Background: an optimization exercise with open tools, aiming at small area. Do not read the settings as production practice.
In this exercise RTL edits were held to simulation tests only and were not proved equivalent to the original.
The series may have gaps, and a smaller design here may also do less where the tests do not look.

Run 1, cell classes on the final placement:
Scale: 1.5 px per um.
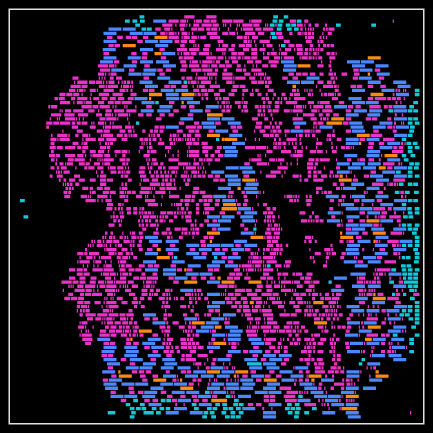
Run 1, congestion heat map:
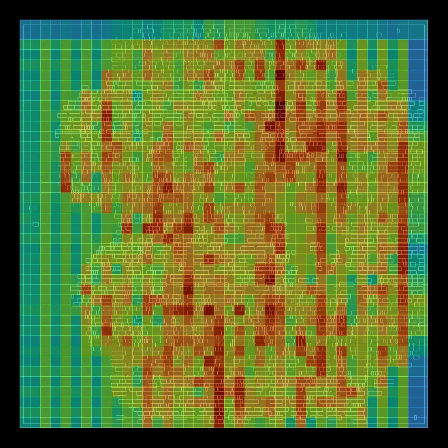
Run 1, signal wires by layer:
Scale: 1.5 px per um.
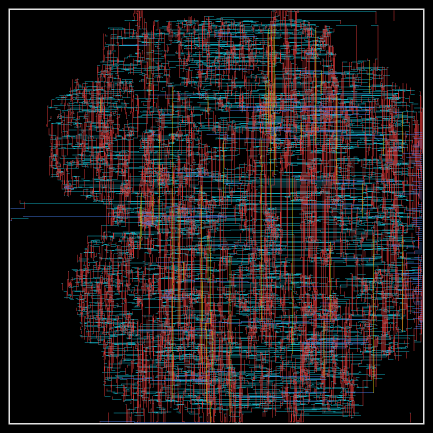
[config.mk]
export PLATFORM = sky130hd
export DESIGN_NAME = yuv422_to_rgb
export DESIGN_NICKNAME = yuv422_to_rgb
export VERILOG_FILES = /design/flow/design.v
export SDC_FILE = /design/flow/constraint.sdc
export NUM_CORES = 4
export LEC_CHECK = 0
export CAP_MARGIN = 20
export CORE_MARGIN = 2
export CORE_UTILIZATION = 40
export SLEW_MARGIN = 20
[constraint.sdc]
create_clock -name core_clock -period 9.0 [get_ports {pclk}]
set_input_delay 1.8000 -clock core_clock [delete_from_list [all_inputs] [get_ports {pclk}]]
set_output_delay 1.8000 -clock core_clock [all_outputs]
set_load 0.01 [all_outputs]
[design.v]
module yuv_to_rgb (
input            clk             ,  
input            rst_n           ,  
input            start_conversion,  
input      [7:0] y               , 
input      [7:0] u               ,
input      [7:0] v               ,
output reg [7:0] r               , 
output reg [7:0] g               , 
output reg [7:0] b               ,
output reg       pixel_ready        
);
parameter signed [15:0] C_1_402 = 16'h059C;   
parameter signed [15:0] C_0_344 = 16'h0160;   
parameter signed [15:0] C_0_714 = 16'h02DB;   
parameter signed [15:0] C_1_772 = 16'h0716;   
wire signed [15:0] y_s;
wire signed [15:0] u_s;
wire signed [15:0] v_s;
wire signed [31:0] r_temp;
wire signed [31:0] g_temp;
wire signed [31:0] b_temp;
assign y_s = y;
assign u_s = u - 128;   
assign v_s = v - 128;   
assign r_temp = y_s + ((v_s * C_1_402) >>> 10);
assign g_temp = y_s - ((u_s * C_0_344) >>> 10) - ((v_s * C_0_714) >>> 10);
assign b_temp = y_s + ((u_s * C_1_772) >>> 10);
always @(posedge clk or negedge rst_n)	
	if (~rst_n)	            r <= 8'h00; else
	if (start_conversion) begin	
		if (r_temp < 0)	    r <= 8'h00; else
		if (r_temp > 255) 	r <= 8'hFF; else
											    r <= r_temp[7:0];
	end
always @(posedge clk or negedge rst_n)	
	if (~rst_n)	            g <= 8'h00; else
	if (start_conversion) begin	
		if (g_temp < 0)	    g <= 8'h00; else
		if (g_temp > 255) 	g <= 8'hFF; else
											    g <= g_temp[7:0];
	end
always @(posedge clk or negedge rst_n)	
	if (~rst_n)	            b <= 8'h00; else
	if (start_conversion) begin	
		if (b_temp < 0)	    b <= 8'h00; else
		if (b_temp > 255) 	b <= 8'hFF; else
											    b <= b_temp[7:0];
	end
always @(posedge clk or negedge rst_n)
	if (~rst_n)     	        pixel_ready <= 1'b0; else
	if (pixel_ready)          pixel_ready <= 1'b0; else
	if (start_conversion)	    pixel_ready <= 1'b1;
endmodule
module yuv422_to_rgb (
input             pclk               ,  
input             presetn            ,  
input      [31:0] paddr              ,  
input      [31:0] pwdata             ,  
output reg [31:0] prdata             ,  
input         	  pwrite             ,  
input         	  psel               ,  
input         	  penable            , 
output            pslverr            ,  
output            pready             ,  
output reg        irq                ,  
output reg [95:0] rgb_out               
);
localparam IDLE    = 3'd0;
localparam LOAD    = 3'd1;
localparam CONVERT = 3'd2;
reg  [7:0] yuv_mem [0:7];     
reg  [7:0] y0;                
reg  [7:0] u0;                
reg  [7:0] y1;                
reg  [7:0] v0;                
reg  [7:0] y2;                
reg  [7:0] u1;                
reg  [7:0] y3;                
reg  [7:0] v1;                
wire [7:0] r0;                
wire [7:0] g0;                
wire [7:0] b0;                
wire [7:0] r1;                
wire [7:0] g1;                
wire [7:0] b1;                
wire [7:0] r2;                
wire [7:0] g2;                
wire [7:0] b2;                
wire [7:0] r3;                
wire [7:0] g3;                
wire [7:0] b3;                
reg        cnt_writes;        
reg  [2:0] state;             
reg        start_conversion;  
wire [3:0] result_ready;      
yuv_to_rgb conv0 (.clk(pclk), .rst_n(presetn), .start_conversion(start_conversion), .y(y0), .u(u0), .v(v0), .r(r0), .g(g0), .b(b0), .pixel_ready(result_ready[0]));
yuv_to_rgb conv1 (.clk(pclk), .rst_n(presetn), .start_conversion(start_conversion), .y(y1), .u(u0), .v(v0), .r(r1), .g(g1), .b(b1), .pixel_ready(result_ready[1]));
yuv_to_rgb conv2 (.clk(pclk), .rst_n(presetn), .start_conversion(start_conversion), .y(y2), .u(u1), .v(v1), .r(r2), .g(g2), .b(b2), .pixel_ready(result_ready[2]));
yuv_to_rgb conv3 (.clk(pclk), .rst_n(presetn), .start_conversion(start_conversion), .y(y3), .u(u1), .v(v1), .r(r3), .g(g3), .b(b3), .pixel_ready(result_ready[3]));
assign pready  = 1'b1;
assign pslverr = 1'b0;
always @(posedge pclk or negedge presetn)
	if (~presetn)	prdata <= 32'd0; else
	if (psel & ~penable & ~pwrite)	
		case(paddr[7:0])
			8'h20: prdata <= (state == IDLE) ? {32'hFFFFFFFF} : {32'd0};
			8'h30: prdata <= {rgb_out[95:72], 8'd0};   
			8'h34: prdata <= {rgb_out[71:48], 8'd0};   
			8'h38: prdata <= {rgb_out[47:24], 8'd0};   
			8'h3c: prdata <= {rgb_out[23:0], 8'd0};   
		endcase           
always @(posedge pclk or negedge presetn)
	if (~presetn)	                        cnt_writes <= 'd0; else
	if (psel & penable & pready & pwrite)	cnt_writes <= cnt_writes + 'd1;
always @(posedge pclk or negedge presetn)
	if (~presetn)	                                     start_conversion <= 1'b0; else
	if (start_conversion)                              start_conversion <= 1'b0; else
	if (psel & penable & pready & pwrite & cnt_writes) start_conversion <= 1'b1;
always @(posedge pclk or negedge presetn)
	if (~presetn)      	irq <= 1'b0; else
	if (irq)					  irq <= 1'b0; else
	if (&result_ready)	irq <= 1'b1;
always @(posedge pclk or negedge presetn)
	if (~presetn)	                                                  state <= IDLE; else
	case(state)
		IDLE    : if (psel & ~penable & pwrite)                       state <= LOAD;     
		LOAD    : if (psel & penable & pready & pwrite & cnt_writes)  state <= CONVERT;  
		CONVERT : if (&result_ready)                                  state <= IDLE;     
	endcase
always @(posedge pclk or negedge presetn)
	if (~presetn) begin	yuv_mem[0] <= 8'd0;
	                    yuv_mem[1] <= 8'd0;
	                    yuv_mem[2] <= 8'd0;
	                    yuv_mem[3] <= 8'd0;
	                    yuv_mem[4] <= 8'd0;
	                    yuv_mem[5] <= 8'd0;
	                    yuv_mem[6] <= 8'd0;
	                    yuv_mem[7] <= 8'd0; end else
	if (psel & pwrite & ~penable) 
		case (paddr[7:0])                               
      8'h10: begin yuv_mem[0] <= pwdata[7:0];           
									 yuv_mem[1] <= pwdata[15:8];          
									 yuv_mem[2] <= pwdata[23:16];         
									 yuv_mem[3] <= pwdata[31:24]; end     
      8'h14: begin yuv_mem[4] <= pwdata[7:0];           
                   yuv_mem[5] <= pwdata[15:8];          
                   yuv_mem[6] <= pwdata[23:16];         
                   yuv_mem[7] <= pwdata[31:24]; end     
    endcase
always @(posedge pclk or negedge presetn)
	if (~presetn)	            rgb_out <= 96'd0; else
	if (&result_ready)	      rgb_out <= {r0, g0, b0, r1, g1, b1, r2, g2, b2, r3, g3, b3};  
always @(posedge pclk or negedge presetn)
	if (~presetn)	                    y0 <= 'd0; else
	if ((state == LOAD) & cnt_writes) y0 <= yuv_mem[0];
always @(posedge pclk or negedge presetn)
	if (~presetn)	                    u0 <= 'd0; else
	if ((state == LOAD) & cnt_writes) u0 <= yuv_mem[1];
always @(posedge pclk or negedge presetn)
	if (~presetn)	                    y1 <= 'd0; else
	if ((state == LOAD) & cnt_writes) y1 <= yuv_mem[2];
always @(posedge pclk or negedge presetn)
	if (~presetn)	                    v0 <= 'd0; else
	if ((state == LOAD) & cnt_writes) v0 <= yuv_mem[3];
always @(posedge pclk or negedge presetn)
	if (~presetn)	                    y2 <= 'd0; else
	if ((state == LOAD) & cnt_writes) y2 <= yuv_mem[4];
always @(posedge pclk or negedge presetn)
	if (~presetn)	                    u1 <= 'd0; else
	if ((state == LOAD) & cnt_writes) u1 <= yuv_mem[5];
always @(posedge pclk or negedge presetn)
	if (~presetn)	                    y3 <= 'd0; else
	if ((state == LOAD) & cnt_writes) y3 <= yuv_mem[6];
always @(posedge pclk or negedge presetn)
	if (~presetn)	                    v1 <= 'd0; else
	if ((state == LOAD) & cnt_writes) v1 <= yuv_mem[7];
endmodule
[run.sh]
#!/bin/bash
# synth_recipe.tcl (not shown) runs the flow's synth.tcl, then flattens the netlist and writes it again
# the make line also repeats each setting of config.mk as NAME=value (left out here)
make -C /OpenROAD-flow-scripts/flow DESIGN_CONFIG=/design/flow/config.mk WORK_HOME=/design/flow/orfs CLKGATE_MAP_FILE= SYNTH_SCRIPT=/design/flow/synth_recipe.tcl finish
==> results.cfg, run 1 <==
[status]
status = no timing/DRC/antenna violations

[timing]
worst_pin_slew_ps = 1040
skew_ps = 31.5
layout_min_cycle_time_ps = 7810
setup-tns-final_ps = 0
rsz0062_at_grt = false
fin_ws_ps = 1190
setup_viol = 0
slew_violations = 0
maxSlewHeadroom_pct = 30.5
min_period_over_period_pct = 86.8
max_freq_mhz = 128
timing_hold_violations_final = 0

[clock_network]
cts-root-buf = clkbuf_16
cts_tree = done
clk_latency_ps = 580
post_cts_buffers = 0
htreeDepth = 2
clock_path_buffers = 3
cts.sinks = 354
ctsHoldBuffers = 0
ctsResizeCount = 0
path_clk_slew_ps = 60
numCtsBuffers = 39

[global_routing]
grt_pass1_wl_um = 122000
gr-usage-all-layers_pct = 20.9
grt_overflow = 0
grt_pass1_vias = 21467
antenna_found_initial = 3
grt_max_degree = 181

[synthesis]
syn-instance-count = 2791
synth.largest_area_cell = dfrtp_1
yosysSeqAreaShare_pct = 30.1
syn-mean-instance-area_um2 = 10.5
synthArstFlopShare_pct = 100
yosys_warnings = 3
ys_ff_latch = 354
synth.area.top_cells = dfrtp_1 (30%), ha_1 (20%), fa_1 (10%)
ys_types = 70
netlist_area_um2 = 29400
synth_top_area_share_pct = 30.1
synth_nets = 3480
synth_edf_count = 0
ys.flop_type = dfrtp_1

[final_layout]
top_register = rgb_out
seqCellArea_um2 = 8860
drive_gt1_share_pct = 12.4
multi_input_area_um2 = 18600
syn_to_final_growth_pct = 14.1
final_nets = 3633
largest_reg_flops = 96
reg_top3 = rgb_out x96, yuv_mem x64, prdata x25
num_antenna_cells = 0
fill_cells = 6701

[floorplan]
num_rows = 99
pin_count = 200
fp.coreArea_um2 = 73000
die_x_um = 275
initial_core_util_pct = 40.4
die_y_um = 275
dieArea_um2 = 75800

[critical_path]
cp-start-kind = flop
cp_num_cells = 26
worst_setup_path_end_kind = flop
crit_required_ps = 9510
critPathCapture = conv1.g[4]$_DFFE_PN0P_
r2r_slack_ps = 1190
r2r_cells = 26
r2r_start = v0[1]$_DFFE_PN0P_
crit_fanout = 8
arrival_ps = 8330
max_stage_delay_ps = 610
path_class = flop to flop
cp_slowest_cell = mux2i_1
crit_family = adder cells
critical_path_buf_inv_count = 5
r2r-end = conv1.g[4]$_DFFE_PN0P_
startpoint = v0[1]$_DFFE_PN0P_

[route]
avgViaCountPerCell = 5.29
post_drt_wl_per_cell_um = 20.0
drtIter0Drc = 1151
drt-total-wl_um = 78500
vias = 20821
firstDrtPassIters = 5
drtAntennaViolNets = 0
drc_errors = 0

[place]
post-place-ws_ps = 1180
hpwl_um = 64600
place.port_buffers = 173
gp_routability_congestion = 0.898

[flow_run]
maxCapViolations = 0

[hold_path]
holdCritPathClass = flop to flop
About 'cell classes on the final placement':
- remaining buffers and delay cells: cyan (cells 191; share of their area 5.9%)
- sequential cells: blue (cells 354; share of their area 27%)
- clock drivers and dummy loads: orange (cells 71; share of their area 4.1%)
- combinational and other logic: magenta (cells 2358; share of their area 63%)

About 'congestion heat map':
met1 global-route usage: 27.4%
met2 Use GR: 37.0%

About 'signal wires by layer':
- metal 1: cyan (wire length 34.9 mm)
- metal 3: blue (wire length 2770 um)
- metal 4: yellow (wire length 2050 um)
- metal 2: red (wire length 38.8 mm)

-- run 1: kinds of logic (layout without fill, tap and decap cells) --
kind of cell / count (synthesis) / after routing / share of synthesized area, %
buffers and inverters: 526 / 709 / 6.82
multiplexers: 221 / 221 / 9.33
other: 2 / 2 / 0.0255
AO/OA/AOI/OAI: 560 / 560 / 13.3
adder cells (fa/ha/maj): 620 / 620 / 30.3
XOR/XNOR: 148 / 148 / 4.40
flip-flops: 354 / 354 / 30.1
AND/OR/NAND/NOR: 360 / 360 / 5.73
-- run 1: cells in the mapped netlist (5+ instances only) --
master	instances
ha_1	466
inv_1	447
dfrtp_1	354
mux2_2	188
fa_1	154
o21ai_0	129
nor2_1	119
nand2_1	116
a21oi_1	105
xnor2_1	103
clkbuf_1	59
a21o_1	56
xor2_1	45
o21bai_1	34
o221a_2	34
o221ai_1	33
o21a_1	29
a41oi_1	24
mux4_2	24
nor3_1	24
nor2b_1	17
a311oi_1	16
nand3_1	15
or2_2	14
a211oi_1	12
buf_1	11
nand2b_1	11
a221o_1	10
o21ai_1	10
buf_4	9
mux2i_1	9
o211ai_1	8
a21boi_0	7
a31oi_1	7
and3_1	7
o31ai_1	6
a31o_2	5
and4b_1	5
nand4_1	5
nor3b_1	5
-- run 1: how the worst min path moves through the flow --
stage,slack [ps],from,cells after the start,endpoint
2_1_floorplan,400,conv1.pixel_ready$_DFF_PN0_,1,conv1.pixel_ready$_DFF_PN0_
6_report,430,irq$_DFF_PN0_,1,irq$_DFF_PN0_
5_1_grt,460,conv0.pixel_ready$_DFF_PN0_,1,conv0.pixel_ready$_DFF_PN0_
3_3_place_gp,410,conv1.pixel_ready$_DFF_PN0_,1,conv1.pixel_ready$_DFF_PN0_
3_5_place_dp,420,conv2.pixel_ready$_DFF_PN0_,1,conv2.pixel_ready$_DFF_PN0_
4_1_cts,440,irq$_DFF_PN0_,1,irq$_DFF_PN0_
-- run 1: worst reg2reg max path: cells and delay by family (launching register included) --
kind	cells	cell delay, ps
AOI/OAI and AO/OA	11	2320
DFF	1	550
muxes	1	610
xor gates and xnor gates	1	360
buffers and inverters	5	410
adders and majority gates	8	3490
-- run 1: per-stage QoR --
step                      std cells  cell area [um^2]  hold WS (ps)  utilization, %
after detailed placement       3860             32200           420            44.2
final                          3933             33600           426            46.0
after floorplan                2791             29400           403               -
after global placement         3860             32200           413            44.2
after global routing           3933             33600           456            46.0
after CTS                      3931             33500           438            46.0
-- run 1: routing by layer --
metal  up-vias  routed length, um  global-route usage, %
li1       9980                  -                      -
met5         -                  0                      0
met4         0               2050                   5.56
met2       404              38800                   37.0
met3        94               2770                   2.17
met1     10343              34900                   27.4
-- run 1: cell type report --
class | count | area share (%)
Clock inverter | 24 | 0.842
Clock buffer | 47 | 3.11
Multi-Input combinational cell | 1911 | 55.4
Tap cell | 959 | 3.57
Timing Repair Buffer | 191 | 5.71
Inverter | 447 | 4.99
Sequential cell | 354 | 26.4
-- run 1: cells in the final DEF (no fill, tap or decap), types with 12 or more instances in the layout --
| cell | n |
|---|---|
| ha_1 | 466 |
| inv_1 | 447 |
| dfrtp_1 | 353 |
| mux2_2 | 188 |
| clkdlybuf4s50_1 | 171 |
| fa_1 | 154 |
| o21ai_0 | 129 |
| nor2_1 | 119 |
| nand2_1 | 115 |
| a21oi_1 | 105 |
| xnor2_1 | 103 |
| a21o_1 | 56 |
| xor2_1 | 45 |
| clkbuf_16 | 39 |
| o221a_2 | 34 |
| o21bai_1 | 34 |
| o221ai_1 | 33 |
| o21a_1 | 29 |
| nor3_1 | 24 |
| mux4_2 | 24 |
| a41oi_1 | 24 |
| nor2b_1 | 17 |
| a311oi_1 | 16 |
| nand3_1 | 15 |
| buf_4 | 15 |
| or2_2 | 14 |
| a211oi_1 | 12 |
==> run 1 -> run 2 <==
==> design.v (replaced) <==
module yuv_to_rgb (
input      [31:0] yuv,   
output     [47:0] rgb    
);
function [19:0] add;   
input [19:0] a, b; input cin;
integer i; reg c;
begin c = cin;
  for (i = 0; i < 20; i = i + 1) begin
    add[i] = a[i] ^ b[i] ^ c;
    c = (a[i] & b[i]) | (c & (a[i] ^ b[i]));
  end
end endfunction
function [7:0] addclamp;   
input [7:0] y; input [8:0] t;
integer i; reg c; reg [7:0] s;
begin c = 1'b0;
  for (i = 0; i < 8; i = i + 1) begin
    s[i] = y[i] ^ t[i] ^ c;
    c = (y[i] & t[i]) | (c & (y[i] ^ t[i]));
  end
  addclamp = (c == t[8]) ? s : {8{c}};
end endfunction
wire [7:0] y0 = yuv[7:0];
wire [7:0] u  = yuv[15:8];
wire [7:0] y1 = yuv[23:16];
wire [7:0] v  = yuv[31:24];
wire [19:0] us = {{12{~u[7]}}, ~u[7], u[6:0]};
wire [19:0] vs = {{12{~v[7]}}, ~v[7], v[6:0]};
wire [19:0] pr = add(add(add(vs<<10, vs<<8, 1'b0), add(vs<<7, vs<<4, 1'b0), 1'b0), add(vs<<3, vs<<2, 1'b0), 1'b0);
wire [19:0] pgu = add(add(us<<8, us<<6, 1'b0), us<<5, 1'b0);
wire [19:0] pgv = add(add(add(vs<<9, vs<<7, 1'b0), add(vs<<6, vs<<4, 1'b0), 1'b0), add(add(vs<<3, vs<<1, 1'b0), vs, 1'b0), 1'b0);
wire [19:0] pb = add(add(add(us<<10, us<<9, 1'b0), add(us<<8, us<<4, 1'b0), 1'b0), add(us<<2, us<<1, 1'b0), 1'b0);
wire [19:0] ng = add(~{{10{pgu[19]}}, pgu[19:10]}, ~{{10{pgv[19]}}, pgv[19:10]}, 1'b0) + 20'd2;
assign rgb = {addclamp(y0, pr[18:10]), addclamp(y0, ng[8:0]), addclamp(y0, pb[18:10]),
              addclamp(y1, pr[18:10]), addclamp(y1, ng[8:0]), addclamp(y1, pb[18:10])};
endmodule
module yuv422_to_rgb (
input             pclk               ,
input             presetn            ,
input      [31:0] paddr              ,
input      [31:0] pwdata             ,
output reg [31:0] prdata             ,
input             pwrite             ,
input             psel               ,
input             penable            ,
output            pslverr            ,
output            pready             ,
output reg        irq                ,
output reg [95:0] rgb_out
);
wire wr_setup  = psel & ~penable &  pwrite;
wire rd_setup  = psel & ~penable & ~pwrite;
wire wr_access = psel &  penable &  pwrite;
reg        cnt_writes;
reg        loaded;      
reg        conv1;       
reg        conv2;       
reg        wr_yuv;      
reg [47:0] pix_mem [0:1];
wire idle = ~loaded & ~conv1 & ~conv2;
assign pready  = 1'b1;
assign pslverr = 1'b0;
always @(posedge pclk or negedge presetn)
	if (~presetn) begin
		cnt_writes <= 1'b0;
		loaded     <= 1'b0;
		conv1      <= 1'b0;
		conv2      <= 1'b0;
		irq        <= 1'b0;
		wr_yuv     <= 1'b0;
	end else begin
		if (wr_access) cnt_writes <= ~cnt_writes;
		conv1  <= wr_access & cnt_writes & ~conv1;
		conv2  <= conv1 & ~conv2;
		irq    <= conv2 & ~irq;
		loaded <= loaded ? ~(wr_access & cnt_writes) : (wr_setup & ~conv1 & ~conv2);
		wr_yuv <= wr_setup & (paddr[7:0] == 8'h10 || paddr[7:0] == 8'h14);
	end
wire [47:0] pix_new;
yuv_to_rgb conv (.yuv(pwdata), .rgb(pix_new));
always @(posedge pclk or negedge presetn)
	if (~presetn) begin
		pix_mem[0] <= {2{24'h008800}};
		pix_mem[1] <= {2{24'h008800}};
	end else if (wr_yuv)
		pix_mem[paddr[2]] <= pix_new;
always @(posedge pclk or negedge presetn)
	if (~presetn) rgb_out <= 96'd0; else
	if (conv2)    rgb_out <= {pix_mem[0], pix_mem[1]};
reg [23:0] pix;
always @(*)
	case (paddr[3:2])
		2'd0: pix = rgb_out[95:72];
		2'd1: pix = rgb_out[71:48];
		2'd2: pix = rgb_out[47:24];
		default: pix = rgb_out[23:0];
	endcase
always @(posedge pclk or negedge presetn)
	if (~presetn) prdata <= 32'd0; else
	if (rd_setup)
		case (paddr[7:0])
			8'h20: prdata <= {32{idle}};
			8'h30, 8'h34, 8'h38, 8'h3c: prdata <= {pix, 8'd0};
		endcase
endmodule
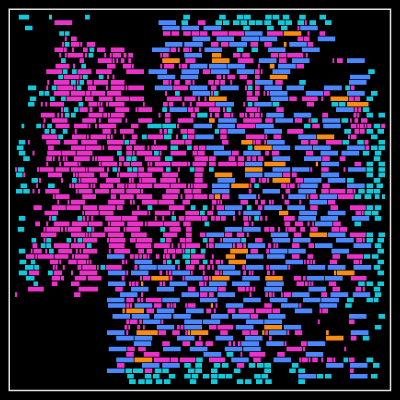
Run 2: cell classes on the final placement
Scale: 2 px per um.
Seq area share: 31.1%
site row count: 68
Core Box Area: 34300 um^2
fin area: 18000 um^2

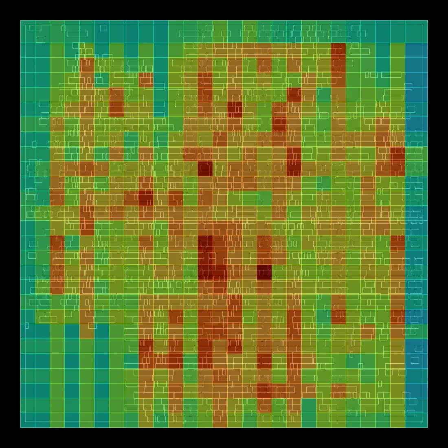
Run 2: congestion heat map
layer with the highest usage: met2
Routed wire per std cell: 19.0 um
met3 usage: 1.70%
met1 global-route usage: 27.9%

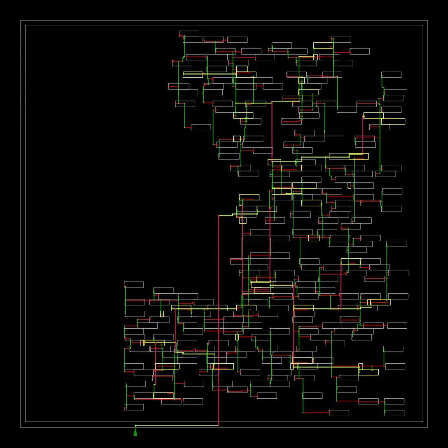
Run 2: clock wiring as the flow saved it
clock buf count: 34

==> results.cfg, run 2 <==
[timing]
rsz0062_at_grt = true
worst_pin_slew_ps = 1050
maxSlewHeadroom_pct = 30.2
slew_violations = 0
hold_ws_ps = 423
timing_hold_violations_final = 0
setup-tns-final_ps = -17880
setup_viol = 32
fin_ws_ps = -768
max_freq_mhz = 102
min_period_over_period_pct = 109

[clock_network]
numCtsBuffers = 24
ctsHoldBuffers = 0
clock_path_buffers = 3
htreeDepth = 1

[synthesis]
ys_ff_latch = 223
synthArstFlopShare_pct = 100
syn-mean-instance-area_um2 = 12.3
ys_types = 50
ys.flop_type = dfrtp_1
yosys.cell_count.top_type = dfrtp_1
synth_edf_count = 0
synth_nets = 1375
synth_commonest_cells = dfrtp_1 (215), inv_1 (148), fa_1 (147)
synth_top_area_share_pct = 38.9
yosysSeqAreaShare_pct = 40.4
synth.area.top_cells = dfrtp_1 (39%), fa_1 (21%), mux2_2 (7.8%)
synth.largest_area_cell = dfrtp_1

[global_routing]
grt_pass1_wl_um = 55700
grt_overflow = 0
gr-usage-all-layers_pct = 19.7

[route]
drtIter0Drc = 385
avgViaCountPerCell = 5.12
drc_errors = 0
drtAntennaViolNets = 0
drt-total-wl_um = 34900
vias = 9390

[place]
hpwl_um = 26300
dp_cells = 1781
place.port_buffers = 173

[final_layout]
layout_common_cells = dfrtp_1 (214), clkdlybuf4s50_1 (162), inv_1 (119), nand2_1 (118)
drive_gt1_share_pct = 31.4
layout_commonest_cell = dfrtp_1
stdcell_count = 1834
num_antenna_cells = 0
syn_to_final_growth_pct = 30.3

[floorplan]
die_y_um = 190
die_x_um = 190
dieArea_um2 = 36100

[critical_path]
path_class = input pin to flop
r2r_start = conv2$_DFF_PN0_
max_stage_delay_ps = 540
cp_slowest_cell = fa_2
r2r_slack_ps = 6900
worst_setup_path_end_kind = flop
r2r_cells = 2
arrival_ps = 10200
cp-start-kind = input pin

[hold_path]
hold_path_end = irq$_DFF_PN0_
whs_path_depth = 1

[status]
status = failed layout checks
violations = negative setup slack

[flow_run]
maxCapViolations = 0
[run 2: worst max-delay path by stage]
stage / cells after the start / to / start / slack, ps
after global placement: 35 / pix_mem[1][39]$_DFFE_PN1P_ / pwdata[24] / -1660
after global routing: 35 / pix_mem[1][39]$_DFFE_PN1P_ / pwdata[24] / -1000
after CTS: 32 / pix_mem[1][39]$_DFFE_PN1P_ / pwdata[24] / -880
after detailed placement: 36 / pix_mem[0][15]$_DFFE_PN1P_ / pwdata[24] / -1780
final: 32 / pix_mem[1][39]$_DFFE_PN1P_ / pwdata[24] / -770
after floorplan: 31 / pix_mem[0][37]$_DFFE_PN0P_ / pwdata[27] / -1060
[run 2: logic make-up after synthesis]
family	after synthesis	share of synthesized area, %
compound gates	192	10.1
xor+xnor	12	1.09
fa+ha+maj	185	24.7
buf+inv	212	6.31
flops	223	40.4
mux	120	11.7
other cells	2	0.0543
simple gates	179	5.67
[run 2: worst reg2reg max path, cell delays in order (launching register included)]
cell     delay [ps]
dfrtp_4         710
buf_4           810
mux2_2          460
[run 2: through the flow]
stage               setup WS, ps  utilization [%]
global placement           -1660             48.5
CTS                         -878             51.6
floorplan                  -1060                -
finish                      -768             52.5
global route                -997             52.5
detailed placement         -1780             48.5
[run 2: repair_timing]
item | CTS | global route
setup buffers | 5 | 5
endpoints found under the setup margin | 96 | 96
hold endpoints to repair | 0 | 0
resized for setup | 91 | 95
pin swaps | 42 | 52
[run 2: layout make-up]
cell class	instances	area [um^2]
clock buffer	34	668
tap	455	569
clock inverter	9	141
multi-input combinational	690	7930
fill	2977	16300
inverter	148	564
sequential	223	5590
timing repair buffer	275	2550
[run 2: layer usage]
metal / vias up / GRT usage (%) / share of wire [%]
met4: 0 / 4.32 / 1.8
met2: 197 / 33.1 / 49
met1: 4873 / 27.9 / 45
li1: 4281 / - / -
met5: - / 0 / 0
met3: 39 / 1.70 / 4.2
## Run 3: files that changed since run 2, shown whole
==> design.v <==
module yuv_terms (
input      [7:0]  U,
input      [7:0]  V,
output     [26:0] t
);
wire t1 = V[1] | V[0];
wire t2 = V[2] | t1;
wire t3 = ~V[0];
wire t4 = (V[3] & t3) | (V[3] & t2) | (t3 & t2);
wire t5 = ~V[1];
wire t6 = (V[4] & t5) | (V[4] & t4) | (t5 & t4);
wire t7 = ~V[2];
wire t8, t9;
fa fa_t8 (.a(V[5]), .b(t7), .c(V[0]), .s(t8), .co(t9));
wire t10 = t8 & t6;
wire t11 = ~V[3];
wire t12, t13;
fa fa_t12 (.a(V[6]), .b(t11), .c(V[1]), .s(t12), .co(t13));
wire t14 = (t9 & t12) | (t9 & t10) | (t12 & t10);
wire t15, t16;
fa fa_t15 (.a(V[7]), .b(V[2]), .c(V[0]), .s(t15), .co(t16));
wire t17 = ~V[4];
wire t18, t19;
fa fa_t18 (.a(t17), .b(t13), .c(t15), .s(t18), .co(t19));
wire t20 = t18 | t14;
wire t21 = ~V[5];
wire t22, t23;
fa fa_t22 (.a(t21), .b(V[3]), .c(V[1]), .s(t22), .co(t23));
wire t24, t25;
fa fa_t24 (.a(t16), .b(t22), .c(t19), .s(t24), .co(t25));
wire t26 = t24 ^ t20;
wire t27 = t24 | t20;
wire t28 = ~V[6];
wire t29, t30;
fa fa_t29 (.a(t28), .b(V[4]), .c(V[2]), .s(t29), .co(t30));
wire t31, t32;
fa fa_t31 (.a(t3), .b(t23), .c(t29), .s(t31), .co(t32));
wire t33, t34;
fa fa_t33 (.a(t31), .b(t25), .c(t27), .s(t33), .co(t34));
wire t35 = ~V[7];
wire t36, t37;
fa fa_t36 (.a(t35), .b(V[5]), .c(V[3]), .s(t36), .co(t37));
wire t38, t39;
fa fa_t38 (.a(t5), .b(t30), .c(t36), .s(t38), .co(t39));
wire t40, t41;
fa fa_t40 (.a(t32), .b(t38), .c(t34), .s(t40), .co(t41));
wire t42, t43;
fa fa_t42 (.a(V[6]), .b(V[4]), .c(t7), .s(t42), .co(t43));
wire t44, t45;
fa fa_t44 (.a(t37), .b(t42), .c(t39), .s(t44), .co(t45));
wire t46, t47;
fa fa_t46 (.a(t44), .b(t41), .c(t40), .s(t46), .co(t47));
wire t48, t49;
fa fa_t48 (.a(V[7]), .b(V[5]), .c(t11), .s(t48), .co(t49));
wire t50, t51;
fa fa_t50 (.a(t43), .b(t48), .c(t45), .s(t50), .co(t51));
wire t52, t53;
fa fa_t52 (.a(t50), .b(t47), .c(t46), .s(t52), .co(t53));
wire t54, t55;
fa fa_t54 (.a(V[6]), .b(t17), .c(t49), .s(t54), .co(t55));
wire t56, t57;
fa fa_t56 (.a(t54), .b(t51), .c(t53), .s(t56), .co(t57));
wire t58, t59;
fa fa_t58 (.a(V[7]), .b(t21), .c(t55), .s(t58), .co(t59));
wire t60, t61;
fa fa_t60 (.a(t58), .b(t57), .c(t56), .s(t60), .co(t61));
wire t62, t63;
fa fa_t62 (.a(t28), .b(t59), .c(t61), .s(t62), .co(t63));
wire t64 = t35 ^ t63 ^ t62;
wire t65 = U[1] | U[0];
wire t66, t67;
fa fa_t66 (.a(U[2]), .b(U[0]), .c(t65), .s(t66), .co(t67));
wire t68, t69;
fa fa_t68 (.a(U[3]), .b(U[1]), .c(t67), .s(t68), .co(t69));
wire t70 = t66 | t68;
wire t71 = ~U[0];
wire t72, t73;
fa fa_t72 (.a(U[4]), .b(U[2]), .c(t71), .s(t72), .co(t73));
wire t74 = (t72 & t69) | (t72 & t70) | (t69 & t70);
wire t75 = ~U[1];
wire t76, t77;
fa fa_t76 (.a(U[5]), .b(U[3]), .c(t75), .s(t76), .co(t77));
wire t78 = (t73 & t76) | (t73 & t74) | (t76 & t74);
wire t79 = ~U[2];
wire t80, t81;
fa fa_t80 (.a(U[6]), .b(U[4]), .c(t79), .s(t80), .co(t81));
wire t82 = (t77 & t80) | (t77 & t78) | (t80 & t78);
wire t83, t84;
fa fa_t83 (.a(U[7]), .b(U[5]), .c(U[0]), .s(t83), .co(t84));
wire t85 = ~U[3];
wire t86, t87;
fa fa_t86 (.a(t85), .b(t81), .c(t83), .s(t86), .co(t87));
wire t88 = t86 | t82;
wire t89 = ~U[4];
wire t90, t91;
fa fa_t90 (.a(U[6]), .b(t89), .c(U[1]), .s(t90), .co(t91));
wire t92, t93;
fa fa_t92 (.a(t84), .b(t90), .c(t87), .s(t92), .co(t93));
wire t94 = t92 | t88;
wire t95 = ~U[5];
wire t96, t97;
fa fa_t96 (.a(U[7]), .b(t95), .c(U[2]), .s(t96), .co(t97));
wire t98, t99;
fa fa_t98 (.a(t91), .b(t96), .c(t93), .s(t98), .co(t99));
wire t100 = t98 ^ t94;
wire t101 = t98 & t94;
wire t102, t103;
fa fa_t102 (.a(U[6]), .b(t85), .c(U[0]), .s(t102), .co(t103));
wire t104 = ~t102;
wire t105, t106;
fa fa_t105 (.a(t97), .b(t104), .c(t99), .s(t105), .co(t106));
wire t107 = t105 ^ t101;
wire t108 = t105 & t101;
wire t109, t110;
fa fa_t109 (.a(U[7]), .b(t89), .c(U[1]), .s(t109), .co(t110));
wire t111 = ~t106;
wire t112, t113;
fa fa_t112 (.a(t103), .b(t109), .c(t111), .s(t112), .co(t113));
wire t114 = t112 ^ t108;
wire t115 = t112 & ~t108;
wire t116, t117;
fa fa_t116 (.a(t95), .b(U[2]), .c(t110), .s(t116), .co(t117));
wire t118, t119;
fa fa_t118 (.a(t116), .b(t113), .c(t115), .s(t118), .co(t119));
wire t120 = ~U[6];
wire t121, t122;
fa fa_t121 (.a(t120), .b(U[3]), .c(t117), .s(t121), .co(t122));
wire t123, t124;
fa fa_t123 (.a(t121), .b(t119), .c(t118), .s(t123), .co(t124));
wire t125 = ~U[7];
wire t126, t127;
fa fa_t126 (.a(t125), .b(U[4]), .c(t122), .s(t126), .co(t127));
wire t128, t129;
fa fa_t128 (.a(t126), .b(t124), .c(t123), .s(t128), .co(t129));
wire t130, t131;
fa fa_t130 (.a(U[5]), .b(t127), .c(t129), .s(t130), .co(t131));
wire t132, t133;
fa fa_t132 (.a(U[6]), .b(t131), .c(t130), .s(t132), .co(t133));
wire t134 = U[7] ^ t133 ^ t132;
wire t135 = U[1] | U[0];
wire t136, t137;
fa fa_t136 (.a(U[2]), .b(U[0]), .c(t135), .s(t136), .co(t137));
wire t138, t139;
fa fa_t138 (.a(U[3]), .b(U[1]), .c(t137), .s(t138), .co(t139));
wire t140 = t136 | t138;
wire t141, t142;
fa fa_t141 (.a(U[4]), .b(U[2]), .c(t71), .s(t141), .co(t142));
wire t143 = (t141 & t139) | (t141 & t140) | (t139 & t140);
wire t144 = V[1] | V[0];
wire t145, t146;
fa fa_t145 (.a(V[2]), .b(V[0]), .c(t144), .s(t145), .co(t146));
wire t147, t148;
fa fa_t147 (.a(V[3]), .b(V[1]), .c(t146), .s(t147), .co(t148));
wire t149 = t145 | t147;
wire t150, t151;
fa fa_t150 (.a(V[4]), .b(V[2]), .c(t148), .s(t150), .co(t151));
wire t152 = t149 | t150;
wire t153, t154;
fa fa_t153 (.a(V[5]), .b(V[3]), .c(V[0]), .s(t153), .co(t154));
wire t155, t156;
fa fa_t155 (.a(t153), .b(t151), .c(t152), .s(t155), .co(t156));
wire t157, t158;
fa fa_t157 (.a(V[6]), .b(V[4]), .c(V[1]), .s(t157), .co(t158));
wire t159, t160;
fa fa_t159 (.a(t154), .b(t157), .c(t156), .s(t159), .co(t160));
wire t161 = t155 | t159;
wire t162, t163;
fa fa_t162 (.a(V[7]), .b(V[5]), .c(V[2]), .s(t162), .co(t163));
wire t164, t165;
fa fa_t164 (.a(t158), .b(t162), .c(t160), .s(t164), .co(t165));
wire t166 = t161 & t164;
wire t167, t168;
fa fa_t167 (.a(V[6]), .b(V[3]), .c(V[0]), .s(t167), .co(t168));
wire t169, t170;
fa fa_t169 (.a(t163), .b(t167), .c(t165), .s(t169), .co(t170));
wire t171 = t166 | t169;
wire t172, t173;
fa fa_t172 (.a(V[7]), .b(V[4]), .c(V[1]), .s(t172), .co(t173));
wire t174, t175;
fa fa_t174 (.a(t168), .b(t172), .c(t170), .s(t174), .co(t175));
wire t176 = t171 & t174;
wire t177, t178;
fa fa_t177 (.a(U[5]), .b(U[3]), .c(V[5]), .s(t177), .co(t178));
wire t179, t180;
fa fa_t179 (.a(U[1]), .b(t7), .c(V[0]), .s(t179), .co(t180));
wire t181, t182;
fa fa_t181 (.a(t173), .b(t142), .c(t177), .s(t181), .co(t182));
wire t183 = ~t179;
wire t184, t185;
fa fa_t184 (.a(t183), .b(t181), .c(t143), .s(t184), .co(t185));
wire t186, t187;
fa fa_t186 (.a(t184), .b(t175), .c(t176), .s(t186), .co(t187));
wire t188, t189;
fa fa_t188 (.a(U[6]), .b(U[4]), .c(V[6]), .s(t188), .co(t189));
wire t190, t191;
fa fa_t190 (.a(U[2]), .b(t11), .c(V[1]), .s(t190), .co(t191));
wire t192 = ~t180;
wire t193, t194;
fa fa_t193 (.a(t178), .b(t192), .c(t188), .s(t193), .co(t194));
wire t195 = ~t190;
wire t196, t197;
fa fa_t196 (.a(t195), .b(t182), .c(t193), .s(t196), .co(t197));
wire t198, t199;
fa fa_t198 (.a(t196), .b(t185), .c(t187), .s(t198), .co(t199));
wire t200, t201;
fa fa_t200 (.a(U[7]), .b(U[5]), .c(V[7]), .s(t200), .co(t201));
wire t202, t203;
fa fa_t202 (.a(U[3]), .b(t17), .c(V[2]), .s(t202), .co(t203));
wire t204 = ~t191;
wire t205, t206;
fa fa_t205 (.a(t189), .b(t204), .c(t200), .s(t205), .co(t206));
wire t207 = ~t202;
wire t208, t209;
fa fa_t208 (.a(t207), .b(t194), .c(t205), .s(t208), .co(t209));
wire t210, t211;
fa fa_t210 (.a(t197), .b(t208), .c(t199), .s(t210), .co(t211));
wire t212 = t198 ^ t210;
wire t213 = t198 & t210;
wire t214, t215;
fa fa_t214 (.a(U[6]), .b(t89), .c(V[5]), .s(t214), .co(t215));
wire t216 = ~t201;
wire t217, t218;
fa fa_t217 (.a(V[3]), .b(t216), .c(t203), .s(t217), .co(t218));
wire t219 = ~t217;
wire t220, t221;
fa fa_t220 (.a(t214), .b(t206), .c(t219), .s(t220), .co(t221));
wire t222, t223;
fa fa_t222 (.a(t209), .b(t220), .c(t211), .s(t222), .co(t223));
wire t224 = t213 ^ t222;
wire t225 = t213 | t222;
wire t226, t227;
fa fa_t226 (.a(U[7]), .b(t95), .c(V[6]), .s(t226), .co(t227));
wire t228, t229;
fa fa_t228 (.a(t17), .b(t215), .c(t226), .s(t228), .co(t229));
wire t230 = ~t218;
wire t231, t232;
fa fa_t231 (.a(t230), .b(t228), .c(t221), .s(t231), .co(t232));
wire t233, t234;
fa fa_t233 (.a(t231), .b(t223), .c(t225), .s(t233), .co(t234));
wire t235, t236;
fa fa_t235 (.a(U[6]), .b(t35), .c(V[5]), .s(t235), .co(t236));
wire t237 = ~t235;
wire t238, t239;
fa fa_t238 (.a(t227), .b(t237), .c(t229), .s(t238), .co(t239));
wire t240, t241;
fa fa_t240 (.a(t238), .b(t232), .c(t234), .s(t240), .co(t241));
wire t242, t243;
fa fa_t242 (.a(U[7]), .b(V[6]), .c(t236), .s(t242), .co(t243));
wire t244 = ~t242;
wire t245, t246;
fa fa_t245 (.a(t244), .b(t239), .c(t241), .s(t245), .co(t246));
wire t247 = ~t246;
wire t248, t249;
fa fa_t248 (.a(V[7]), .b(t243), .c(t247), .s(t248), .co(t249));
assign t[0] = t26;
assign t[1] = t33;
assign t[2] = t40;
assign t[3] = t46;
assign t[4] = t52;
assign t[5] = t56;
assign t[6] = t60;
assign t[7] = t62;
assign t[8] = t64;
assign t[9] = t186;
assign t[10] = t198;
assign t[11] = t212;
assign t[12] = t224;
assign t[13] = t233;
assign t[14] = t240;
assign t[15] = t245;
assign t[16] = t248;
assign t[17] = t249;
assign t[18] = t100;
assign t[19] = t107;
assign t[20] = t114;
assign t[21] = t118;
assign t[22] = t123;
assign t[23] = t128;
assign t[24] = t130;
assign t[25] = t132;
assign t[26] = t134;
endmodule
module yuv_to_rgb (
input      [7:0]  y0,
input      [7:0]  y1,
input      [26:0] t,
output     [47:0] rgb
);
wire p1 = y0[0] ^ t[0];
wire p2 = y0[0] & t[0];
wire p3 = ~t[1];
wire p4, p5;
fa fa_p4 (.a(y0[1]), .b(p3), .c(p2), .s(p4), .co(p5));
wire p6, p7;
fa fa_p6 (.a(y0[2]), .b(t[2]), .c(p5), .s(p6), .co(p7));
wire p8, p9;
fa fa_p8 (.a(y0[3]), .b(t[3]), .c(p7), .s(p8), .co(p9));
wire p10 = ~t[4];
wire p11, p12;
fa fa_p11 (.a(y0[4]), .b(p10), .c(p9), .s(p11), .co(p12));
wire p13, p14;
fa fa_p13 (.a(y0[5]), .b(t[5]), .c(p12), .s(p13), .co(p14));
wire p15 = ~t[6];
wire p16, p17;
fa fa_p16 (.a(y0[6]), .b(p15), .c(p14), .s(p16), .co(p17));
wire p18, p19;
fa fa_p18 (.a(y0[7]), .b(t[7]), .c(p17), .s(p18), .co(p19));
wire r_y0_sel = p19 ^ ~t[8];
wire [7:0] r_y0 = {(r_y0_sel ? p19 : p18), (r_y0_sel ? p19 : p16), (r_y0_sel ? p19 : p13), (r_y0_sel ? p19 : p11), (r_y0_sel ? p19 : p8), (r_y0_sel ? p19 : p6), (r_y0_sel ? p19 : p4), (r_y0_sel ? p19 : p1)};
wire p20 = y0[0] ^ t[9];
wire p21 = y0[0] & t[9];
wire p22 = ~t[10];
wire p23, p24;
fa fa_p23 (.a(y0[1]), .b(p22), .c(p21), .s(p23), .co(p24));
wire p25, p26;
fa fa_p25 (.a(y0[2]), .b(t[11]), .c(p24), .s(p25), .co(p26));
wire p27 = ~t[12];
wire p28, p29;
fa fa_p28 (.a(y0[3]), .b(p27), .c(p26), .s(p28), .co(p29));
wire p30, p31;
fa fa_p30 (.a(y0[4]), .b(t[13]), .c(p29), .s(p30), .co(p31));
wire p32, p33;
fa fa_p32 (.a(y0[5]), .b(t[14]), .c(p31), .s(p32), .co(p33));
wire p34, p35;
fa fa_p34 (.a(y0[6]), .b(t[15]), .c(p33), .s(p34), .co(p35));
wire p36 = ~t[16];
wire p37, p38;
fa fa_p37 (.a(y0[7]), .b(p36), .c(p35), .s(p37), .co(p38));
wire g_y0_sel = p38 ^ t[17];
wire [7:0] g_y0 = {(g_y0_sel ? p38 : p37), (g_y0_sel ? p38 : p34), (g_y0_sel ? p38 : p32), (g_y0_sel ? p38 : p30), (g_y0_sel ? p38 : p28), (g_y0_sel ? p38 : p25), (g_y0_sel ? p38 : p23), (g_y0_sel ? p38 : p20)};
wire p39 = y0[0] ^ t[18];
wire p40 = y0[0] & ~t[18];
wire p41 = ~t[19];
wire p42, p43;
fa fa_p42 (.a(y0[1]), .b(p41), .c(p40), .s(p42), .co(p43));
wire p44 = ~t[20];
wire p45, p46;
fa fa_p45 (.a(y0[2]), .b(p44), .c(p43), .s(p45), .co(p46));
wire p47 = ~t[21];
wire p48, p49;
fa fa_p48 (.a(y0[3]), .b(p47), .c(p46), .s(p48), .co(p49));
wire p50 = ~t[22];
wire p51, p52;
fa fa_p51 (.a(y0[4]), .b(p50), .c(p49), .s(p51), .co(p52));
wire p53, p54;
fa fa_p53 (.a(y0[5]), .b(t[23]), .c(p52), .s(p53), .co(p54));
wire p55 = ~t[24];
wire p56, p57;
fa fa_p56 (.a(y0[6]), .b(p55), .c(p54), .s(p56), .co(p57));
wire p58 = ~t[25];
wire p59, p60;
fa fa_p59 (.a(y0[7]), .b(p58), .c(p57), .s(p59), .co(p60));
wire b_y0_sel = p60 ^ t[26];
wire [7:0] b_y0 = {(b_y0_sel ? p60 : p59), (b_y0_sel ? p60 : p56), (b_y0_sel ? p60 : p53), (b_y0_sel ? p60 : p51), (b_y0_sel ? p60 : p48), (b_y0_sel ? p60 : p45), (b_y0_sel ? p60 : p42), (b_y0_sel ? p60 : ~p39)};
wire p61 = y1[0] ^ t[0];
wire p62 = y1[0] & t[0];
wire p63, p64;
fa fa_p63 (.a(y1[1]), .b(p3), .c(p62), .s(p63), .co(p64));
wire p65, p66;
fa fa_p65 (.a(y1[2]), .b(t[2]), .c(p64), .s(p65), .co(p66));
wire p67, p68;
fa fa_p67 (.a(y1[3]), .b(t[3]), .c(p66), .s(p67), .co(p68));
wire p69, p70;
fa fa_p69 (.a(y1[4]), .b(p10), .c(p68), .s(p69), .co(p70));
wire p71, p72;
fa fa_p71 (.a(y1[5]), .b(t[5]), .c(p70), .s(p71), .co(p72));
wire p73, p74;
fa fa_p73 (.a(y1[6]), .b(p15), .c(p72), .s(p73), .co(p74));
wire p75, p76;
fa fa_p75 (.a(y1[7]), .b(t[7]), .c(p74), .s(p75), .co(p76));
wire r_y1_sel = p76 ^ ~t[8];
wire [7:0] r_y1 = {(r_y1_sel ? p76 : p75), (r_y1_sel ? p76 : p73), (r_y1_sel ? p76 : p71), (r_y1_sel ? p76 : p69), (r_y1_sel ? p76 : p67), (r_y1_sel ? p76 : p65), (r_y1_sel ? p76 : p63), (r_y1_sel ? p76 : p61)};
wire p77 = y1[0] ^ t[9];
wire p78 = y1[0] & t[9];
wire p79, p80;
fa fa_p79 (.a(y1[1]), .b(p22), .c(p78), .s(p79), .co(p80));
wire p81, p82;
fa fa_p81 (.a(y1[2]), .b(t[11]), .c(p80), .s(p81), .co(p82));
wire p83, p84;
fa fa_p83 (.a(y1[3]), .b(p27), .c(p82), .s(p83), .co(p84));
wire p85, p86;
fa fa_p85 (.a(y1[4]), .b(t[13]), .c(p84), .s(p85), .co(p86));
wire p87, p88;
fa fa_p87 (.a(y1[5]), .b(t[14]), .c(p86), .s(p87), .co(p88));
wire p89, p90;
fa fa_p89 (.a(y1[6]), .b(t[15]), .c(p88), .s(p89), .co(p90));
wire p91, p92;
fa fa_p91 (.a(y1[7]), .b(p36), .c(p90), .s(p91), .co(p92));
wire g_y1_sel = p92 ^ t[17];
wire [7:0] g_y1 = {(g_y1_sel ? p92 : p91), (g_y1_sel ? p92 : p89), (g_y1_sel ? p92 : p87), (g_y1_sel ? p92 : p85), (g_y1_sel ? p92 : p83), (g_y1_sel ? p92 : p81), (g_y1_sel ? p92 : p79), (g_y1_sel ? p92 : p77)};
wire p93 = y1[0] ^ t[18];
wire p94 = y1[0] & ~t[18];
wire p95, p96;
fa fa_p95 (.a(y1[1]), .b(p41), .c(p94), .s(p95), .co(p96));
wire p97, p98;
fa fa_p97 (.a(y1[2]), .b(p44), .c(p96), .s(p97), .co(p98));
wire p99, p100;
fa fa_p99 (.a(y1[3]), .b(p47), .c(p98), .s(p99), .co(p100));
wire p101, p102;
fa fa_p101 (.a(y1[4]), .b(p50), .c(p100), .s(p101), .co(p102));
wire p103, p104;
fa fa_p103 (.a(y1[5]), .b(t[23]), .c(p102), .s(p103), .co(p104));
wire p105, p106;
fa fa_p105 (.a(y1[6]), .b(p55), .c(p104), .s(p105), .co(p106));
wire p107, p108;
fa fa_p107 (.a(y1[7]), .b(p58), .c(p106), .s(p107), .co(p108));
wire b_y1_sel = p108 ^ t[26];
wire [7:0] b_y1 = {(b_y1_sel ? p108 : p107), (b_y1_sel ? p108 : p105), (b_y1_sel ? p108 : p103), (b_y1_sel ? p108 : p101), (b_y1_sel ? p108 : p99), (b_y1_sel ? p108 : p97), (b_y1_sel ? p108 : p95), (b_y1_sel ? p108 : ~p93)};
assign rgb = {r_y0, g_y0, b_y0, r_y1, g_y1, b_y1};
endmodule
module fa (input a, input b, input c, output s, output co);
assign s  = a ^ b ^ c;
assign co = (a & b) | (a & c) | (b & c);
endmodule
module yuv422_to_rgb (
input             pclk               ,
input             presetn            ,
input      [31:0] paddr              ,
input      [31:0] pwdata             ,
output reg [31:0] prdata             ,
input             pwrite             ,
input             psel               ,
input             penable            ,
output            pslverr            ,
output            pready             ,
output reg        irq                ,
output reg [95:0] rgb_out
);
wire wr_setup  = psel & ~penable &  pwrite;
wire rd_setup  = psel & ~penable & ~pwrite;
wire wr_access = psel &  penable &  pwrite;
reg        cnt_writes;
reg        loaded;      
reg        conv1;       
reg        conv2;       
reg        wr0, wr1;    
reg [15:0] st_y;        
reg [26:0] st_t;        
reg [47:0] pix_mem [0:1];
wire idle = ~loaded & ~conv1 & ~conv2;
assign pready  = 1'b1;
assign pslverr = 1'b0;
always @(posedge pclk or negedge presetn)
	if (~presetn) begin
		cnt_writes <= 1'b0;
		loaded     <= 1'b0;
		conv1      <= 1'b0;
		conv2      <= 1'b0;
		irq        <= 1'b0;
		wr0        <= 1'b0;
		wr1        <= 1'b0;
	end else begin
		if (wr_access) cnt_writes <= ~cnt_writes;
		conv1  <= wr_access & cnt_writes & ~conv1;
		conv2  <= conv1 & ~conv2;
		irq    <= conv2 & ~irq;
		loaded <= loaded ? ~(wr_access & cnt_writes) : (wr_setup & ~conv1 & ~conv2);
		wr0    <= wr_setup & (paddr[7:0] == 8'h10);
		wr1    <= wr_setup & (paddr[7:0] == 8'h14);
	end
wire [26:0] terms;
yuv_terms chroma (.U(pwdata[15:8]), .V(pwdata[31:24]), .t(terms));
always @(posedge pclk) begin
	st_y <= {pwdata[23:16], pwdata[7:0]};
	st_t <= terms;
end
wire [47:0] pix_new;
yuv_to_rgb conv (.y0(st_y[7:0]), .y1(st_y[15:8]), .t(st_t), .rgb(pix_new));
always @(posedge pclk or negedge presetn)
	if (~presetn) begin
		pix_mem[0] <= {2{24'h008800}};
		pix_mem[1] <= {2{24'h008800}};
	end else begin
		if (wr0) pix_mem[0] <= pix_new;
		if (wr1) pix_mem[1] <= pix_new;
	end
always @(posedge pclk or negedge presetn)
	if (~presetn) rgb_out <= 96'd0; else
	if (conv2)    rgb_out <= {pix_mem[0], pix_mem[1]};
reg [23:0] pix;
always @(*)
	case (paddr[3:2])
		2'd0: pix = rgb_out[95:72];
		2'd1: pix = rgb_out[71:48];
		2'd2: pix = rgb_out[47:24];
		default: pix = rgb_out[23:0];
	endcase
always @(posedge pclk or negedge presetn)
	if (~presetn) prdata <= 32'd0; else
	if (rd_setup)
		case (paddr[7:0])
			8'h20: prdata <= {32{idle}};
			8'h30, 8'h34, 8'h38, 8'h3c: prdata <= {pix, 8'd0};
		endcase
endmodule
==> config.mk <==
export PLATFORM = sky130hd
export DESIGN_NAME = yuv422_to_rgb
export DESIGN_NICKNAME = yuv422_to_rgb
export VERILOG_FILES = /design/flow/design.v
export SDC_FILE = /design/flow/constraint.sdc
export NUM_CORES = 4
export LEC_CHECK = 0
export CAP_MARGIN = 20
export CORE_MARGIN = 2
export CORE_UTILIZATION = 40
export SLEW_MARGIN = 20
export SYNTH_HIERARCHICAL = 1
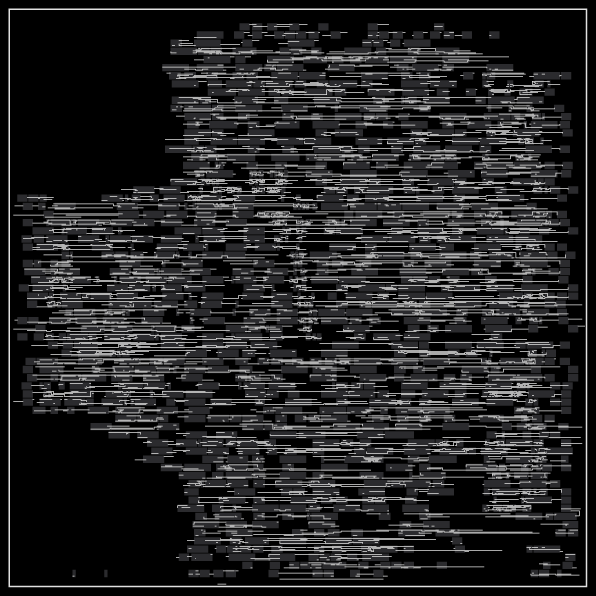
Run 3: the metal 1 layer
Scale: 3 px per um. Cells faint in the background.
- share of all routed wire: 48%
- longest straight run: 68.1 um
- wire length on this layer: 15000 um
- main direction: horizontal
- nets with wire on the layer: 1177

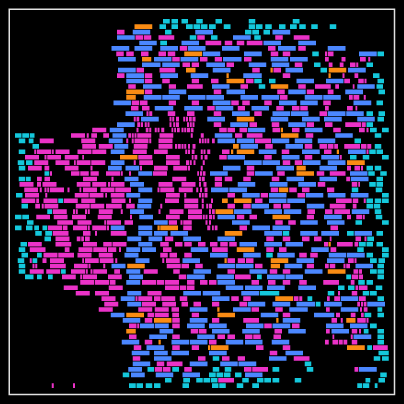
Run 3: cell classes on the final placement
Scale: 2 px per um.
- sequential cells: blue (cells 267; share of their area 40%)
- combinational and other logic: magenta (cells 643; share of their area 43%)
- clock drivers and dummy loads: orange (cells 50; share of their area 5.2%)
- remaining buffers and delay cells: cyan (cells 197; share of their area 12%)

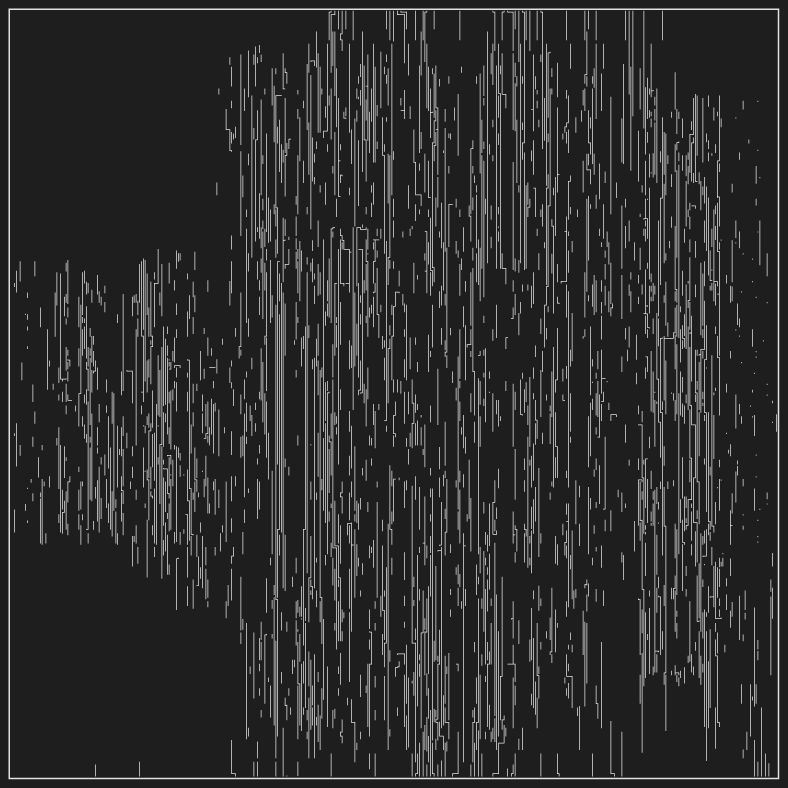
Run 3: signal wires on met2
Scale: 4 px per um.
- wire length on this layer: 14700 um
- share of all routed wire: 47%
- nets with wire on the layer: 1172

==> results.cfg, run 3 <==
[route]
vias = 8122
firstDrtPassIters = 7
post_drt_wl_per_cell_um = 19.5
drc_errors = 0
drtAntennaViolNets = 0
drt-total-wl_um = 31500
avgViaCountPerCell = 5.04
drtIter0Drc = 420

[timing]
timing_hold_violations_final = 0
max_freq_mhz = 114
layout_min_cycle_time_ps = 8740
worst_pin_slew_ps = 1060
setup_viol = 0
min_period_over_period_pct = 97.1
maxSlewHeadroom_pct = 29.4
skew_ps = 14.5
rsz0062_at_grt = false
slew_violations = 0
hold_ws_ps = 427

[critical_path]
cp-start-kind = input pin
startpoint = pwdata[25]
path_class = input pin to flop
r2r_start = st_y[0]$_DFF_P_
r2r_cells = 11
crit_family = adder cells
r2r_slack_ps = 4660
cp_slowest_cell = fa_1
critical_path_buf_inv_count = 5
crit_top_cell = fa_2
crit_fanout = 2
worst_setup_path_end_kind = flop
arrival_ps = 9150
max_stage_delay_ps = 430
r2r-end = pix_mem[1][34]$_DFFE_PN0P_
crit_required_ps = 9410

[final_layout]
layout_common_cells = dfrtp_1 (213), mux2_2 (192), clkdlybuf4s50_1 (170), fa_1 (124), inv_1 (73)
final_nets = 1350
fin_util_pct = 48.9
layout_commonest_cell = dfrtp_1
stdcell_count = 1612
reg_top3 = pix_mem x96, rgb_out x96, st_t x27
drive_gt1_share_pct = 27.2
num_antenna_cells = 0
syn_to_final_growth_pct = 19.8

[floorplan]
fp.coreArea_um2 = 34600
die_x_um = 192
dieArea_um2 = 36800
pin_count = 200
num_rows = 68
initial_core_util_pct = 40.8
die_y_um = 192

[synthesis]
ys.flop_type = dfrtp_1
synth.area.top_cells = dfrtp_1 (38%), fa_1 (19%), mux2_2 (15%)
synth_edf_count = 0
syn-mean-instance-area_um2 = 14.1
netlist_area_um2 = 14100
synth.largest_area_cell = dfrtp_1
ys_ff_latch = 267
syn-instance-count = 1002
yosys.cell_count.top_type = dfrtp_1
ys_types = 49
yosysSeqAreaShare_pct = 45.8
synthArstFlopShare_pct = 83.9
synth_commonest_cells = dfrtp_1 (216), mux2_2 (192), fa_1 (133)
yosys_warnings = 8
synth_top_area_share_pct = 38.3
synth_nets = 1216

[hold_path]
worstHoldStart = irq$_DFF_PN0_
whs_path_depth = 1
holdCritPathClass = flop to flop
hold_path_end = irq$_DFF_PN0_

[place]
gp_routability_congestion = 0.837
hpwl_um = 23100
place.port_buffers = 173
dp_cells = 1561

[global_routing]
antenna_found_initial = 0
grt_max_degree = 143
grt_overflow = 0
gr-usage-all-layers_pct = 17.6
grt_pass1_vias = 8593
grt_pass1_wl_um = 50100

[clock_network]
path_clk_slew_ps = 60
htreeDepth = 1
cts-root-buf = clkbuf_16
clk_latency_ps = 530
cts.sinks = 267
numCtsBuffers = 27
cts_tree = done
post_cts_buffers = 0
clock_path_buffers = 3

[flow_run]
maxCapViolations = 0

[status]
status = no timing/DRC/antenna violations
run 3: changes by cell type after synthesis, moves of 17 or more:
cell       previous run  this run
a21oi_1              18         1
dfxtp_1               0        43
clkbuf_1             34        16
ha_1                 34        12
mux2_2               96       192
nand2_1             123        38
a32oi_1               0        24
and2_1               17         0
a2bb2oi_1            24         0
buf_4                11        40
o31ai_1              26         1
nand4_1               0        24
inv_1               148        73
run 3: timing repair:
item | in CTS | in global routing
resized for setup | 2 | 5
hold buffers | 0 | 0
setup endpoints to repair | 1 | 1
run 3: worst max-delay path by stage:
| stage | endpoint | slack (ps) | cells past startpoint |
|---|---|---|---|
| detailed placement | st_t[16]$_DFF_P_ | -630 | 25 |
| CTS | st_t[16]$_DFF_P_ | 30 | 25 |
| global route | st_t[16]$_DFF_P_ | 10 | 25 |
| floorplan | st_t[16]$_DFF_P_ | 40 | 25 |
| global placement | st_t[16]$_DFF_P_ | -510 | 25 |
| finish | st_t[16]$_DFF_P_ | 260 | 25 |
run 3: area by class of cell:
cell class	count	area (um^2)
multi-input combinational	569	6810
clock buffer	48	835
clock inverter	2	17.5
sequential	267	6480
tap	455	569
inverter	74	278
fill	3096	17700
timing repair buffer	197	1940
run 3: metal layers:
metal / global-route usage (%) / share of wire [%] / vias up
met4: 3.40 / 1.3 / 0
met2: 27.7 / 47 / 184
met5: 0 / 0 / -
met3: 2.21 / 4.4 / 38
li1: - / - / 3666
met1: 26.3 / 48 / 4234
run 3: metrics by stage:
stage / setup TNS, ps / setup WS (ps) / instance area, um^2
6_report: 0 / 262 / 16900
3_3_place_gp: -800 / -508 / 16000
3_5_place_dp: -1150 / -630 / 16000
5_1_grt: 0 / 13.5 / 16900
2_1_floorplan: 0 / 37.9 / 14100
4_1_cts: 0 / 34.4 / 16900
run 3: kinds of logic after synthesis:
group	synth area share, %
DFF	45.8
muxes	19.1
buffers and inverters	6.10
adders and majority gates	21.1
and+or+nand+nor	3.84
AOI/OAI and AO/OA	3.59
xor gates and xnor gates	0.310
other	0.0532
run 3: modules after synthesis, one instance, submodules excluded:
module / cell area [um^2] / cells inside
yuv422_to_rgb: 10100 / 632
yuv_to_rgb: 806 / 145
yuv_terms: 573 / 92
fa: 20.0 / 1
==> run 3 -> run 4 <==
--- a/design.v
+++ b/design.v
@@ -434,9 +434,8 @@
 reg        conv1;       
 reg        conv2;       
 reg        wr0, wr1;    
-reg [15:0] st_y;        
-reg [26:0] st_t;        
-reg [47:0] pix_mem [0:1];
+reg [31:0] yuv_mem [0:1];
+reg [47:0] pix01;       
 wire idle = ~loaded & ~conv1 & ~conv2;
 assign pready  = 1'b1;
 assign pslverr = 1'b0;
@@ -458,38 +457,37 @@
 		wr0    <= wr_setup & (paddr[7:0] == 8'h10);
 		wr1    <= wr_setup & (paddr[7:0] == 8'h14);
 	end
-wire [26:0] terms;
-yuv_terms chroma (.U(pwdata[15:8]), .V(pwdata[31:24]), .t(terms));
-always @(posedge pclk) begin
-	st_y <= {pwdata[23:16], pwdata[7:0]};
-	st_t <= terms;
-end
-wire [47:0] pix_new;
-yuv_to_rgb conv (.y0(st_y[7:0]), .y1(st_y[15:8]), .t(st_t), .rgb(pix_new));
 always @(posedge pclk or negedge presetn)
 	if (~presetn) begin
-		pix_mem[0] <= {2{24'h008800}};
-		pix_mem[1] <= {2{24'h008800}};
+		yuv_mem[0] <= 32'd0;
+		yuv_mem[1] <= 32'd0;
 	end else begin
-		if (wr0) pix_mem[0] <= pix_new;
-		if (wr1) pix_mem[1] <= pix_new;
+		if (wr0) yuv_mem[0] <= pwdata;
+		if (wr1) yuv_mem[1] <= pwdata;
 	end
+wire [31:0] cin = conv2 ? yuv_mem[1] : yuv_mem[0];
+wire [26:0] terms;
+wire [47:0] pix;
+yuv_terms chroma (.U(cin[15:8]), .V(cin[31:24]), .t(terms));
+yuv_to_rgb conv (.y0(cin[7:0]), .y1(cin[23:16]), .t(terms), .rgb(pix));
+always @(posedge pclk)
+	pix01 <= pix;
 always @(posedge pclk or negedge presetn)
 	if (~presetn) rgb_out <= 96'd0; else
-	if (conv2)    rgb_out <= {pix_mem[0], pix_mem[1]};
-reg [23:0] pix;
+	if (conv2)    rgb_out <= {pix01, pix};
+reg [23:0] rd_pix;
 always @(*)
 	case (paddr[3:2])
-		2'd0: pix = rgb_out[95:72];
-		2'd1: pix = rgb_out[71:48];
-		2'd2: pix = rgb_out[47:24];
-		default: pix = rgb_out[23:0];
+		2'd0: rd_pix = rgb_out[95:72];
+		2'd1: rd_pix = rgb_out[71:48];
+		2'd2: rd_pix = rgb_out[47:24];
+		default: rd_pix = rgb_out[23:0];
 	endcase
 always @(posedge pclk or negedge presetn)
 	if (~presetn) prdata <= 32'd0; else
 	if (rd_setup)
 		case (paddr[7:0])
 			8'h20: prdata <= {32{idle}};
-			8'h30, 8'h34, 8'h38, 8'h3c: prdata <= {pix, 8'd0};
+			8'h30, 8'h34, 8'h38, 8'h3c: prdata <= {rd_pix, 8'd0};
 		endcase
 endmodule
--- a/config.mk
+++ b/config.mk
@@ -8,5 +8,6 @@
 export CAP_MARGIN = 20
 export CORE_MARGIN = 2
 export CORE_UTILIZATION = 40
+export CTS_BUF_LIST = sky130_fd_sc_hd__clkbuf_4
 export SLEW_MARGIN = 20
 export SYNTH_HIERARCHICAL = 1
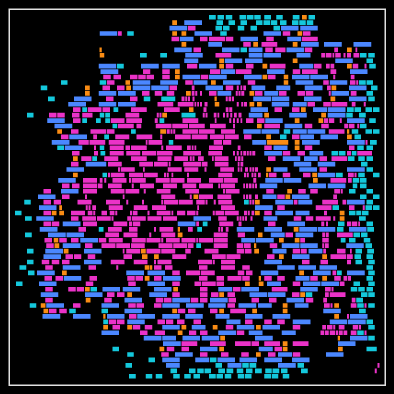
Run 4: cell classes on the final placement
Scale: 2 px per um.
- combinational and other logic: magenta (cells 643; share of their area 45%)
- clock drivers and dummy loads: orange (cells 121; share of their area 5.6%)
- sequential cells: blue (cells 240; share of their area 36%)
- remaining buffers and delay cells: cyan (cells 201; share of their area 12%)

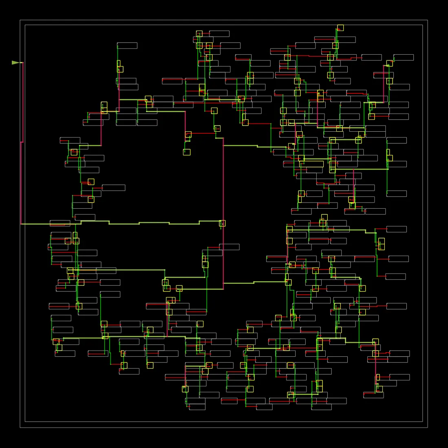
Run 4: clock wiring as the flow saved it
total number of sequential cells: 240
clk sink count: 240
Final Skew: 52.4 ps
Clock Latency Late Sink: 650 ps
clock buf count: 106

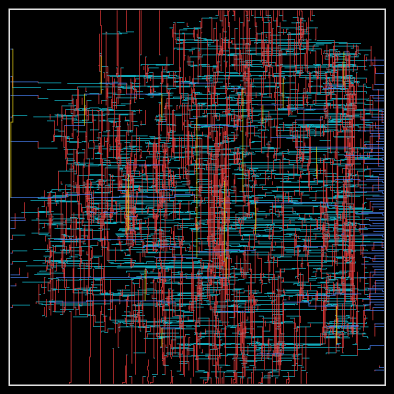
Run 4: signal wires by layer
Scale: 2 px per um.
Post-Route WL: 30800 um
Routed wire per std cell: 18.6 um
routed vias: 8218
Total GRT Usage: 18.1%

==> results.cfg, run 4 <==
[status]
status = no timing/DRC/antenna violations

[critical_path]
crit_top_cell = fa_2
crit_fanout = 5
crit_required_ps = 9510
arrival_ps = 9390
worst_setup_path_end_kind = flop
cp-start-kind = flop
cp_slowest_cell = dfrtp_4
max_stage_delay_ps = 520
crit_family = adder cells
critical_path_buf_inv_count = 6
path_class = flop to flop

[timing]
worst_pin_slew_ps = 1130
slew_violations = 0
timing_hold_violations_final = 0
fin_ws_ps = 117
maxSlewHeadroom_pct = 24.4
rsz0062_at_grt = true
max_freq_mhz = 113
setup_viol = 0
layout_min_cycle_time_ps = 8880
min_period_over_period_pct = 98.7

[place]
post-place-ws_ps = -84.0
hpwl_um = 22900
place.port_buffers = 173
gp_routability_congestion = 0.865
dp_cells = 1530
placed_area_um2 = 15400

[floorplan]
pin_count = 200
dieArea_um2 = 35000
fp.coreArea_um2 = 33300
initial_core_util_pct = 40.3
die_y_um = 187
die_x_um = 187
num_rows = 67

[final_layout]
syn_to_final_growth_pct = 22.1
final_nets = 1367
drive_gt1_share_pct = 34.0
layout_common_cells = dfrtp_1 (191), mux2_2 (185), clkdlybuf4s50_1 (171), fa_1 (110), clkbuf_4 (106)
reg_top3 = rgb_out x96, yuv_mem x64, pix01 x48
stdcell_count = 1654
fin_area_um2 = 16400
multi_input_area_um2 = 6910
seqCellArea_um2 = 5770
fill_cells = 3030
layout_commonest_cell = dfrtp_1
top_register = rgb_out
largest_reg_flops = 96

[synthesis]
yosysSeqAreaShare_pct = 42.9
synth_top_area_share_pct = 35.8
yosys_warnings = 8
synthArstFlopShare_pct = 80.0
ys.flop_type = dfrtp_1
netlist_area_um2 = 13400
ys_types = 48
synth_edf_count = 0
synth_nets = 1191
synth_commonest_cells = dfrtp_1 (192), mux2_2 (192), fa_1 (133)
syn-instance-count = 977
syn-mean-instance-area_um2 = 13.7
ys_ff_latch = 240
synth.largest_area_cell = dfrtp_1
synth.area.top_cells = dfrtp_1 (36%), fa_1 (20%), mux2_2 (16%)

[hold_path]
holdCritPathClass = flop to flop

[flow_run]
maxCapViolations = 0

[route]
drc_errors = 0
avgViaCountPerCell = 4.97
firstDrtPassIters = 4
drtIter0Drc = 384
drtAntennaViolNets = 0

[global_routing]
grt_pass1_vias = 8758
antenna_found_initial = 1
grt_overflow = 0
grt_pass1_wl_um = 49800
grt_max_degree = 126

[clock_network]
htreeDepth = 3
cts-root-buf = clkbuf_4
cts_tree = done
ctsHoldBuffers = 0
numCtsBuffers = 67
path_clk_slew_ps = 60
clock_path_buffers = 3

[power]
run 4: changes by cell type after synthesis:
cell and change:
dfstp_2 -8, dfxtp_1 +5, buf_1 +2, dfrtp_1 -24
clkbuf_1 -2, buf_2 +2
run 4: through the flow:
step                      hold WS [ps]  utilization (%)  TNS (ps)
after floorplan                    439                -      -190
after CTS                          425             49.1         0
after global routing               448             49.3     -1510
after detailed placement           422             46.4      -288
final                              421             49.3         0
after global placement             423             46.4         0
run 4: cell families (layout without fill, tap and decap cells):
kind of cell             after synthesis  after routing  synth area share, %
other                                  2              3               0.0559
AO/OA/AOI/OAI                         74             74                 3.77
AND/OR/NAND/NOR                      111            111                 4.04
adder cells (fa/ha/maj)              161            161                 22.2
flip-flops                           240            240                 42.9
multiplexers                         216            216                 20.1
buffers and inverters                168            396                 6.50
XOR/XNOR                               5              5                0.326
run 4: per-layer routing:
metal  track usage [%]  wire (um)  vias to the layer above
li1                  -          -                     3726
met1              25.0      14000                     4244
met2              28.8      14900                      206
met3              4.22       1530                       42
met4              5.13        461                        0
met5                 0          0                        -
run 4: cell type report:
type                       count  area share, %
antenna                        1         0.0153
clock buffer                 106           4.85
clock inverter                15          0.595
inverter                      74           1.73
multi-input combinational    569           42.2
sequential                   240           35.2
tap                          448           3.42
timing repair buffer         201           12.0
run 4: worst paths after layout:
path,startpoint,end,slack (ps),cells past startpoint
worst max-delay path,conv2$_DFF_PN0_,rgb_out[39]$_DFFE_PN0P_,120,31
worst min-delay path,irq$_DFF_PN0_,irq$_DFF_PN0_,420,1
worst max register to register,conv2$_DFF_PN0_,rgb_out[39]$_DFFE_PN0P_,120,31
worst min register to register,irq$_DFF_PN0_,irq$_DFF_PN0_,420,1
max in group asynchronous,presetn,rgb_out[59]$_DFFE_PN0P_,6150,2
min in group asynchronous,presetn,prdata[25]$_DFFE_PN0P_,1270,1
run 4: timing repair:
action / 4_1_cts / 5_1_grt
setup buffers: 1 / 1
gates resized for setup: 5 / 7
pin swaps: 0 / 3
setup endpoints to repair: 8 / 16
run 4: per-module statistics from Yosys (local to each module, per instance):
module | copies in the design | cells inside
yuv422_to_rgb | 1 | 607
yuv_to_rgb | 1 | 145
yuv_terms | 1 | 92
fa | 133 | 1
==> run 4 -> run 5 <==
--- a/config.mk
+++ b/config.mk
@@ -8,6 +8,5 @@
 export CAP_MARGIN = 20
 export CORE_MARGIN = 2
 export CORE_UTILIZATION = 40
-export CTS_BUF_LIST = sky130_fd_sc_hd__clkbuf_4
 export SLEW_MARGIN = 20
 export SYNTH_HIERARCHICAL = 1
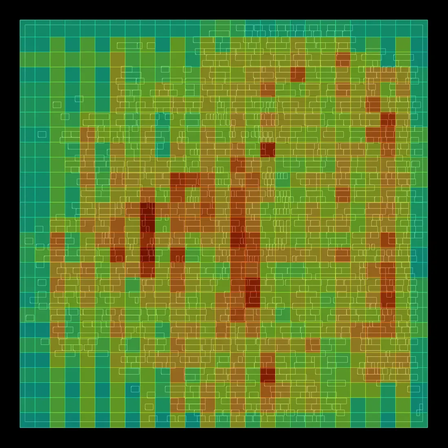
Run 5: congestion heat map
Routed wire per std cell: 19.4 um
met2 Use GR: 28.8%

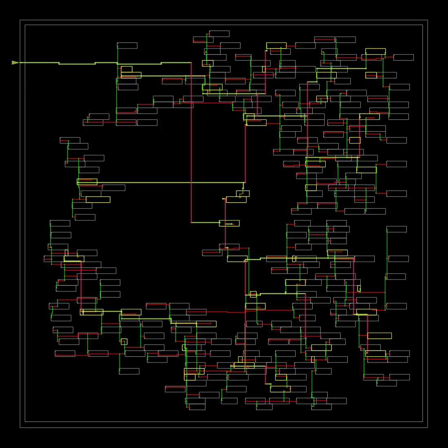
Run 5: clock wiring as the flow saved it
Num CTS Buffers: 26
Clock Latency Late Sink: 530 ps
Final Skew: 11.7 ps

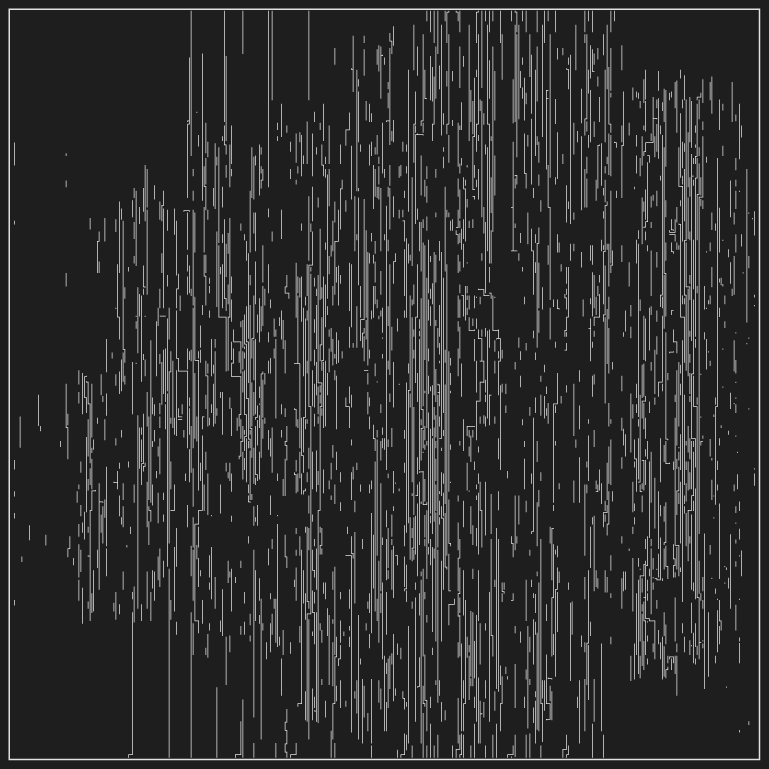
Run 5: signal wires on met2
Scale: 4 px per um.
- main direction: vertical
- wire length on this layer: 14600 um
- share of all routed wire: 48%

==> results.cfg, run 5 <==
[status]
status = no timing/DRC/antenna violations

[synthesis]
syn-instance-count = 977
ys_ff_latch = 240
yosysSeqAreaShare_pct = 42.9
netlist_area_um2 = 13400
synth_edf_count = 0
synth_top_area_share_pct = 35.8
synthArstFlopShare_pct = 80.0
yosys_warnings = 8
synth_commonest_cells = dfrtp_1 (192), mux2_2 (192), fa_1 (133)
ys.flop_type = dfrtp_1
synth_nets = 1191
syn-mean-instance-area_um2 = 13.7
ys_types = 48
synth.largest_area_cell = dfrtp_1
synth.area.top_cells = dfrtp_1 (36%), fa_1 (20%), mux2_2 (16%)

[clock_network]
cts.sinks = 240
cts_tree = done
ctsHoldBuffers = 0
path_clk_slew_ps = 60
clock_path_buffers = 3
htreeDepth = 1
cts-root-buf = clkbuf_16

[global_routing]
grt_overflow = 0
gr-max-usage-layer = met2
grt_use_met1_pct = 25.5
use_met3_pct = 2.80
antenna_found_initial = 0
gr-usage-all-layers_pct = 17.8
grt_pass1_wl_um = 49300
grt_pass1_vias = 8425
grt_max_degree = 126

[route]
firstDrtPassIters = 4
drt-total-wl_um = 30600
vias = 8023
drtIter0Drc = 441
drtAntennaViolNets = 0
drc_errors = 0
avgViaCountPerCell = 5.08

[hold_path]
worstHoldStart = irq$_DFF_PN0_
hold_path_end = irq$_DFF_PN0_
holdCritPathClass = flop to flop
whs_path_depth = 1

[timing]
max_freq_mhz = 112
layout_min_cycle_time_ps = 8900
min_period_over_period_pct = 98.9
setup_viol = 0
worst_pin_slew_ps = 1090
slew_violations = 0
hold_ws_ps = 422
timing_hold_violations_final = 0
maxSlewHeadroom_pct = 27.0
rsz0062_at_grt = true

[critical_path]
r2r_start = conv2$_DFF_PN0_
crit_fanout = 14
worst_setup_path_end_kind = flop
max_stage_delay_ps = 510
r2r_slack_ps = 100
path_class = flop to flop
crit_required_ps = 9410
cp-start-kind = flop
r2r_cells = 29
cp_slowest_cell = dfrtp_4
crit_top_cell = fa_2
r2r-end = rgb_out[9]$_DFFE_PN0P_
arrival_ps = 9310

[floorplan]
initial_core_util_pct = 40.3
dieArea_um2 = 35000
pin_count = 200
die_y_um = 187
fp.coreArea_um2 = 33300
die_x_um = 187
num_rows = 67

[final_layout]
final_nets = 1325
largest_reg_flops = 96
syn_to_final_growth_pct = 22.4
fin_util_pct = 49.4
drive_gt1_share_pct = 30.4
reg_top3 = rgb_out x96, yuv_mem x64, pix01 x48
top_register = rgb_out
layout_common_cells = dfrtp_1 (191), mux2_2 (182), clkdlybuf4s50_1 (171), fa_1 (110), inv_1 (66)
num_antenna_cells = 0
layout_commonest_cell = dfrtp_1
fill_cells = 2965

[place]
gp_routability_congestion = 0.865
hpwl_um = 22900
place.port_buffers = 173

[flow_run]
maxCapViolations = 0
==> run 5: cell types whose count changed in the layout (fill, tap and decap cells not counted), sizes merged <==
| cell | change |
|---|---|
| bufinv | +1 |
| buf | -1 |
| diode | -1 |
| clkinv | -9 |
| inv | -2 |
| clkbuf | -64 |
| clkinvlp | +1 |
==> run 5: through the flow <==
step / worst slack (ps) / cell area [um^2] / TNS (ps) / instances
after floorplan: -57.0 / 13600 / -190 / 977
after global placement: 25.0 / 15400 / 0 / 1530
final: 97.9 / 16400 / 0 / 1579
after CTS: 20.7 / 16400 / 0 / 1579
after global routing: -182 / 16400 / -2330 / 1579
after detailed placement: -84.0 / 15400 / -288 / 1530
==> run 5: logic make-up (layout without fill, tap and decap cells) <==
logic type | Yosys count | count (layout) | share of synthesized area [%]
compound gates | 74 | 74 | 3.77
xor+xnor | 5 | 5 | 0.326
fa+ha+maj | 161 | 161 | 22.2
buf+inv | 168 | 322 | 6.50
flops | 240 | 240 | 42.9
mux | 216 | 216 | 20.1
other cells | 2 | 2 | 0.0559
simple gates | 111 | 111 | 4.04
==> run 5: worst max-delay path by stage <==
stage                    start  cells after the start  slack [ps]                      end
4_1_cts        conv2$_DFF_PN0_                     27          20  rgb_out[15]$_DFFE_PN0P_
3_5_place_dp   conv2$_DFF_PN0_                     31         -80  rgb_out[39]$_DFFE_PN0P_
5_1_grt        conv2$_DFF_PN0_                     29        -180  rgb_out[15]$_DFFE_PN0P_
3_3_place_gp   conv2$_DFF_PN0_                     29          30  rgb_out[33]$_DFFE_PN0P_
2_1_floorplan  conv2$_DFF_PN0_                     34         -60   rgb_out[9]$_DFFE_PN0P_
6_report       conv2$_DFF_PN0_                     29         100   rgb_out[9]$_DFFE_PN0P_
==> run 5: timing repair <==
action                                  CTS  global route
endpoints found under the setup margin    7            17
setup buffers                             1             0
gates resized for setup                   5            19
pin swaps                                 0             3
==> run 5: metal layers <==
| metal | part of all wire, % | up-vias | routed length, um |
|---|---|---|---|
| li1 | - | 3599 | - |
| met1 | 46 | 4201 | 14200 |
| met2 | 48 | 185 | 14600 |
| met3 | 4.7 | 38 | 1440 |
| met4 | 1.5 | 0 | 467 |
| met5 | 0 | - | 0 |
==> run 5: final cells by class <==
| class | count | area, um^2 | area share (%) |
|---|---|---|---|
| inverter | 74 | 283 | 1.72 |
| timing repair buffer | 200 | 1960 | 11.9 |
| clock inverter | 6 | 96.3 | 0.586 |
| multi-input combinational | 569 | 6960 | 42.4 |
| clock buffer | 42 | 801 | 4.87 |
| sequential | 240 | 5770 | 35.1 |
| tap | 448 | 561 | 3.41 |
==> run 5: worst max-delay path: cells and delay by family, from the launching register on <==
family	cells	cell delay [ps]
AO/OA/AOI/OAI	2	250
AND/OR/NAND/NOR	3	480
buffers and inverters	4	340
multiplexers	2	640
adder cells (fa/ha/maj)	18	6570
flip-flops	1	510
==> run 5: modules after synthesis, one instance, submodules excluded <==
module,cells inside,copies in the design,area (um^2),flip-flops and latches
yuv422_to_rgb,607,1,9380,240
yuv_terms,92,1,573,0
yuv_to_rgb,145,1,806,0
fa,1,133,20.0,0
==> run 5 -> run 6 <==
--- a/config.mk
+++ b/config.mk
@@ -8,5 +8,6 @@
 export CAP_MARGIN = 20
 export CORE_MARGIN = 2
 export CORE_UTILIZATION = 40
+export CTS_BUF_LIST = sky130_fd_sc_hd__clkbuf_2
 export SLEW_MARGIN = 20
 export SYNTH_HIERARCHICAL = 1
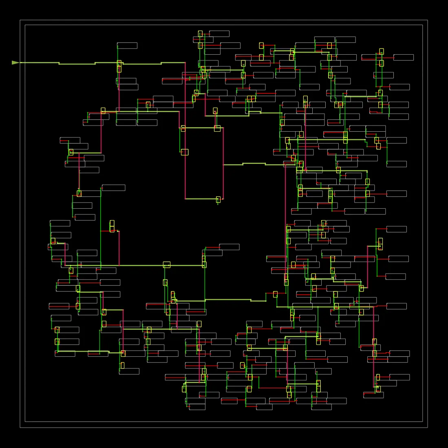
Run 6: clock wiring as the flow saved it
Final Skew: 97.3 ps
clock buf count: 104
Num CTS Buffers: 66
Clock Latency Late Sink: 830 ps

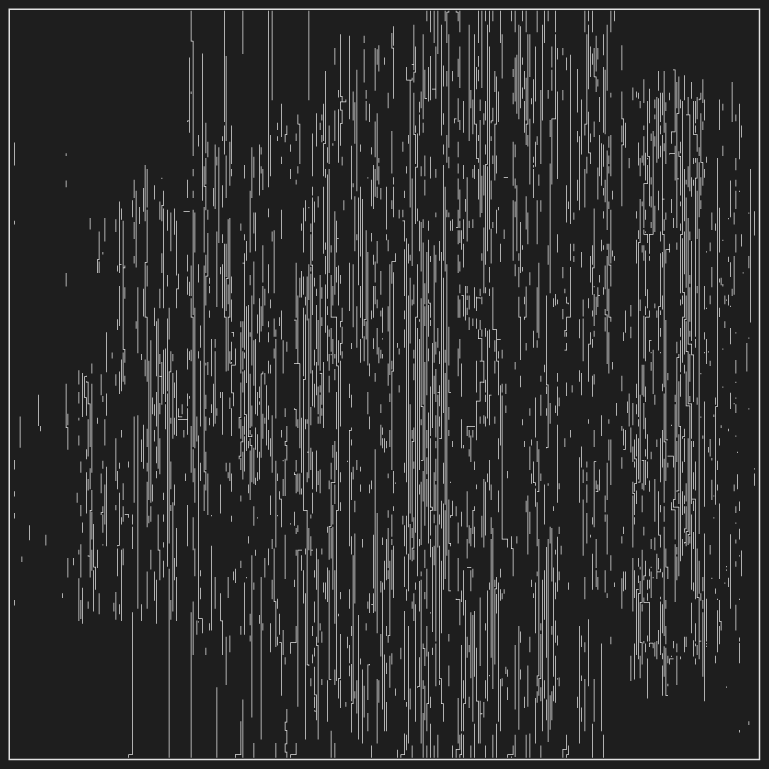
Run 6: signal wires on met2
Scale: 4 px per um.
- wire length on this layer: 14800 um
- longest straight run: 76.2 um

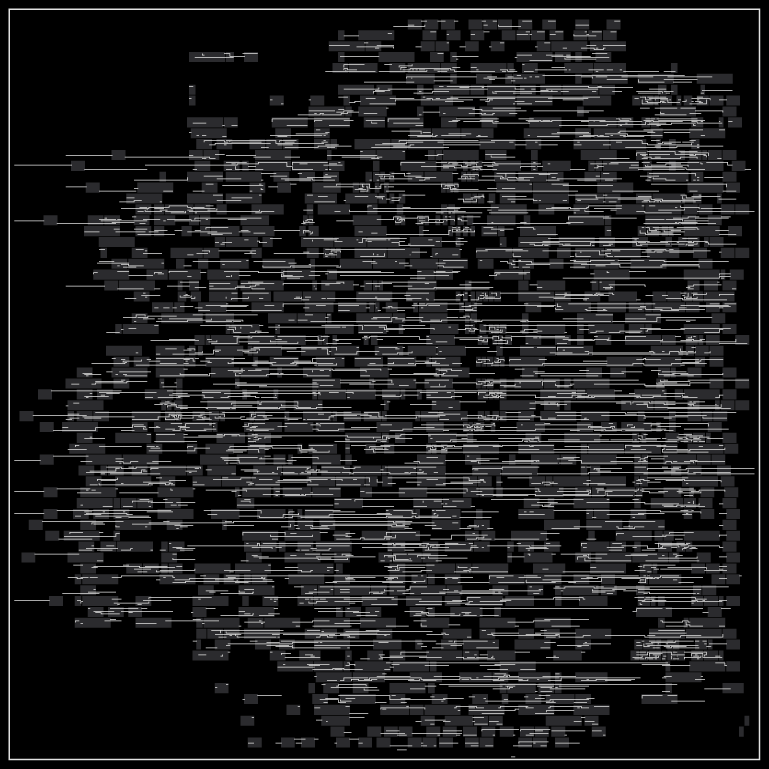
Run 6: the metal 1 layer
Scale: 4 px per um. Cells faint in the background.
- share of all routed wire: 45%
- main direction: horizontal
- longest straight run: 104 um
- wire length on this layer: 14000 um
- nets with wire on the layer: 1200

==> results.cfg, run 6 <==
[clock_network]
htreeDepth = 3
clock_path_buffers = 3
cts_tree = done
cts.sinks = 240
path_clk_slew_ps = 100
ctsHoldBuffers = 0

[timing]
min_period_over_period_pct = 98.7
max_freq_mhz = 113
setup-tns-final_ps = 0
rsz0062_at_grt = true
slew_violations = 0
fin_ws_ps = 113
worst_pin_slew_ps = 1100
setup_viol = 0
maxSlewHeadroom_pct = 26.6
layout_min_cycle_time_ps = 8890
timing_hold_violations_final = 0

[final_layout]
multi_input_area_um2 = 6930
fill_cells = 3044
final_nets = 1366
layout_common_cells = dfrtp_1 (191), mux2_2 (183), clkdlybuf4s50_1 (171), fa_1 (110), clkbuf_2 (104)
seqCellArea_um2 = 5770
fin_util_pct = 48.4
layout_commonest_cell = dfrtp_1
largest_reg_flops = 96
top_register = rgb_out
syn_to_final_growth_pct = 19.9
reg_top3 = rgb_out x96, yuv_mem x64, pix01 x48

[floorplan]
initial_core_util_pct = 40.3
dieArea_um2 = 35000
num_rows = 67
die_y_um = 187
die_x_um = 187
pin_count = 200
fp.coreArea_um2 = 33300

[flow_run]
maxCapViolations = 0

[status]
status = no timing/DRC/antenna violations

[global_routing]
antenna_found_initial = 1
grt_max_degree = 126
grt_pass1_vias = 8753
gr-usage-all-layers_pct = 18.2
grt_overflow = 0

[synthesis]
syn-instance-count = 977
ys_ff_latch = 240
synth_edf_count = 0
synthArstFlopShare_pct = 80.0
netlist_area_um2 = 13400
ys.flop_type = dfrtp_1
yosys_warnings = 8
synth_top_area_share_pct = 35.8
ys_types = 48
yosysSeqAreaShare_pct = 42.9
synth.largest_area_cell = dfrtp_1
syn-mean-instance-area_um2 = 13.7
synth.area.top_cells = dfrtp_1 (36%), fa_1 (20%), mux2_2 (16%)
synth_nets = 1191

[critical_path]
arrival_ps = 9590
cp-start-kind = flop
crit_fanout = 5
path_class = flop to flop
crit_required_ps = 9700
cp_slowest_cell = dfrtp_4
worst_setup_path_end_kind = flop
max_stage_delay_ps = 530

[place]
placed_area_um2 = 15400
gp_routability_congestion = 0.865
post-place-ws_ps = -84.0
hpwl_um = 22900
place.port_buffers = 173

[route]
drtAntennaViolNets = 0
drc_errors = 0
firstDrtPassIters = 4
drtIter0Drc = 380
vias = 8225
avgViaCountPerCell = 4.98

[hold_path]
holdCritPathClass = flop to flop
==> run 6: critical path, delay by kind of cell, from the launching register on <==
| kind | cells | cell delay (ps) |
|---|---|---|
| AO/OA/AOI/OAI | 2 | 210 |
| buffers and inverters | 6 | 520 |
| multiplexers | 2 | 600 |
| adder cells (fa/ha/maj) | 18 | 6450 |
| AND/OR/NAND/NOR | 3 | 500 |
| flip-flops | 1 | 530 |
==> run 6: through the flow <==
| step | hold slack [ps] | instances |
|---|---|---|
| 6_report | 407 | 1650 |
| 5_1_grt | 400 | 1649 |
| 4_1_cts | 393 | 1647 |
| 3_5_place_dp | 422 | 1530 |
| 3_3_place_gp | 423 | 1530 |
| 2_1_floorplan | 439 | 977 |
==> run 6: final cells by class <==
class	instances	share of cell area, %
diodes	2	0.0311
inverters	74	1.76
clock inverters	12	0.396
well taps	448	3.48
repair buffers	201	12.2
multi-input cells	569	43.0
clock buffers	104	3.23
flip-flops and latches	240	35.8
==> run 6: cell families (layout without fill, tap and decap cells) <==
group                    count (synthesis)  after routing  share of synthesized area (%)
AO/OA/AOI/OAI                           74             74                           3.77
XOR/XNOR                                 5              5                          0.326
adder cells (fa/ha/maj)                161            161                           22.2
buffers and inverters                  168            391                           6.50
flip-flops                             240            240                           42.9
multiplexers                           216            216                           20.1
other                                    2              4                         0.0559
AND/OR/NAND/NOR                        111            111                           4.04
==> run 6: what timing repair did <==
action,CTS,global route
resized for setup,5,12
gates cloned,0,0
setup endpoints to repair,8,16
pin swaps,0,3
setup buffers,1,1
==> run 6: path summary, 6_finish.rpt <==
kind,from,endpoint,slack [ps],cells after the start
hold / removal,pix01[5]$_DFF_P_,rgb_out[53]$_DFFE_PN0P_,410,1
hold reg to reg,pix01[5]$_DFF_P_,rgb_out[53]$_DFFE_PN0P_,410,1
max in group asynchronous,presetn,irq$_DFF_PN0_,6310,2
setup / recovery,conv2$_DFF_PN0_,rgb_out[39]$_DFFE_PN0P_,110,31
setup reg to reg,conv2$_DFF_PN0_,rgb_out[39]$_DFFE_PN0P_,110,31
min in group asynchronous,presetn,prdata[25]$_DFFE_PN0P_,1060,1
==> run 6: per-module statistics from Yosys (local to each module, per instance) <==
module / copies in the design / flops+latches
yuv_to_rgb: 1 / 0
yuv_terms: 1 / 0
yuv422_to_rgb: 1 / 240
fa: 133 / 0
==> run 6: layer usage <==
metal	vias up	wire length, um	track usage (%)
li1	3709	-	-
met1	4240	14000	24.8
met2	226	14800	28.9
met3	50	1770	4.35
met4	0	505	5.49
met5	-	0	0
--- run 7: outline of the changes from run 6 ---
design.v: 493 -> 577 lines; modules unchanged: 2
  yuv_terms: edited, 282 -> 374 lines
  yuv_to_rgb: edited, 128 -> 120 lines
==> module yuv_to_rgb as of run 7 <==
module yuv_to_rgb (
input      [7:0]  y0,
input      [7:0]  y1,
input      [26:0] t,
output     [47:0] rgb
);
wire p1 = y0[0] ^ t[0];
wire p2 = y0[0] & t[0];
wire p3 = ~t[1];
wire p4, p5;
fa fa_p4 (.a(y0[1]), .b(p2), .c(p3), .s(p4), .co(p5));
wire p6, p7;
fa fa_p6 (.a(y0[2]), .b(t[2]), .c(p5), .s(p6), .co(p7));
wire p8, p9;
fa fa_p8 (.a(y0[3]), .b(p7), .c(t[3]), .s(p8), .co(p9));
wire p10 = ~t[4];
wire p11, p12;
fa fa_p11 (.a(y0[4]), .b(p9), .c(p10), .s(p11), .co(p12));
wire p13, p14;
fa fa_p13 (.a(y0[5]), .b(t[5]), .c(p12), .s(p13), .co(p14));
wire p15 = ~t[6];
wire p16, p17;
fa fa_p16 (.a(y0[6]), .b(p14), .c(p15), .s(p16), .co(p17));
wire p18, p19;
fa fa_p18 (.a(y0[7]), .b(t[7]), .c(p17), .s(p18), .co(p19));
wire r_y0_sel = p19 ^ ~t[8];
wire [7:0] r_y0 = {(r_y0_sel ? p19 : p18), (r_y0_sel ? p19 : p16), (r_y0_sel ? p19 : p13), (r_y0_sel ? p19 : p11), (r_y0_sel ? p19 : p8), (r_y0_sel ? p19 : p6), (r_y0_sel ? p19 : p4), (r_y0_sel ? p19 : p1)};
wire p20 = y0[0] ^ t[9];
wire p21 = y0[0] & t[9];
wire p22, p23;
fa fa_p22 (.a(y0[1]), .b(p21), .c(t[10]), .s(p22), .co(p23));
wire p24, p25;
fa fa_p24 (.a(y0[2]), .b(t[11]), .c(p23), .s(p24), .co(p25));
wire p26, p27;
fa fa_p26 (.a(y0[3]), .b(t[12]), .c(p25), .s(p26), .co(p27));
wire p28, p29;
fa fa_p28 (.a(y0[4]), .b(t[13]), .c(p27), .s(p28), .co(p29));
wire p30, p31;
fa fa_p30 (.a(y0[5]), .b(t[14]), .c(p29), .s(p30), .co(p31));
wire p32, p33;
fa fa_p32 (.a(y0[6]), .b(t[15]), .c(p31), .s(p32), .co(p33));
wire p34 = ~t[16];
wire p35, p36;
fa fa_p35 (.a(y0[7]), .b(p34), .c(p33), .s(p35), .co(p36));
wire g_y0_sel = p36 ^ t[17];
wire [7:0] g_y0 = {(g_y0_sel ? p36 : p35), (g_y0_sel ? p36 : p32), (g_y0_sel ? p36 : p30), (g_y0_sel ? p36 : p28), (g_y0_sel ? p36 : p26), (g_y0_sel ? p36 : p24), (g_y0_sel ? p36 : p22), (g_y0_sel ? p36 : p20)};
wire p37 = y0[0] ^ t[18];
wire p38 = y0[0] & t[18];
wire p39, p40;
fa fa_p39 (.a(y0[1]), .b(p38), .c(t[19]), .s(p39), .co(p40));
wire p41, p42;
fa fa_p41 (.a(y0[2]), .b(t[20]), .c(p40), .s(p41), .co(p42));
wire p43, p44;
fa fa_p43 (.a(y0[3]), .b(t[21]), .c(p42), .s(p43), .co(p44));
wire p45, p46;
fa fa_p45 (.a(y0[4]), .b(t[22]), .c(p44), .s(p45), .co(p46));
wire p47, p48;
fa fa_p47 (.a(y0[5]), .b(t[23]), .c(p46), .s(p47), .co(p48));
wire p49, p50;
fa fa_p49 (.a(y0[6]), .b(t[24]), .c(p48), .s(p49), .co(p50));
wire p51, p52;
fa fa_p51 (.a(y0[7]), .b(t[25]), .c(p50), .s(p51), .co(p52));
wire b_y0_sel = p52 ^ t[26];
wire [7:0] b_y0 = {(b_y0_sel ? p52 : p51), (b_y0_sel ? p52 : p49), (b_y0_sel ? p52 : p47), (b_y0_sel ? p52 : p45), (b_y0_sel ? p52 : p43), (b_y0_sel ? p52 : p41), (b_y0_sel ? p52 : p39), (b_y0_sel ? p52 : p37)};
wire p53 = y1[0] ^ t[0];
wire p54 = y1[0] & t[0];
wire p55, p56;
fa fa_p55 (.a(y1[1]), .b(p54), .c(p3), .s(p55), .co(p56));
wire p57, p58;
fa fa_p57 (.a(y1[2]), .b(t[2]), .c(p56), .s(p57), .co(p58));
wire p59, p60;
fa fa_p59 (.a(y1[3]), .b(p58), .c(t[3]), .s(p59), .co(p60));
wire p61, p62;
fa fa_p61 (.a(y1[4]), .b(p60), .c(p10), .s(p61), .co(p62));
wire p63, p64;
fa fa_p63 (.a(y1[5]), .b(t[5]), .c(p62), .s(p63), .co(p64));
wire p65, p66;
fa fa_p65 (.a(y1[6]), .b(p64), .c(p15), .s(p65), .co(p66));
wire p67, p68;
fa fa_p67 (.a(y1[7]), .b(t[7]), .c(p66), .s(p67), .co(p68));
wire r_y1_sel = p68 ^ ~t[8];
wire [7:0] r_y1 = {(r_y1_sel ? p68 : p67), (r_y1_sel ? p68 : p65), (r_y1_sel ? p68 : p63), (r_y1_sel ? p68 : p61), (r_y1_sel ? p68 : p59), (r_y1_sel ? p68 : p57), (r_y1_sel ? p68 : p55), (r_y1_sel ? p68 : p53)};
wire p69 = y1[0] ^ t[9];
wire p70 = y1[0] & t[9];
wire p71, p72;
fa fa_p71 (.a(y1[1]), .b(p70), .c(t[10]), .s(p71), .co(p72));
wire p73, p74;
fa fa_p73 (.a(y1[2]), .b(t[11]), .c(p72), .s(p73), .co(p74));
wire p75, p76;
fa fa_p75 (.a(y1[3]), .b(t[12]), .c(p74), .s(p75), .co(p76));
wire p77, p78;
fa fa_p77 (.a(y1[4]), .b(t[13]), .c(p76), .s(p77), .co(p78));
wire p79, p80;
fa fa_p79 (.a(y1[5]), .b(t[14]), .c(p78), .s(p79), .co(p80));
wire p81, p82;
fa fa_p81 (.a(y1[6]), .b(t[15]), .c(p80), .s(p81), .co(p82));
wire p83, p84;
fa fa_p83 (.a(y1[7]), .b(p34), .c(p82), .s(p83), .co(p84));
wire g_y1_sel = p84 ^ t[17];
wire [7:0] g_y1 = {(g_y1_sel ? p84 : p83), (g_y1_sel ? p84 : p81), (g_y1_sel ? p84 : p79), (g_y1_sel ? p84 : p77), (g_y1_sel ? p84 : p75), (g_y1_sel ? p84 : p73), (g_y1_sel ? p84 : p71), (g_y1_sel ? p84 : p69)};
wire p85 = y1[0] ^ t[18];
wire p86 = y1[0] & t[18];
wire p87, p88;
fa fa_p87 (.a(y1[1]), .b(p86), .c(t[19]), .s(p87), .co(p88));
wire p89, p90;
fa fa_p89 (.a(y1[2]), .b(t[20]), .c(p88), .s(p89), .co(p90));
wire p91, p92;
fa fa_p91 (.a(y1[3]), .b(t[21]), .c(p90), .s(p91), .co(p92));
wire p93, p94;
fa fa_p93 (.a(y1[4]), .b(t[22]), .c(p92), .s(p93), .co(p94));
wire p95, p96;
fa fa_p95 (.a(y1[5]), .b(t[23]), .c(p94), .s(p95), .co(p96));
wire p97, p98;
fa fa_p97 (.a(y1[6]), .b(t[24]), .c(p96), .s(p97), .co(p98));
wire p99, p100;
fa fa_p99 (.a(y1[7]), .b(t[25]), .c(p98), .s(p99), .co(p100));
wire b_y1_sel = p100 ^ t[26];
wire [7:0] b_y1 = {(b_y1_sel ? p100 : p99), (b_y1_sel ? p100 : p97), (b_y1_sel ? p100 : p95), (b_y1_sel ? p100 : p93), (b_y1_sel ? p100 : p91), (b_y1_sel ? p100 : p89), (b_y1_sel ? p100 : p87), (b_y1_sel ? p100 : p85)};
assign rgb = {r_y0, g_y0, b_y0, r_y1, g_y1, b_y1};
endmodule
==> flow/run.sh (new file) <==
#!/bin/bash
# The standard layout flow (standard.sh), with the port buffers that
# placement inserts made from the smallest buffer cell. standard.sh's output
# goes to standard.log; each ORFS step keeps its own log under orfs/logs.
export BUFFER_PORTS_ARGS="-buffer_cell sky130_fd_sc_hd__buf_1"
bash standard.sh > standard.log 2>&1
==> standard.sh (new file) <==
#!/bin/bash
# synth_recipe.tcl (not shown) runs the flow's synth.tcl, then flattens the netlist and writes it again
# the make line also repeats each setting of config.mk as NAME=value (left out here)
make -C /OpenROAD-flow-scripts/flow DESIGN_CONFIG=/design/flow/config.mk WORK_HOME=/design/flow/orfs CLKGATE_MAP_FILE= SYNTH_SCRIPT=/design/flow/synth_recipe.tcl "${@:-finish}"
--- a/config.mk
+++ b/config.mk
@@ -9,5 +9,5 @@
 export CORE_MARGIN = 2
 export CORE_UTILIZATION = 40
-export CTS_BUF_LIST = sky130_fd_sc_hd__clkbuf_2
+export CTS_BUF_LIST = sky130_fd_sc_hd__clkbuf_2 sky130_fd_sc_hd__clkbuf_4
 export SLEW_MARGIN = 20
 export SYNTH_HIERARCHICAL = 1
removed: run.sh
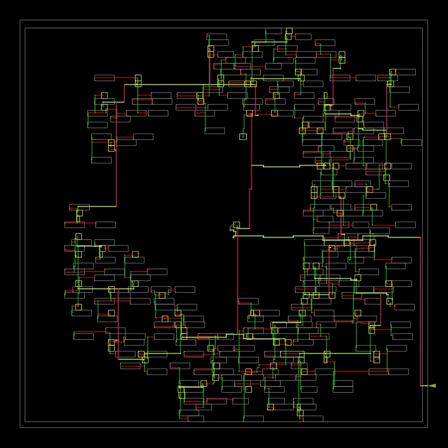
Run 7: clock wiring as the flow saved it
clock buf count: 106
Final Skew: 61.7 ps
Clock Latency Late Sink: 730 ps

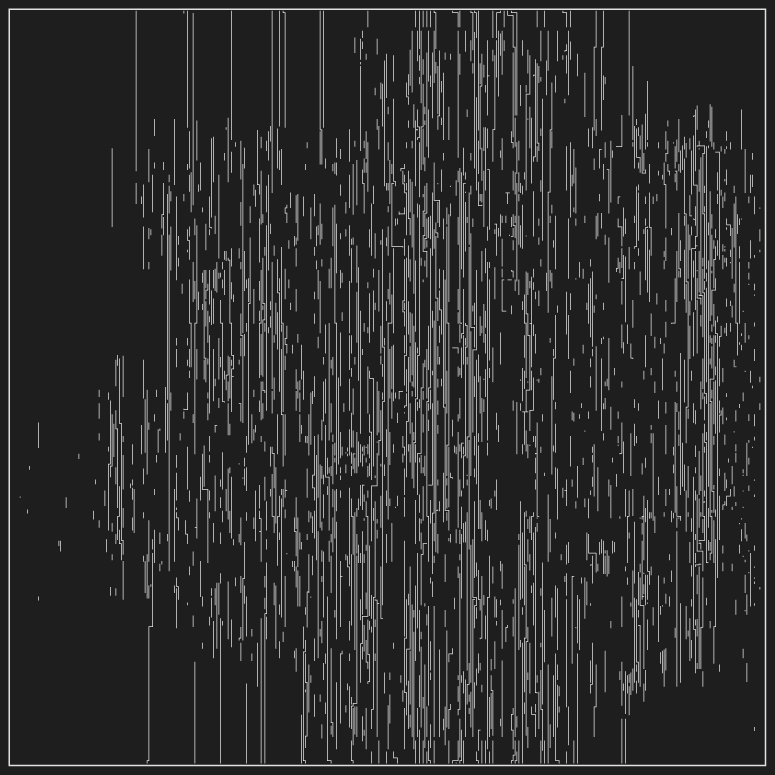
Run 7: signal wires on met2
Scale: 4 px per um.
- nets with wire on the layer: 1226
- wire length on this layer: 14700 um
- main direction: vertical
- longest straight run: 84.0 um

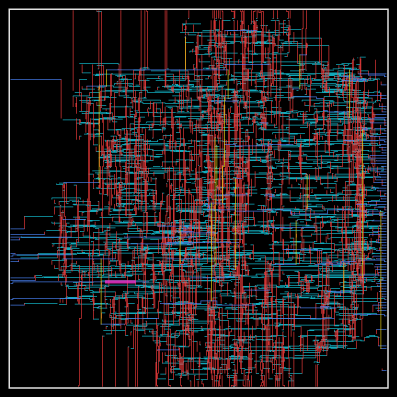
Run 7: signal wires by layer
Scale: 2 px per um.
- metal 4: yellow (wire length 608 um)
- metal 2: red (wire length 14700 um)
- metal 1: cyan (wire length 13600 um)
- metal 5: magenta (wire length 13.8 um)
- metal 3: blue (wire length 1590 um)

==> results.cfg, run 7 <==
[critical_path]
r2r_slack_ps = 1010
crit_top_cell = fa_1
crit_fanout = 24
r2r-end = rgb_out[24]$_DFFE_PN0P_
critical_path_buf_inv_count = 2
crit_family = adder cells
max_stage_delay_ps = 810
arrival_ps = 8600
crit_chain = mux2_2, inv_1, ha_1, fa_1, inv_1, o22ai_1, o221a_2, maj3_1, fa_1, fa_1, fa_1, fa_1, fa_1, fa_1, fa_1, fa_1, xnor2_1, xnor2_1, o21ai_0, mux2_2
cp-start-kind = flop
r2r_start = conv2$_DFF_PN0_
cp_slowest_cell = xnor2_1
path_class = flop to flop
r2r_cells = 20
worst_setup_path_end_kind = flop
crit_required_ps = 9610

[clock_network]
ctsResizeCount = 0
numCtsBuffers = 61
cts-root-buf = clkbuf_4
cts_tree = done
cts.sinks = 240
clock_path_buffers = 3
post_cts_buffers = 0
htreeDepth = 2
ctsHoldBuffers = 0
path_clk_slew_ps = 70

[floorplan]
initial_core_util_pct = 40.7
pin_count = 200
dieArea_um2 = 35600
die_y_um = 189
num_rows = 67
fp.coreArea_um2 = 33500
die_x_um = 189

[synthesis]
synth.area.top_cells = dfrtp_1 (35%), fa_1 (17%), mux2_2 (16%)
netlist_area_um2 = 13600
yosysSeqAreaShare_pct = 42.3
synth_nets = 1252
synth_commonest_cells = dfrtp_1 (192), mux2_2 (192), fa_1 (116)
ys.flop_type = dfrtp_1
syn-mean-instance-area_um2 = 13.3
yosys_warnings = 8
ys_types = 44
synth_top_area_share_pct = 35.2
ys_ff_latch = 240
synth_edf_count = 0
synthArstFlopShare_pct = 80.0
synth.largest_area_cell = dfrtp_1
syn-instance-count = 1027

[timing]
worst_pin_slew_ps = 1070
setup_viol = 0
min_period_over_period_pct = 88.8
rsz0062_at_grt = false
slew_violations = 0
setup-tns-final_ps = 0
hold_ws_ps = 432
timing_hold_violations_final = 0
max_freq_mhz = 125
maxSlewHeadroom_pct = 28.5
layout_min_cycle_time_ps = 7990

[hold_path]
whs_path_depth = 1
worstHoldStart = irq$_DFF_PN0_
hold_path_end = irq$_DFF_PN0_
holdCritPathClass = flop to flop

[final_layout]
multi_input_area_um2 = 6950
layout_common_cells = mux2_2 (192), dfrtp_1 (191), buf_1 (170), fa_1 (116), clkbuf_4 (107)
fill_cells = 3114
final_nets = 1406
layout_commonest_cell = mux2_2
top_register = rgb_out
syn_to_final_growth_pct = 11.7
reg_top3 = rgb_out x96, yuv_mem x64, pix01 x48
largest_reg_flops = 96
seqCellArea_um2 = 5770
drive_gt1_share_pct = 29.2

[route]
vias = 8350
drtAntennaViolNets = 0
drtIter0Drc = 438
drc_errors = 0
firstDrtPassIters = 5
avgViaCountPerCell = 4.96
post_drt_wl_per_cell_um = 18.1
drt-total-wl_um = 30500

[status]
status = no timing/DRC/antenna violations

[global_routing]
antenna_found_initial = 2
gr-usage-all-layers_pct = 17.5
grt_overflow = 0
grt_pass1_vias = 8639
grt_max_degree = 79
grt_pass1_wl_um = 48300

[flow_run]
maxCapViolations = 0

[place]
gp_routability_congestion = 0.852
hpwl_um = 22900
place.port_buffers = 173

[power]
run 7: cell types whose count changed in the layout (fill, tap and decap cells not counted), moves of 23 or more:
| cell | before | now |
|---|---|---|
| clkdlybuf4s50_1 | 171 | 0 |
| fa_2 | 23 | 0 |
| ha_1 | 10 | 40 |
| inv_1 | 66 | 93 |
| buf_1 | 0 | 170 |
| clkbuf_2 | 104 | 2 |
| clkbuf_4 | 0 | 107 |
run 7: per-stage QoR:
stage	std cells	setup WS [ps]	instance area, um^2	util, %
floorplan	1027	1460	13600	-
global placement	1566	909	14400	42.8
detailed placement	1566	725	14400	42.8
CTS	1681	713	15200	45.4
global route	1682	616	15200	45.5
finish	1682	1010	15200	45.5
run 7: per-layer routing:
metal  GRT usage, %  wire length, um  vias to the layer above
li1               -                -                     3852
met2           28.5            14700                      217
met3           3.84             1590                       43
met5              0               13                        -
met1           23.3            13600                     4236
met4           5.68              608                        2
run 7: worst max-delay path by stage:
stage | startpoint | endpoint | slack [ps] | depth (start not counted)
5_1_grt | conv2$_DFF_PN0_ | rgb_out[31]$_DFFE_PN0P_ | 620 | 20
3_3_place_gp | conv2$_DFF_PN0_ | rgb_out[15]$_DFFE_PN0P_ | 910 | 21
4_1_cts | conv2$_DFF_PN0_ | rgb_out[15]$_DFFE_PN0P_ | 710 | 21
2_1_floorplan | conv2$_DFF_PN0_ | rgb_out[33]$_DFFE_PN0P_ | 1460 | 28
3_5_place_dp | conv2$_DFF_PN0_ | rgb_out[15]$_DFFE_PN0P_ | 730 | 21
6_report | conv2$_DFF_PN0_ | rgb_out[24]$_DFFE_PN0P_ | 1010 | 20
run 7: logic make-up (layout without fill, tap and decap cells):
kind of cell | after synthesis | count (layout) | share of synthesized area [%]
flops | 240 | 240 | 42.3
mux | 216 | 216 | 19.8
buf+inv | 187 | 393 | 6.92
fa+ha+maj | 178 | 178 | 22.4
simple gates | 118 | 118 | 4.20
compound gates | 79 | 79 | 3.89
xor+xnor | 7 | 7 | 0.449
other cells | 2 | 3 | 0.0551
run 7: area by class of cell:
cell class	instances	area share, %
antenna	1	0.0164
clock buffer	106	5.22
clock inverter	9	0.451
inverter	93	2.29
multi-input combinational	600	45.6
sequential	240	37.8
tap	448	3.68
timing repair buffer	185	4.92
run 7: worst reg2reg max path: stages, from the launching register on:
cell and delay, ps:
dfrtp_4 660, mux2_2 510, inv_1 250, ha_1 350, fa_1 500, inv_1 70
o22ai_1 70, o221a_2 270, maj3_1 370, fa_1 400, fa_1 400, fa_1 410
fa_1 400, fa_1 390, fa_1 390, fa_1 390, fa_1 390, xnor2_1 140
xnor2_1 810, o21ai_0 400, mux2_2 350
run 7: Yosys stat by module (local to each module, per instance):
module | flops+latches | times used | cell area [um^2] | cells inside
yuv_to_rgb | 0 | 1 | 772 | 136
yuv_terms | 0 | 1 | 1160 | 168
yuv422_to_rgb | 240 | 1 | 9380 | 607
fa | 0 | 116 | 20.0 | 1
==> run 7 -> run 8 <==
--- a/config.mk
+++ b/config.mk
@@ -8,6 +8,6 @@
 export CAP_MARGIN = 20
 export CORE_MARGIN = 2
 export CORE_UTILIZATION = 40
-export CTS_BUF_LIST = sky130_fd_sc_hd__clkbuf_2 sky130_fd_sc_hd__clkbuf_4
+export CTS_BUF_LIST = sky130_fd_sc_hd__clkbuf_4
 export SLEW_MARGIN = 20
 export SYNTH_HIERARCHICAL = 1
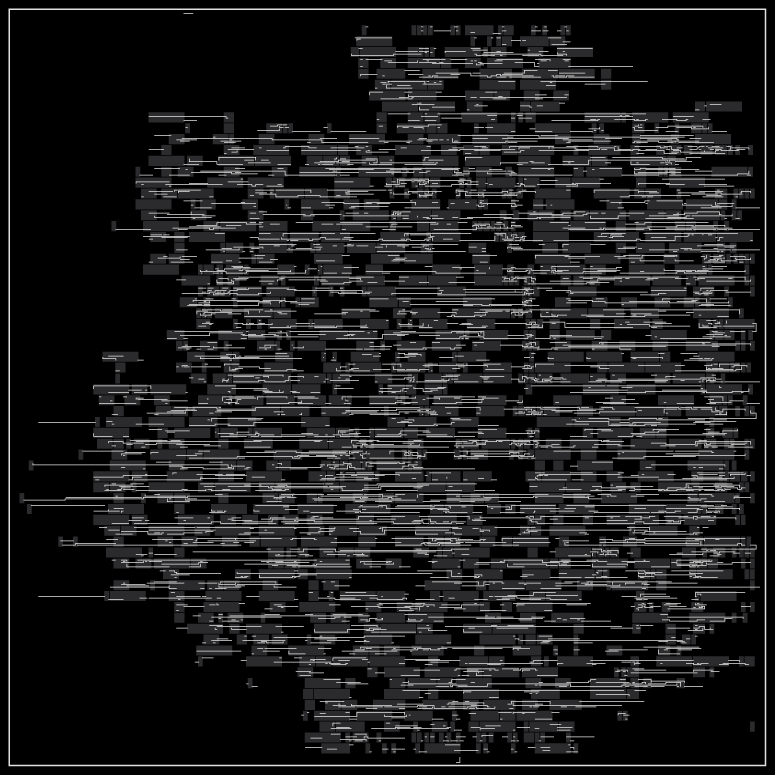
Run 8: the metal 1 layer
Scale: 4 px per um. Cells faint in the background.
- share of all routed wire: 45%
- longest straight run: 55.2 um
- main direction: horizontal
- nets with wire on the layer: 1226
- wire length on this layer: 13600 um

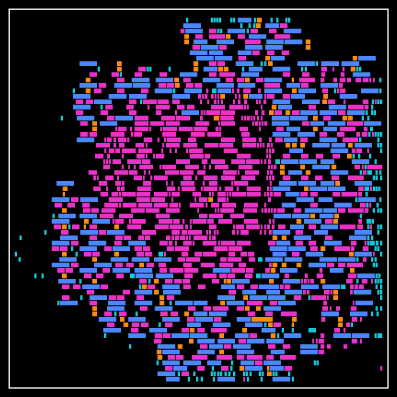
Run 8: cell classes on the final placement
Scale: 2 px per um.
post-layout util: 45.5%
fin area: 15200 um^2
site row count: 67
Core Box Area: 33500 um^2
Seq area share: 37.8%

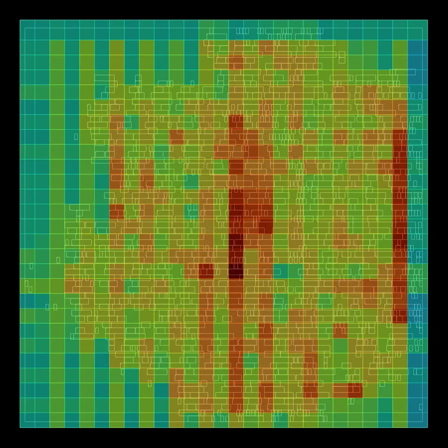
Run 8: congestion heat map
Routed wire per std cell: 18.1 um
met1 global-route usage: 23.3%
met2 Use GR: 28.5%
met3 usage: 3.84%

==> results.cfg, run 8 <==
[final_layout]
layout_common_cells = mux2_2 (192), dfrtp_1 (191), buf_1 (170), fa_1 (116), clkbuf_4 (107)
largest_reg_flops = 96
layout_commonest_cell = mux2_2
syn_to_final_growth_pct = 11.7
final_nets = 1406
stdcell_count = 1682
reg_top3 = rgb_out x96, yuv_mem x64, pix01 x48
drive_gt1_share_pct = 29.2
top_register = rgb_out

[synthesis]
synth.largest_area_cell = dfrtp_1
netlist_area_um2 = 13600
synth_nets = 1252
ys_types = 44
syn-mean-instance-area_um2 = 13.3
synth.area.top_cells = dfrtp_1 (35%), fa_1 (17%), mux2_2 (16%)
ys_ff_latch = 240
yosys_warnings = 8
ys.flop_type = dfrtp_1
synth_edf_count = 0
yosysSeqAreaShare_pct = 42.3
synthArstFlopShare_pct = 80.0
synth_top_area_share_pct = 35.2
synth_commonest_cells = dfrtp_1 (192), mux2_2 (192), fa_1 (116)
syn-instance-count = 1027

[route]
drtAntennaViolNets = 0
avgViaCountPerCell = 4.96
vias = 8350
drt-total-wl_um = 30500
firstDrtPassIters = 5
drc_errors = 0
drtIter0Drc = 438

[global_routing]
gr-max-usage-layer = met2
grt_pass1_vias = 8639
antenna_found_initial = 2
grt_max_degree = 79
grt_pass1_wl_um = 48300
grt_overflow = 0
gr-usage-all-layers_pct = 17.5

[critical_path]
crit_required_ps = 9610
arrival_ps = 8600
crit_chain = mux2_2, inv_1, ha_1, fa_1, inv_1, o22ai_1, o221a_2, maj3_1, fa_1, fa_1, fa_1, fa_1, fa_1, fa_1, fa_1, fa_1, xnor2_1, xnor2_1, o21ai_0, mux2_2
startpoint = conv2$_DFF_PN0_
cp-start-kind = flop
r2r_start = conv2$_DFF_PN0_
crit_fanout = 24
cp_slowest_cell = xnor2_1
worst_setup_path_end_kind = flop
crit_top_cell = fa_1
max_stage_delay_ps = 810
path_class = flop to flop

[timing]
slew_violations = 0
max_freq_mhz = 125
setup-tns-final_ps = 0
maxSlewHeadroom_pct = 28.5
layout_min_cycle_time_ps = 7990
hold_ws_ps = 432
setup_viol = 0
min_period_over_period_pct = 88.8
timing_hold_violations_final = 0
worst_pin_slew_ps = 1070
skew_ps = 61.7
rsz0062_at_grt = false

[floorplan]
die_y_um = 189
pin_count = 200
die_x_um = 189
dieArea_um2 = 35600
initial_core_util_pct = 40.7

[clock_network]
cts-root-buf = clkbuf_4
ctsResizeCount = 0
cts_tree = done
numCtsBuffers = 61
htreeDepth = 2
cts.sinks = 240
path_clk_slew_ps = 70
clock_path_buffers = 3
clk_latency_ps = 730
post_cts_buffers = 0
ctsHoldBuffers = 0

[status]
status = no timing/DRC/antenna violations

[hold_path]
holdCritPathClass = flop to flop
worstHoldStart = irq$_DFF_PN0_

[place]
gp_routability_congestion = 0.852
hpwl_um = 22900
placed_area_um2 = 14400
dp_cells = 1566
place.port_buffers = 173

[flow_run]
maxCapViolations = 0
[run 8: cell counts after synthesis]
Identical to the previous run, type by type.
[run 8: critical path: cells and delay by family (launching register included)]
family / cells / cell delay [ps]
xor gates and xnor gates: 2 / 950
AOI/OAI and AO/OA: 3 / 730
buffers and inverters: 2 / 320
adders and majority gates: 11 / 4390
muxes: 2 / 830
DFF: 1 / 660
[run 8: metal layers]
| layer | part of all wire, % | wire, um |
|---|---|---|
| met5 | 0.043 | 13 |
| met4 | 2.0 | 608 |
| met3 | 5.2 | 1590 |
| met2 | 48 | 14700 |
| met1 | 45 | 13600 |
[run 8: final timing paths]
kind                       slack (ps)  cells past startpoint                          to
setup / recovery                 1010                     20     rgb_out[24]$_DFFE_PN0P_
hold / removal                    430                      1               irq$_DFF_PN0_
setup reg to reg                 1010                     20     rgb_out[24]$_DFFE_PN0P_
hold reg to reg                   430                      1               irq$_DFF_PN0_
max in group asynchronous        6520                      2  yuv_mem[1][29]$_DFFE_PN0P_
min in group asynchronous        1170                      1      prdata[28]$_DFFE_PN0P_
[run 8: cell type report]
| cell class | instances | area, um^2 |
|---|---|---|
| multi-input cells | 600 | 6950 |
| clock inverters | 9 | 68.8 |
| fillers | 3114 | 18300 |
| repair buffers | 185 | 749 |
| inverters | 93 | 349 |
| flip-flops and latches | 240 | 5770 |
| well taps | 448 | 561 |
| diodes | 1 | 2.50 |
| clock buffers | 106 | 796 |
[run 8: cell families (layout without fill, tap and decap cells)]
family | count (synthesis) | after routing | synth area share, %
XOR/XNOR | 7 | 7 | 0.449
flip-flops | 240 | 240 | 42.3
adder cells (fa/ha/maj) | 178 | 178 | 22.4
AO/OA/AOI/OAI | 79 | 79 | 3.89
other | 2 | 3 | 0.0551
multiplexers | 216 | 216 | 19.8
AND/OR/NAND/NOR | 118 | 118 | 4.20
buffers and inverters | 187 | 393 | 6.92
[run 8: modules after synthesis, one instance, submodules excluded]
module / times used / cells inside / cell area, um^2 / flip-flops and latches
yuv_to_rgb: 1 / 136 / 772 / 0
fa: 116 / 1 / 20.0 / 0
yuv422_to_rgb: 1 / 607 / 9380 / 240
yuv_terms: 1 / 168 / 1160 / 0
[run 8: per-stage QoR]
| step | utilization, % | setup WS (ps) |
|---|---|---|
| 6_report | 45.5 | 1010 |
| 2_1_floorplan | - | 1460 |
| 4_1_cts | 45.4 | 713 |
| 3_5_place_dp | 42.8 | 725 |
| 5_1_grt | 45.5 | 616 |
| 3_3_place_gp | 42.8 | 909 |
==> run 8 -> run 9 <==
==> flow/run.sh (replaced) <==
#!/bin/bash
export BUFFER_PORTS_ARGS="-buffer_cell sky130_fd_sc_hd__buf_1"
export CTS_ARGS="-sink_clustering_enable -repair_clock_nets -dont_use_dummy_load -buf_list sky130_fd_sc_hd__clkbuf_4"
bash standard.sh > standard.log 2>&1
--- a/config.mk
+++ b/config.mk
@@ -8,6 +8,5 @@
 export CAP_MARGIN = 20
 export CORE_MARGIN = 2
 export CORE_UTILIZATION = 40
-export CTS_BUF_LIST = sky130_fd_sc_hd__clkbuf_4
 export SLEW_MARGIN = 20
 export SYNTH_HIERARCHICAL = 1
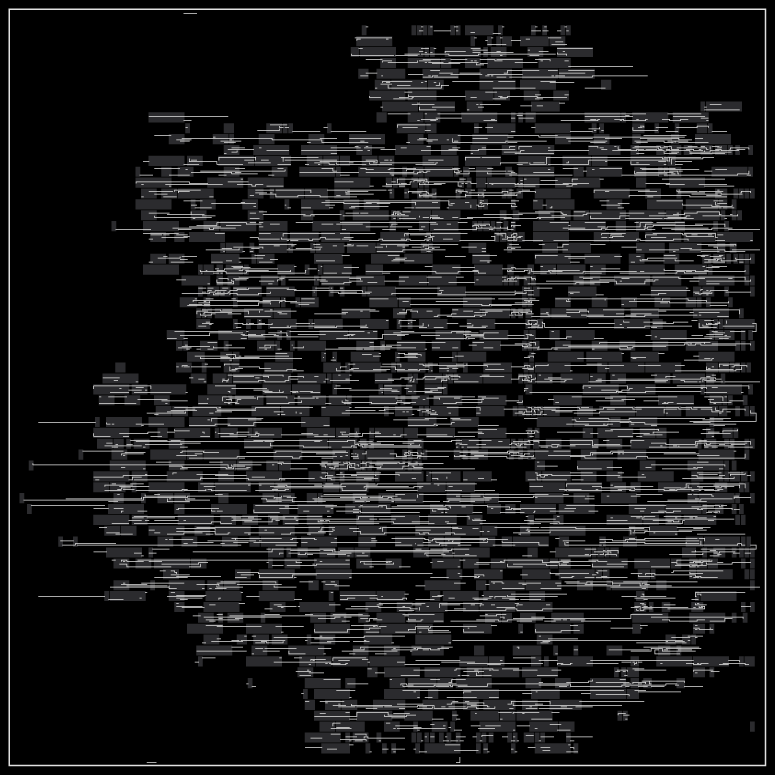
Run 9: the metal 1 layer
Scale: 4 px per um. Cells faint in the background.
- wire length on this layer: 13600 um
- main direction: horizontal
- longest straight run: 57.5 um

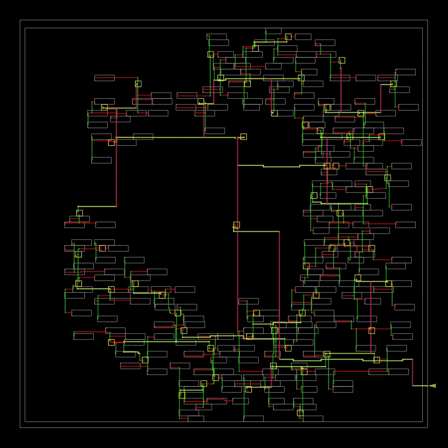
Run 9: clock wiring as the flow saved it
Clock Latency Late Sink: 700 ps
clock buf count: 61
Final Skew: 81.1 ps
Num CTS Buffers: 61

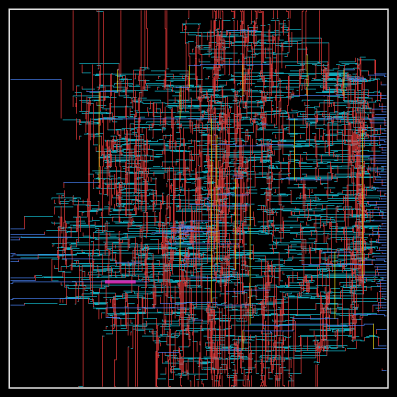
Run 9: signal wires by layer
Scale: 2 px per um.
Post-Route WL: 30300 um
Total GRT Usage: 17.3%
routed vias: 8259
Routed wire per std cell: 18.6 um

==> results.cfg, run 9 <==
[synthesis]
synth_edf_count = 0
yosys_warnings = 8
synthArstFlopShare_pct = 80.0
synth_nets = 1252
synth_top_area_share_pct = 35.2
syn-mean-instance-area_um2 = 13.3
ys_types = 44
netlist_area_um2 = 13600
ys_ff_latch = 240
ys.flop_type = dfrtp_1
synth_commonest_cells = dfrtp_1 (192), mux2_2 (192), fa_1 (116)
synth.area.top_cells = dfrtp_1 (35%), fa_1 (17%), mux2_2 (16%)

[critical_path]
worst_setup_path_end_kind = flop
path_class = flop to flop
startpoint = conv2$_DFF_PN0_
arrival_ps = 8530
r2r_cells = 20
r2r_slack_ps = 1060
cp-start-kind = flop
r2r_start = conv2$_DFF_PN0_
crit_required_ps = 9590
r2r-end = rgb_out[24]$_DFFE_PN0P_

[floorplan]
pin_count = 200
initial_core_util_pct = 40.7
num_rows = 67
die_x_um = 189
die_y_um = 189
dieArea_um2 = 35600
fp.coreArea_um2 = 33500

[place]
placed_area_um2 = 14400
hpwl_um = 22900
post-place-ws_ps = 725
gp_routability_congestion = 0.852

[route]
firstDrtPassIters = 5

[global_routing]
use_met3_pct = 3.76
grt_use_met1_pct = 23.2
met2_usage_pct = 28.3
grt_overflow = 0
grt_pass1_wl_um = 48000
antenna_found_initial = 2
gr-max-usage-layer = met2

[final_layout]
largest_reg_flops = 96
fill_cells = 3124
multi_input_area_um2 = 6950
reg_top3 = rgb_out x96, yuv_mem x64, pix01 x48
drive_gt1_share_pct = 26.5
layout_common_cells = mux2_2 (192), dfrtp_1 (191), buf_1 (170), fa_1 (116), inv_1 (93)
top_register = rgb_out
syn_to_final_growth_pct = 8.77

[timing]
layout_min_cycle_time_ps = 7940
maxSlewHeadroom_pct = 26.8
fin_ws_ps = 1060
max_freq_mhz = 126
hold_ws_ps = 431
rsz0062_at_grt = false
min_period_over_period_pct = 88.2
timing_hold_violations_final = 0

[clock_network]
clock_path_buffers = 3
cts.sinks = 240
cts-root-buf = clkbuf_4
post_cts_buffers = 0
path_clk_slew_ps = 60
ctsHoldBuffers = 0
cts_tree = done
ctsResizeCount = 0

[hold_path]
whs_path_depth = 1

[flow_run]
maxCapViolations = 0

[status]
status = no timing/DRC/antenna violations
run 9: cell families (layout without fill, tap and decap cells):
logic type / after synthesis / after routing / synth area share (%)
multiplexers: 216 / 216 / 19.8
flip-flops: 240 / 240 / 42.3
XOR/XNOR: 7 / 7 / 0.449
adder cells (fa/ha/maj): 178 / 178 / 22.4
buffers and inverters: 187 / 339 / 6.92
AND/OR/NAND/NOR: 118 / 118 / 4.20
AO/OA/AOI/OAI: 79 / 79 / 3.89
other: 2 / 3 / 0.0551
run 9: final cells by class:
class	instances	share of cell area, %
inverter	93	2.35
tap	448	3.78
sequential	240	38.9
clock buffer	61	3.09
antenna	1	0.0169
multi-input combinational	600	46.8
timing repair buffer	185	5.05
run 9: critical path: stages, from the launching register on:
cell	delay (ps)
dfrtp_4	660
mux2_2	480
inv_1	240
ha_1	340
fa_1	490
inv_1	70
o22ai_1	70
o221a_2	270
maj3_1	370
fa_1	400
fa_1	400
fa_1	410
fa_1	400
fa_1	390
fa_1	390
fa_1	390
fa_1	390
xnor2_1	150
xnor2_1	810
o21ai_0	380
mux2_2	350
run 9: per-layer routing:
layer	routed length, um	up-vias
met3	1580	42
met4	571	2
li1	-	3795
met5	13	-
met2	14500	217
met1	13600	4203
run 9: Yosys stat by module (local to each module, per instance):
module         cells inside  area, um^2  times used
fa                        1        20.0         116
yuv422_to_rgb           607        9380           1
yuv_terms               168        1160           1
yuv_to_rgb              136         772           1
run 9: worst min-delay path by stage:
stage / endpoint / slack (ps) / start
2_1_floorplan: rgb_out[48]$_DFFE_PN0P_ / 440 / pix01[0]$_DFF_P_
4_1_cts: rgb_out[81]$_DFFE_PN0P_ / 420 / pix01[33]$_DFF_P_
5_1_grt: irq$_DFF_PN0_ / 450 / irq$_DFF_PN0_
3_3_place_gp: irq$_DFF_PN0_ / 410 / irq$_DFF_PN0_
3_5_place_dp: irq$_DFF_PN0_ / 420 / irq$_DFF_PN0_
6_report: irq$_DFF_PN0_ / 430 / irq$_DFF_PN0_
run 9: stage by stage:
step,std cells,utilization (%)
final,1628,44.3
after global routing,1628,44.3
after CTS,1627,44.2
after detailed placement,1566,42.8
after global placement,1566,42.8
after floorplan,1027,-

==> re-timing with driven ports <==
The flow's constraints put no driver on any port. The routed layouts listed below were extracted and timed again, unchanged, in two steps.
Step 1 assumes that a clkbuf_16 drives the clock port and a buf_2 every other input.
Step 2 times the ports against the registers' clock, not the clock port: input delays grow and output delays shrink by t, the midpoint of the rising clock arrivals with the driver on.
Slacks: no drivers / after step 1 / after step 2; pairs: no drivers / after step 1.
run	t (ns)	setup slack, ns	worst data-port slew with drivers (ns)
run 1	0.630	1.189 / 1.189 / 1.189	0.05
run 2	0.561	-0.768 / -0.769 / -1.330	0.05
run 3	0.579	0.262 / 0.291 / -0.288	0.05
run 4	0.663	0.117 / 0.117 / 0.117	0.05
run 5	0.575	0.098 / 0.098 / 0.098	0.05
run 6	0.830	0.113 / 0.113 / 0.113	0.05
run 7	0.744	1.011 / 1.011 / 1.011	0.07
run 8	0.744	1.011 / 1.011 / 1.011	0.07
run 9	0.710	1.059 / 1.059 / 1.059	0.07
With both steps, setup timing fails in run 3, where it was met with ideal ports. For run 2, which loses most, drivers alone change the setup slack by -0.001 ns; drivers and shift together by -0.562 ns.
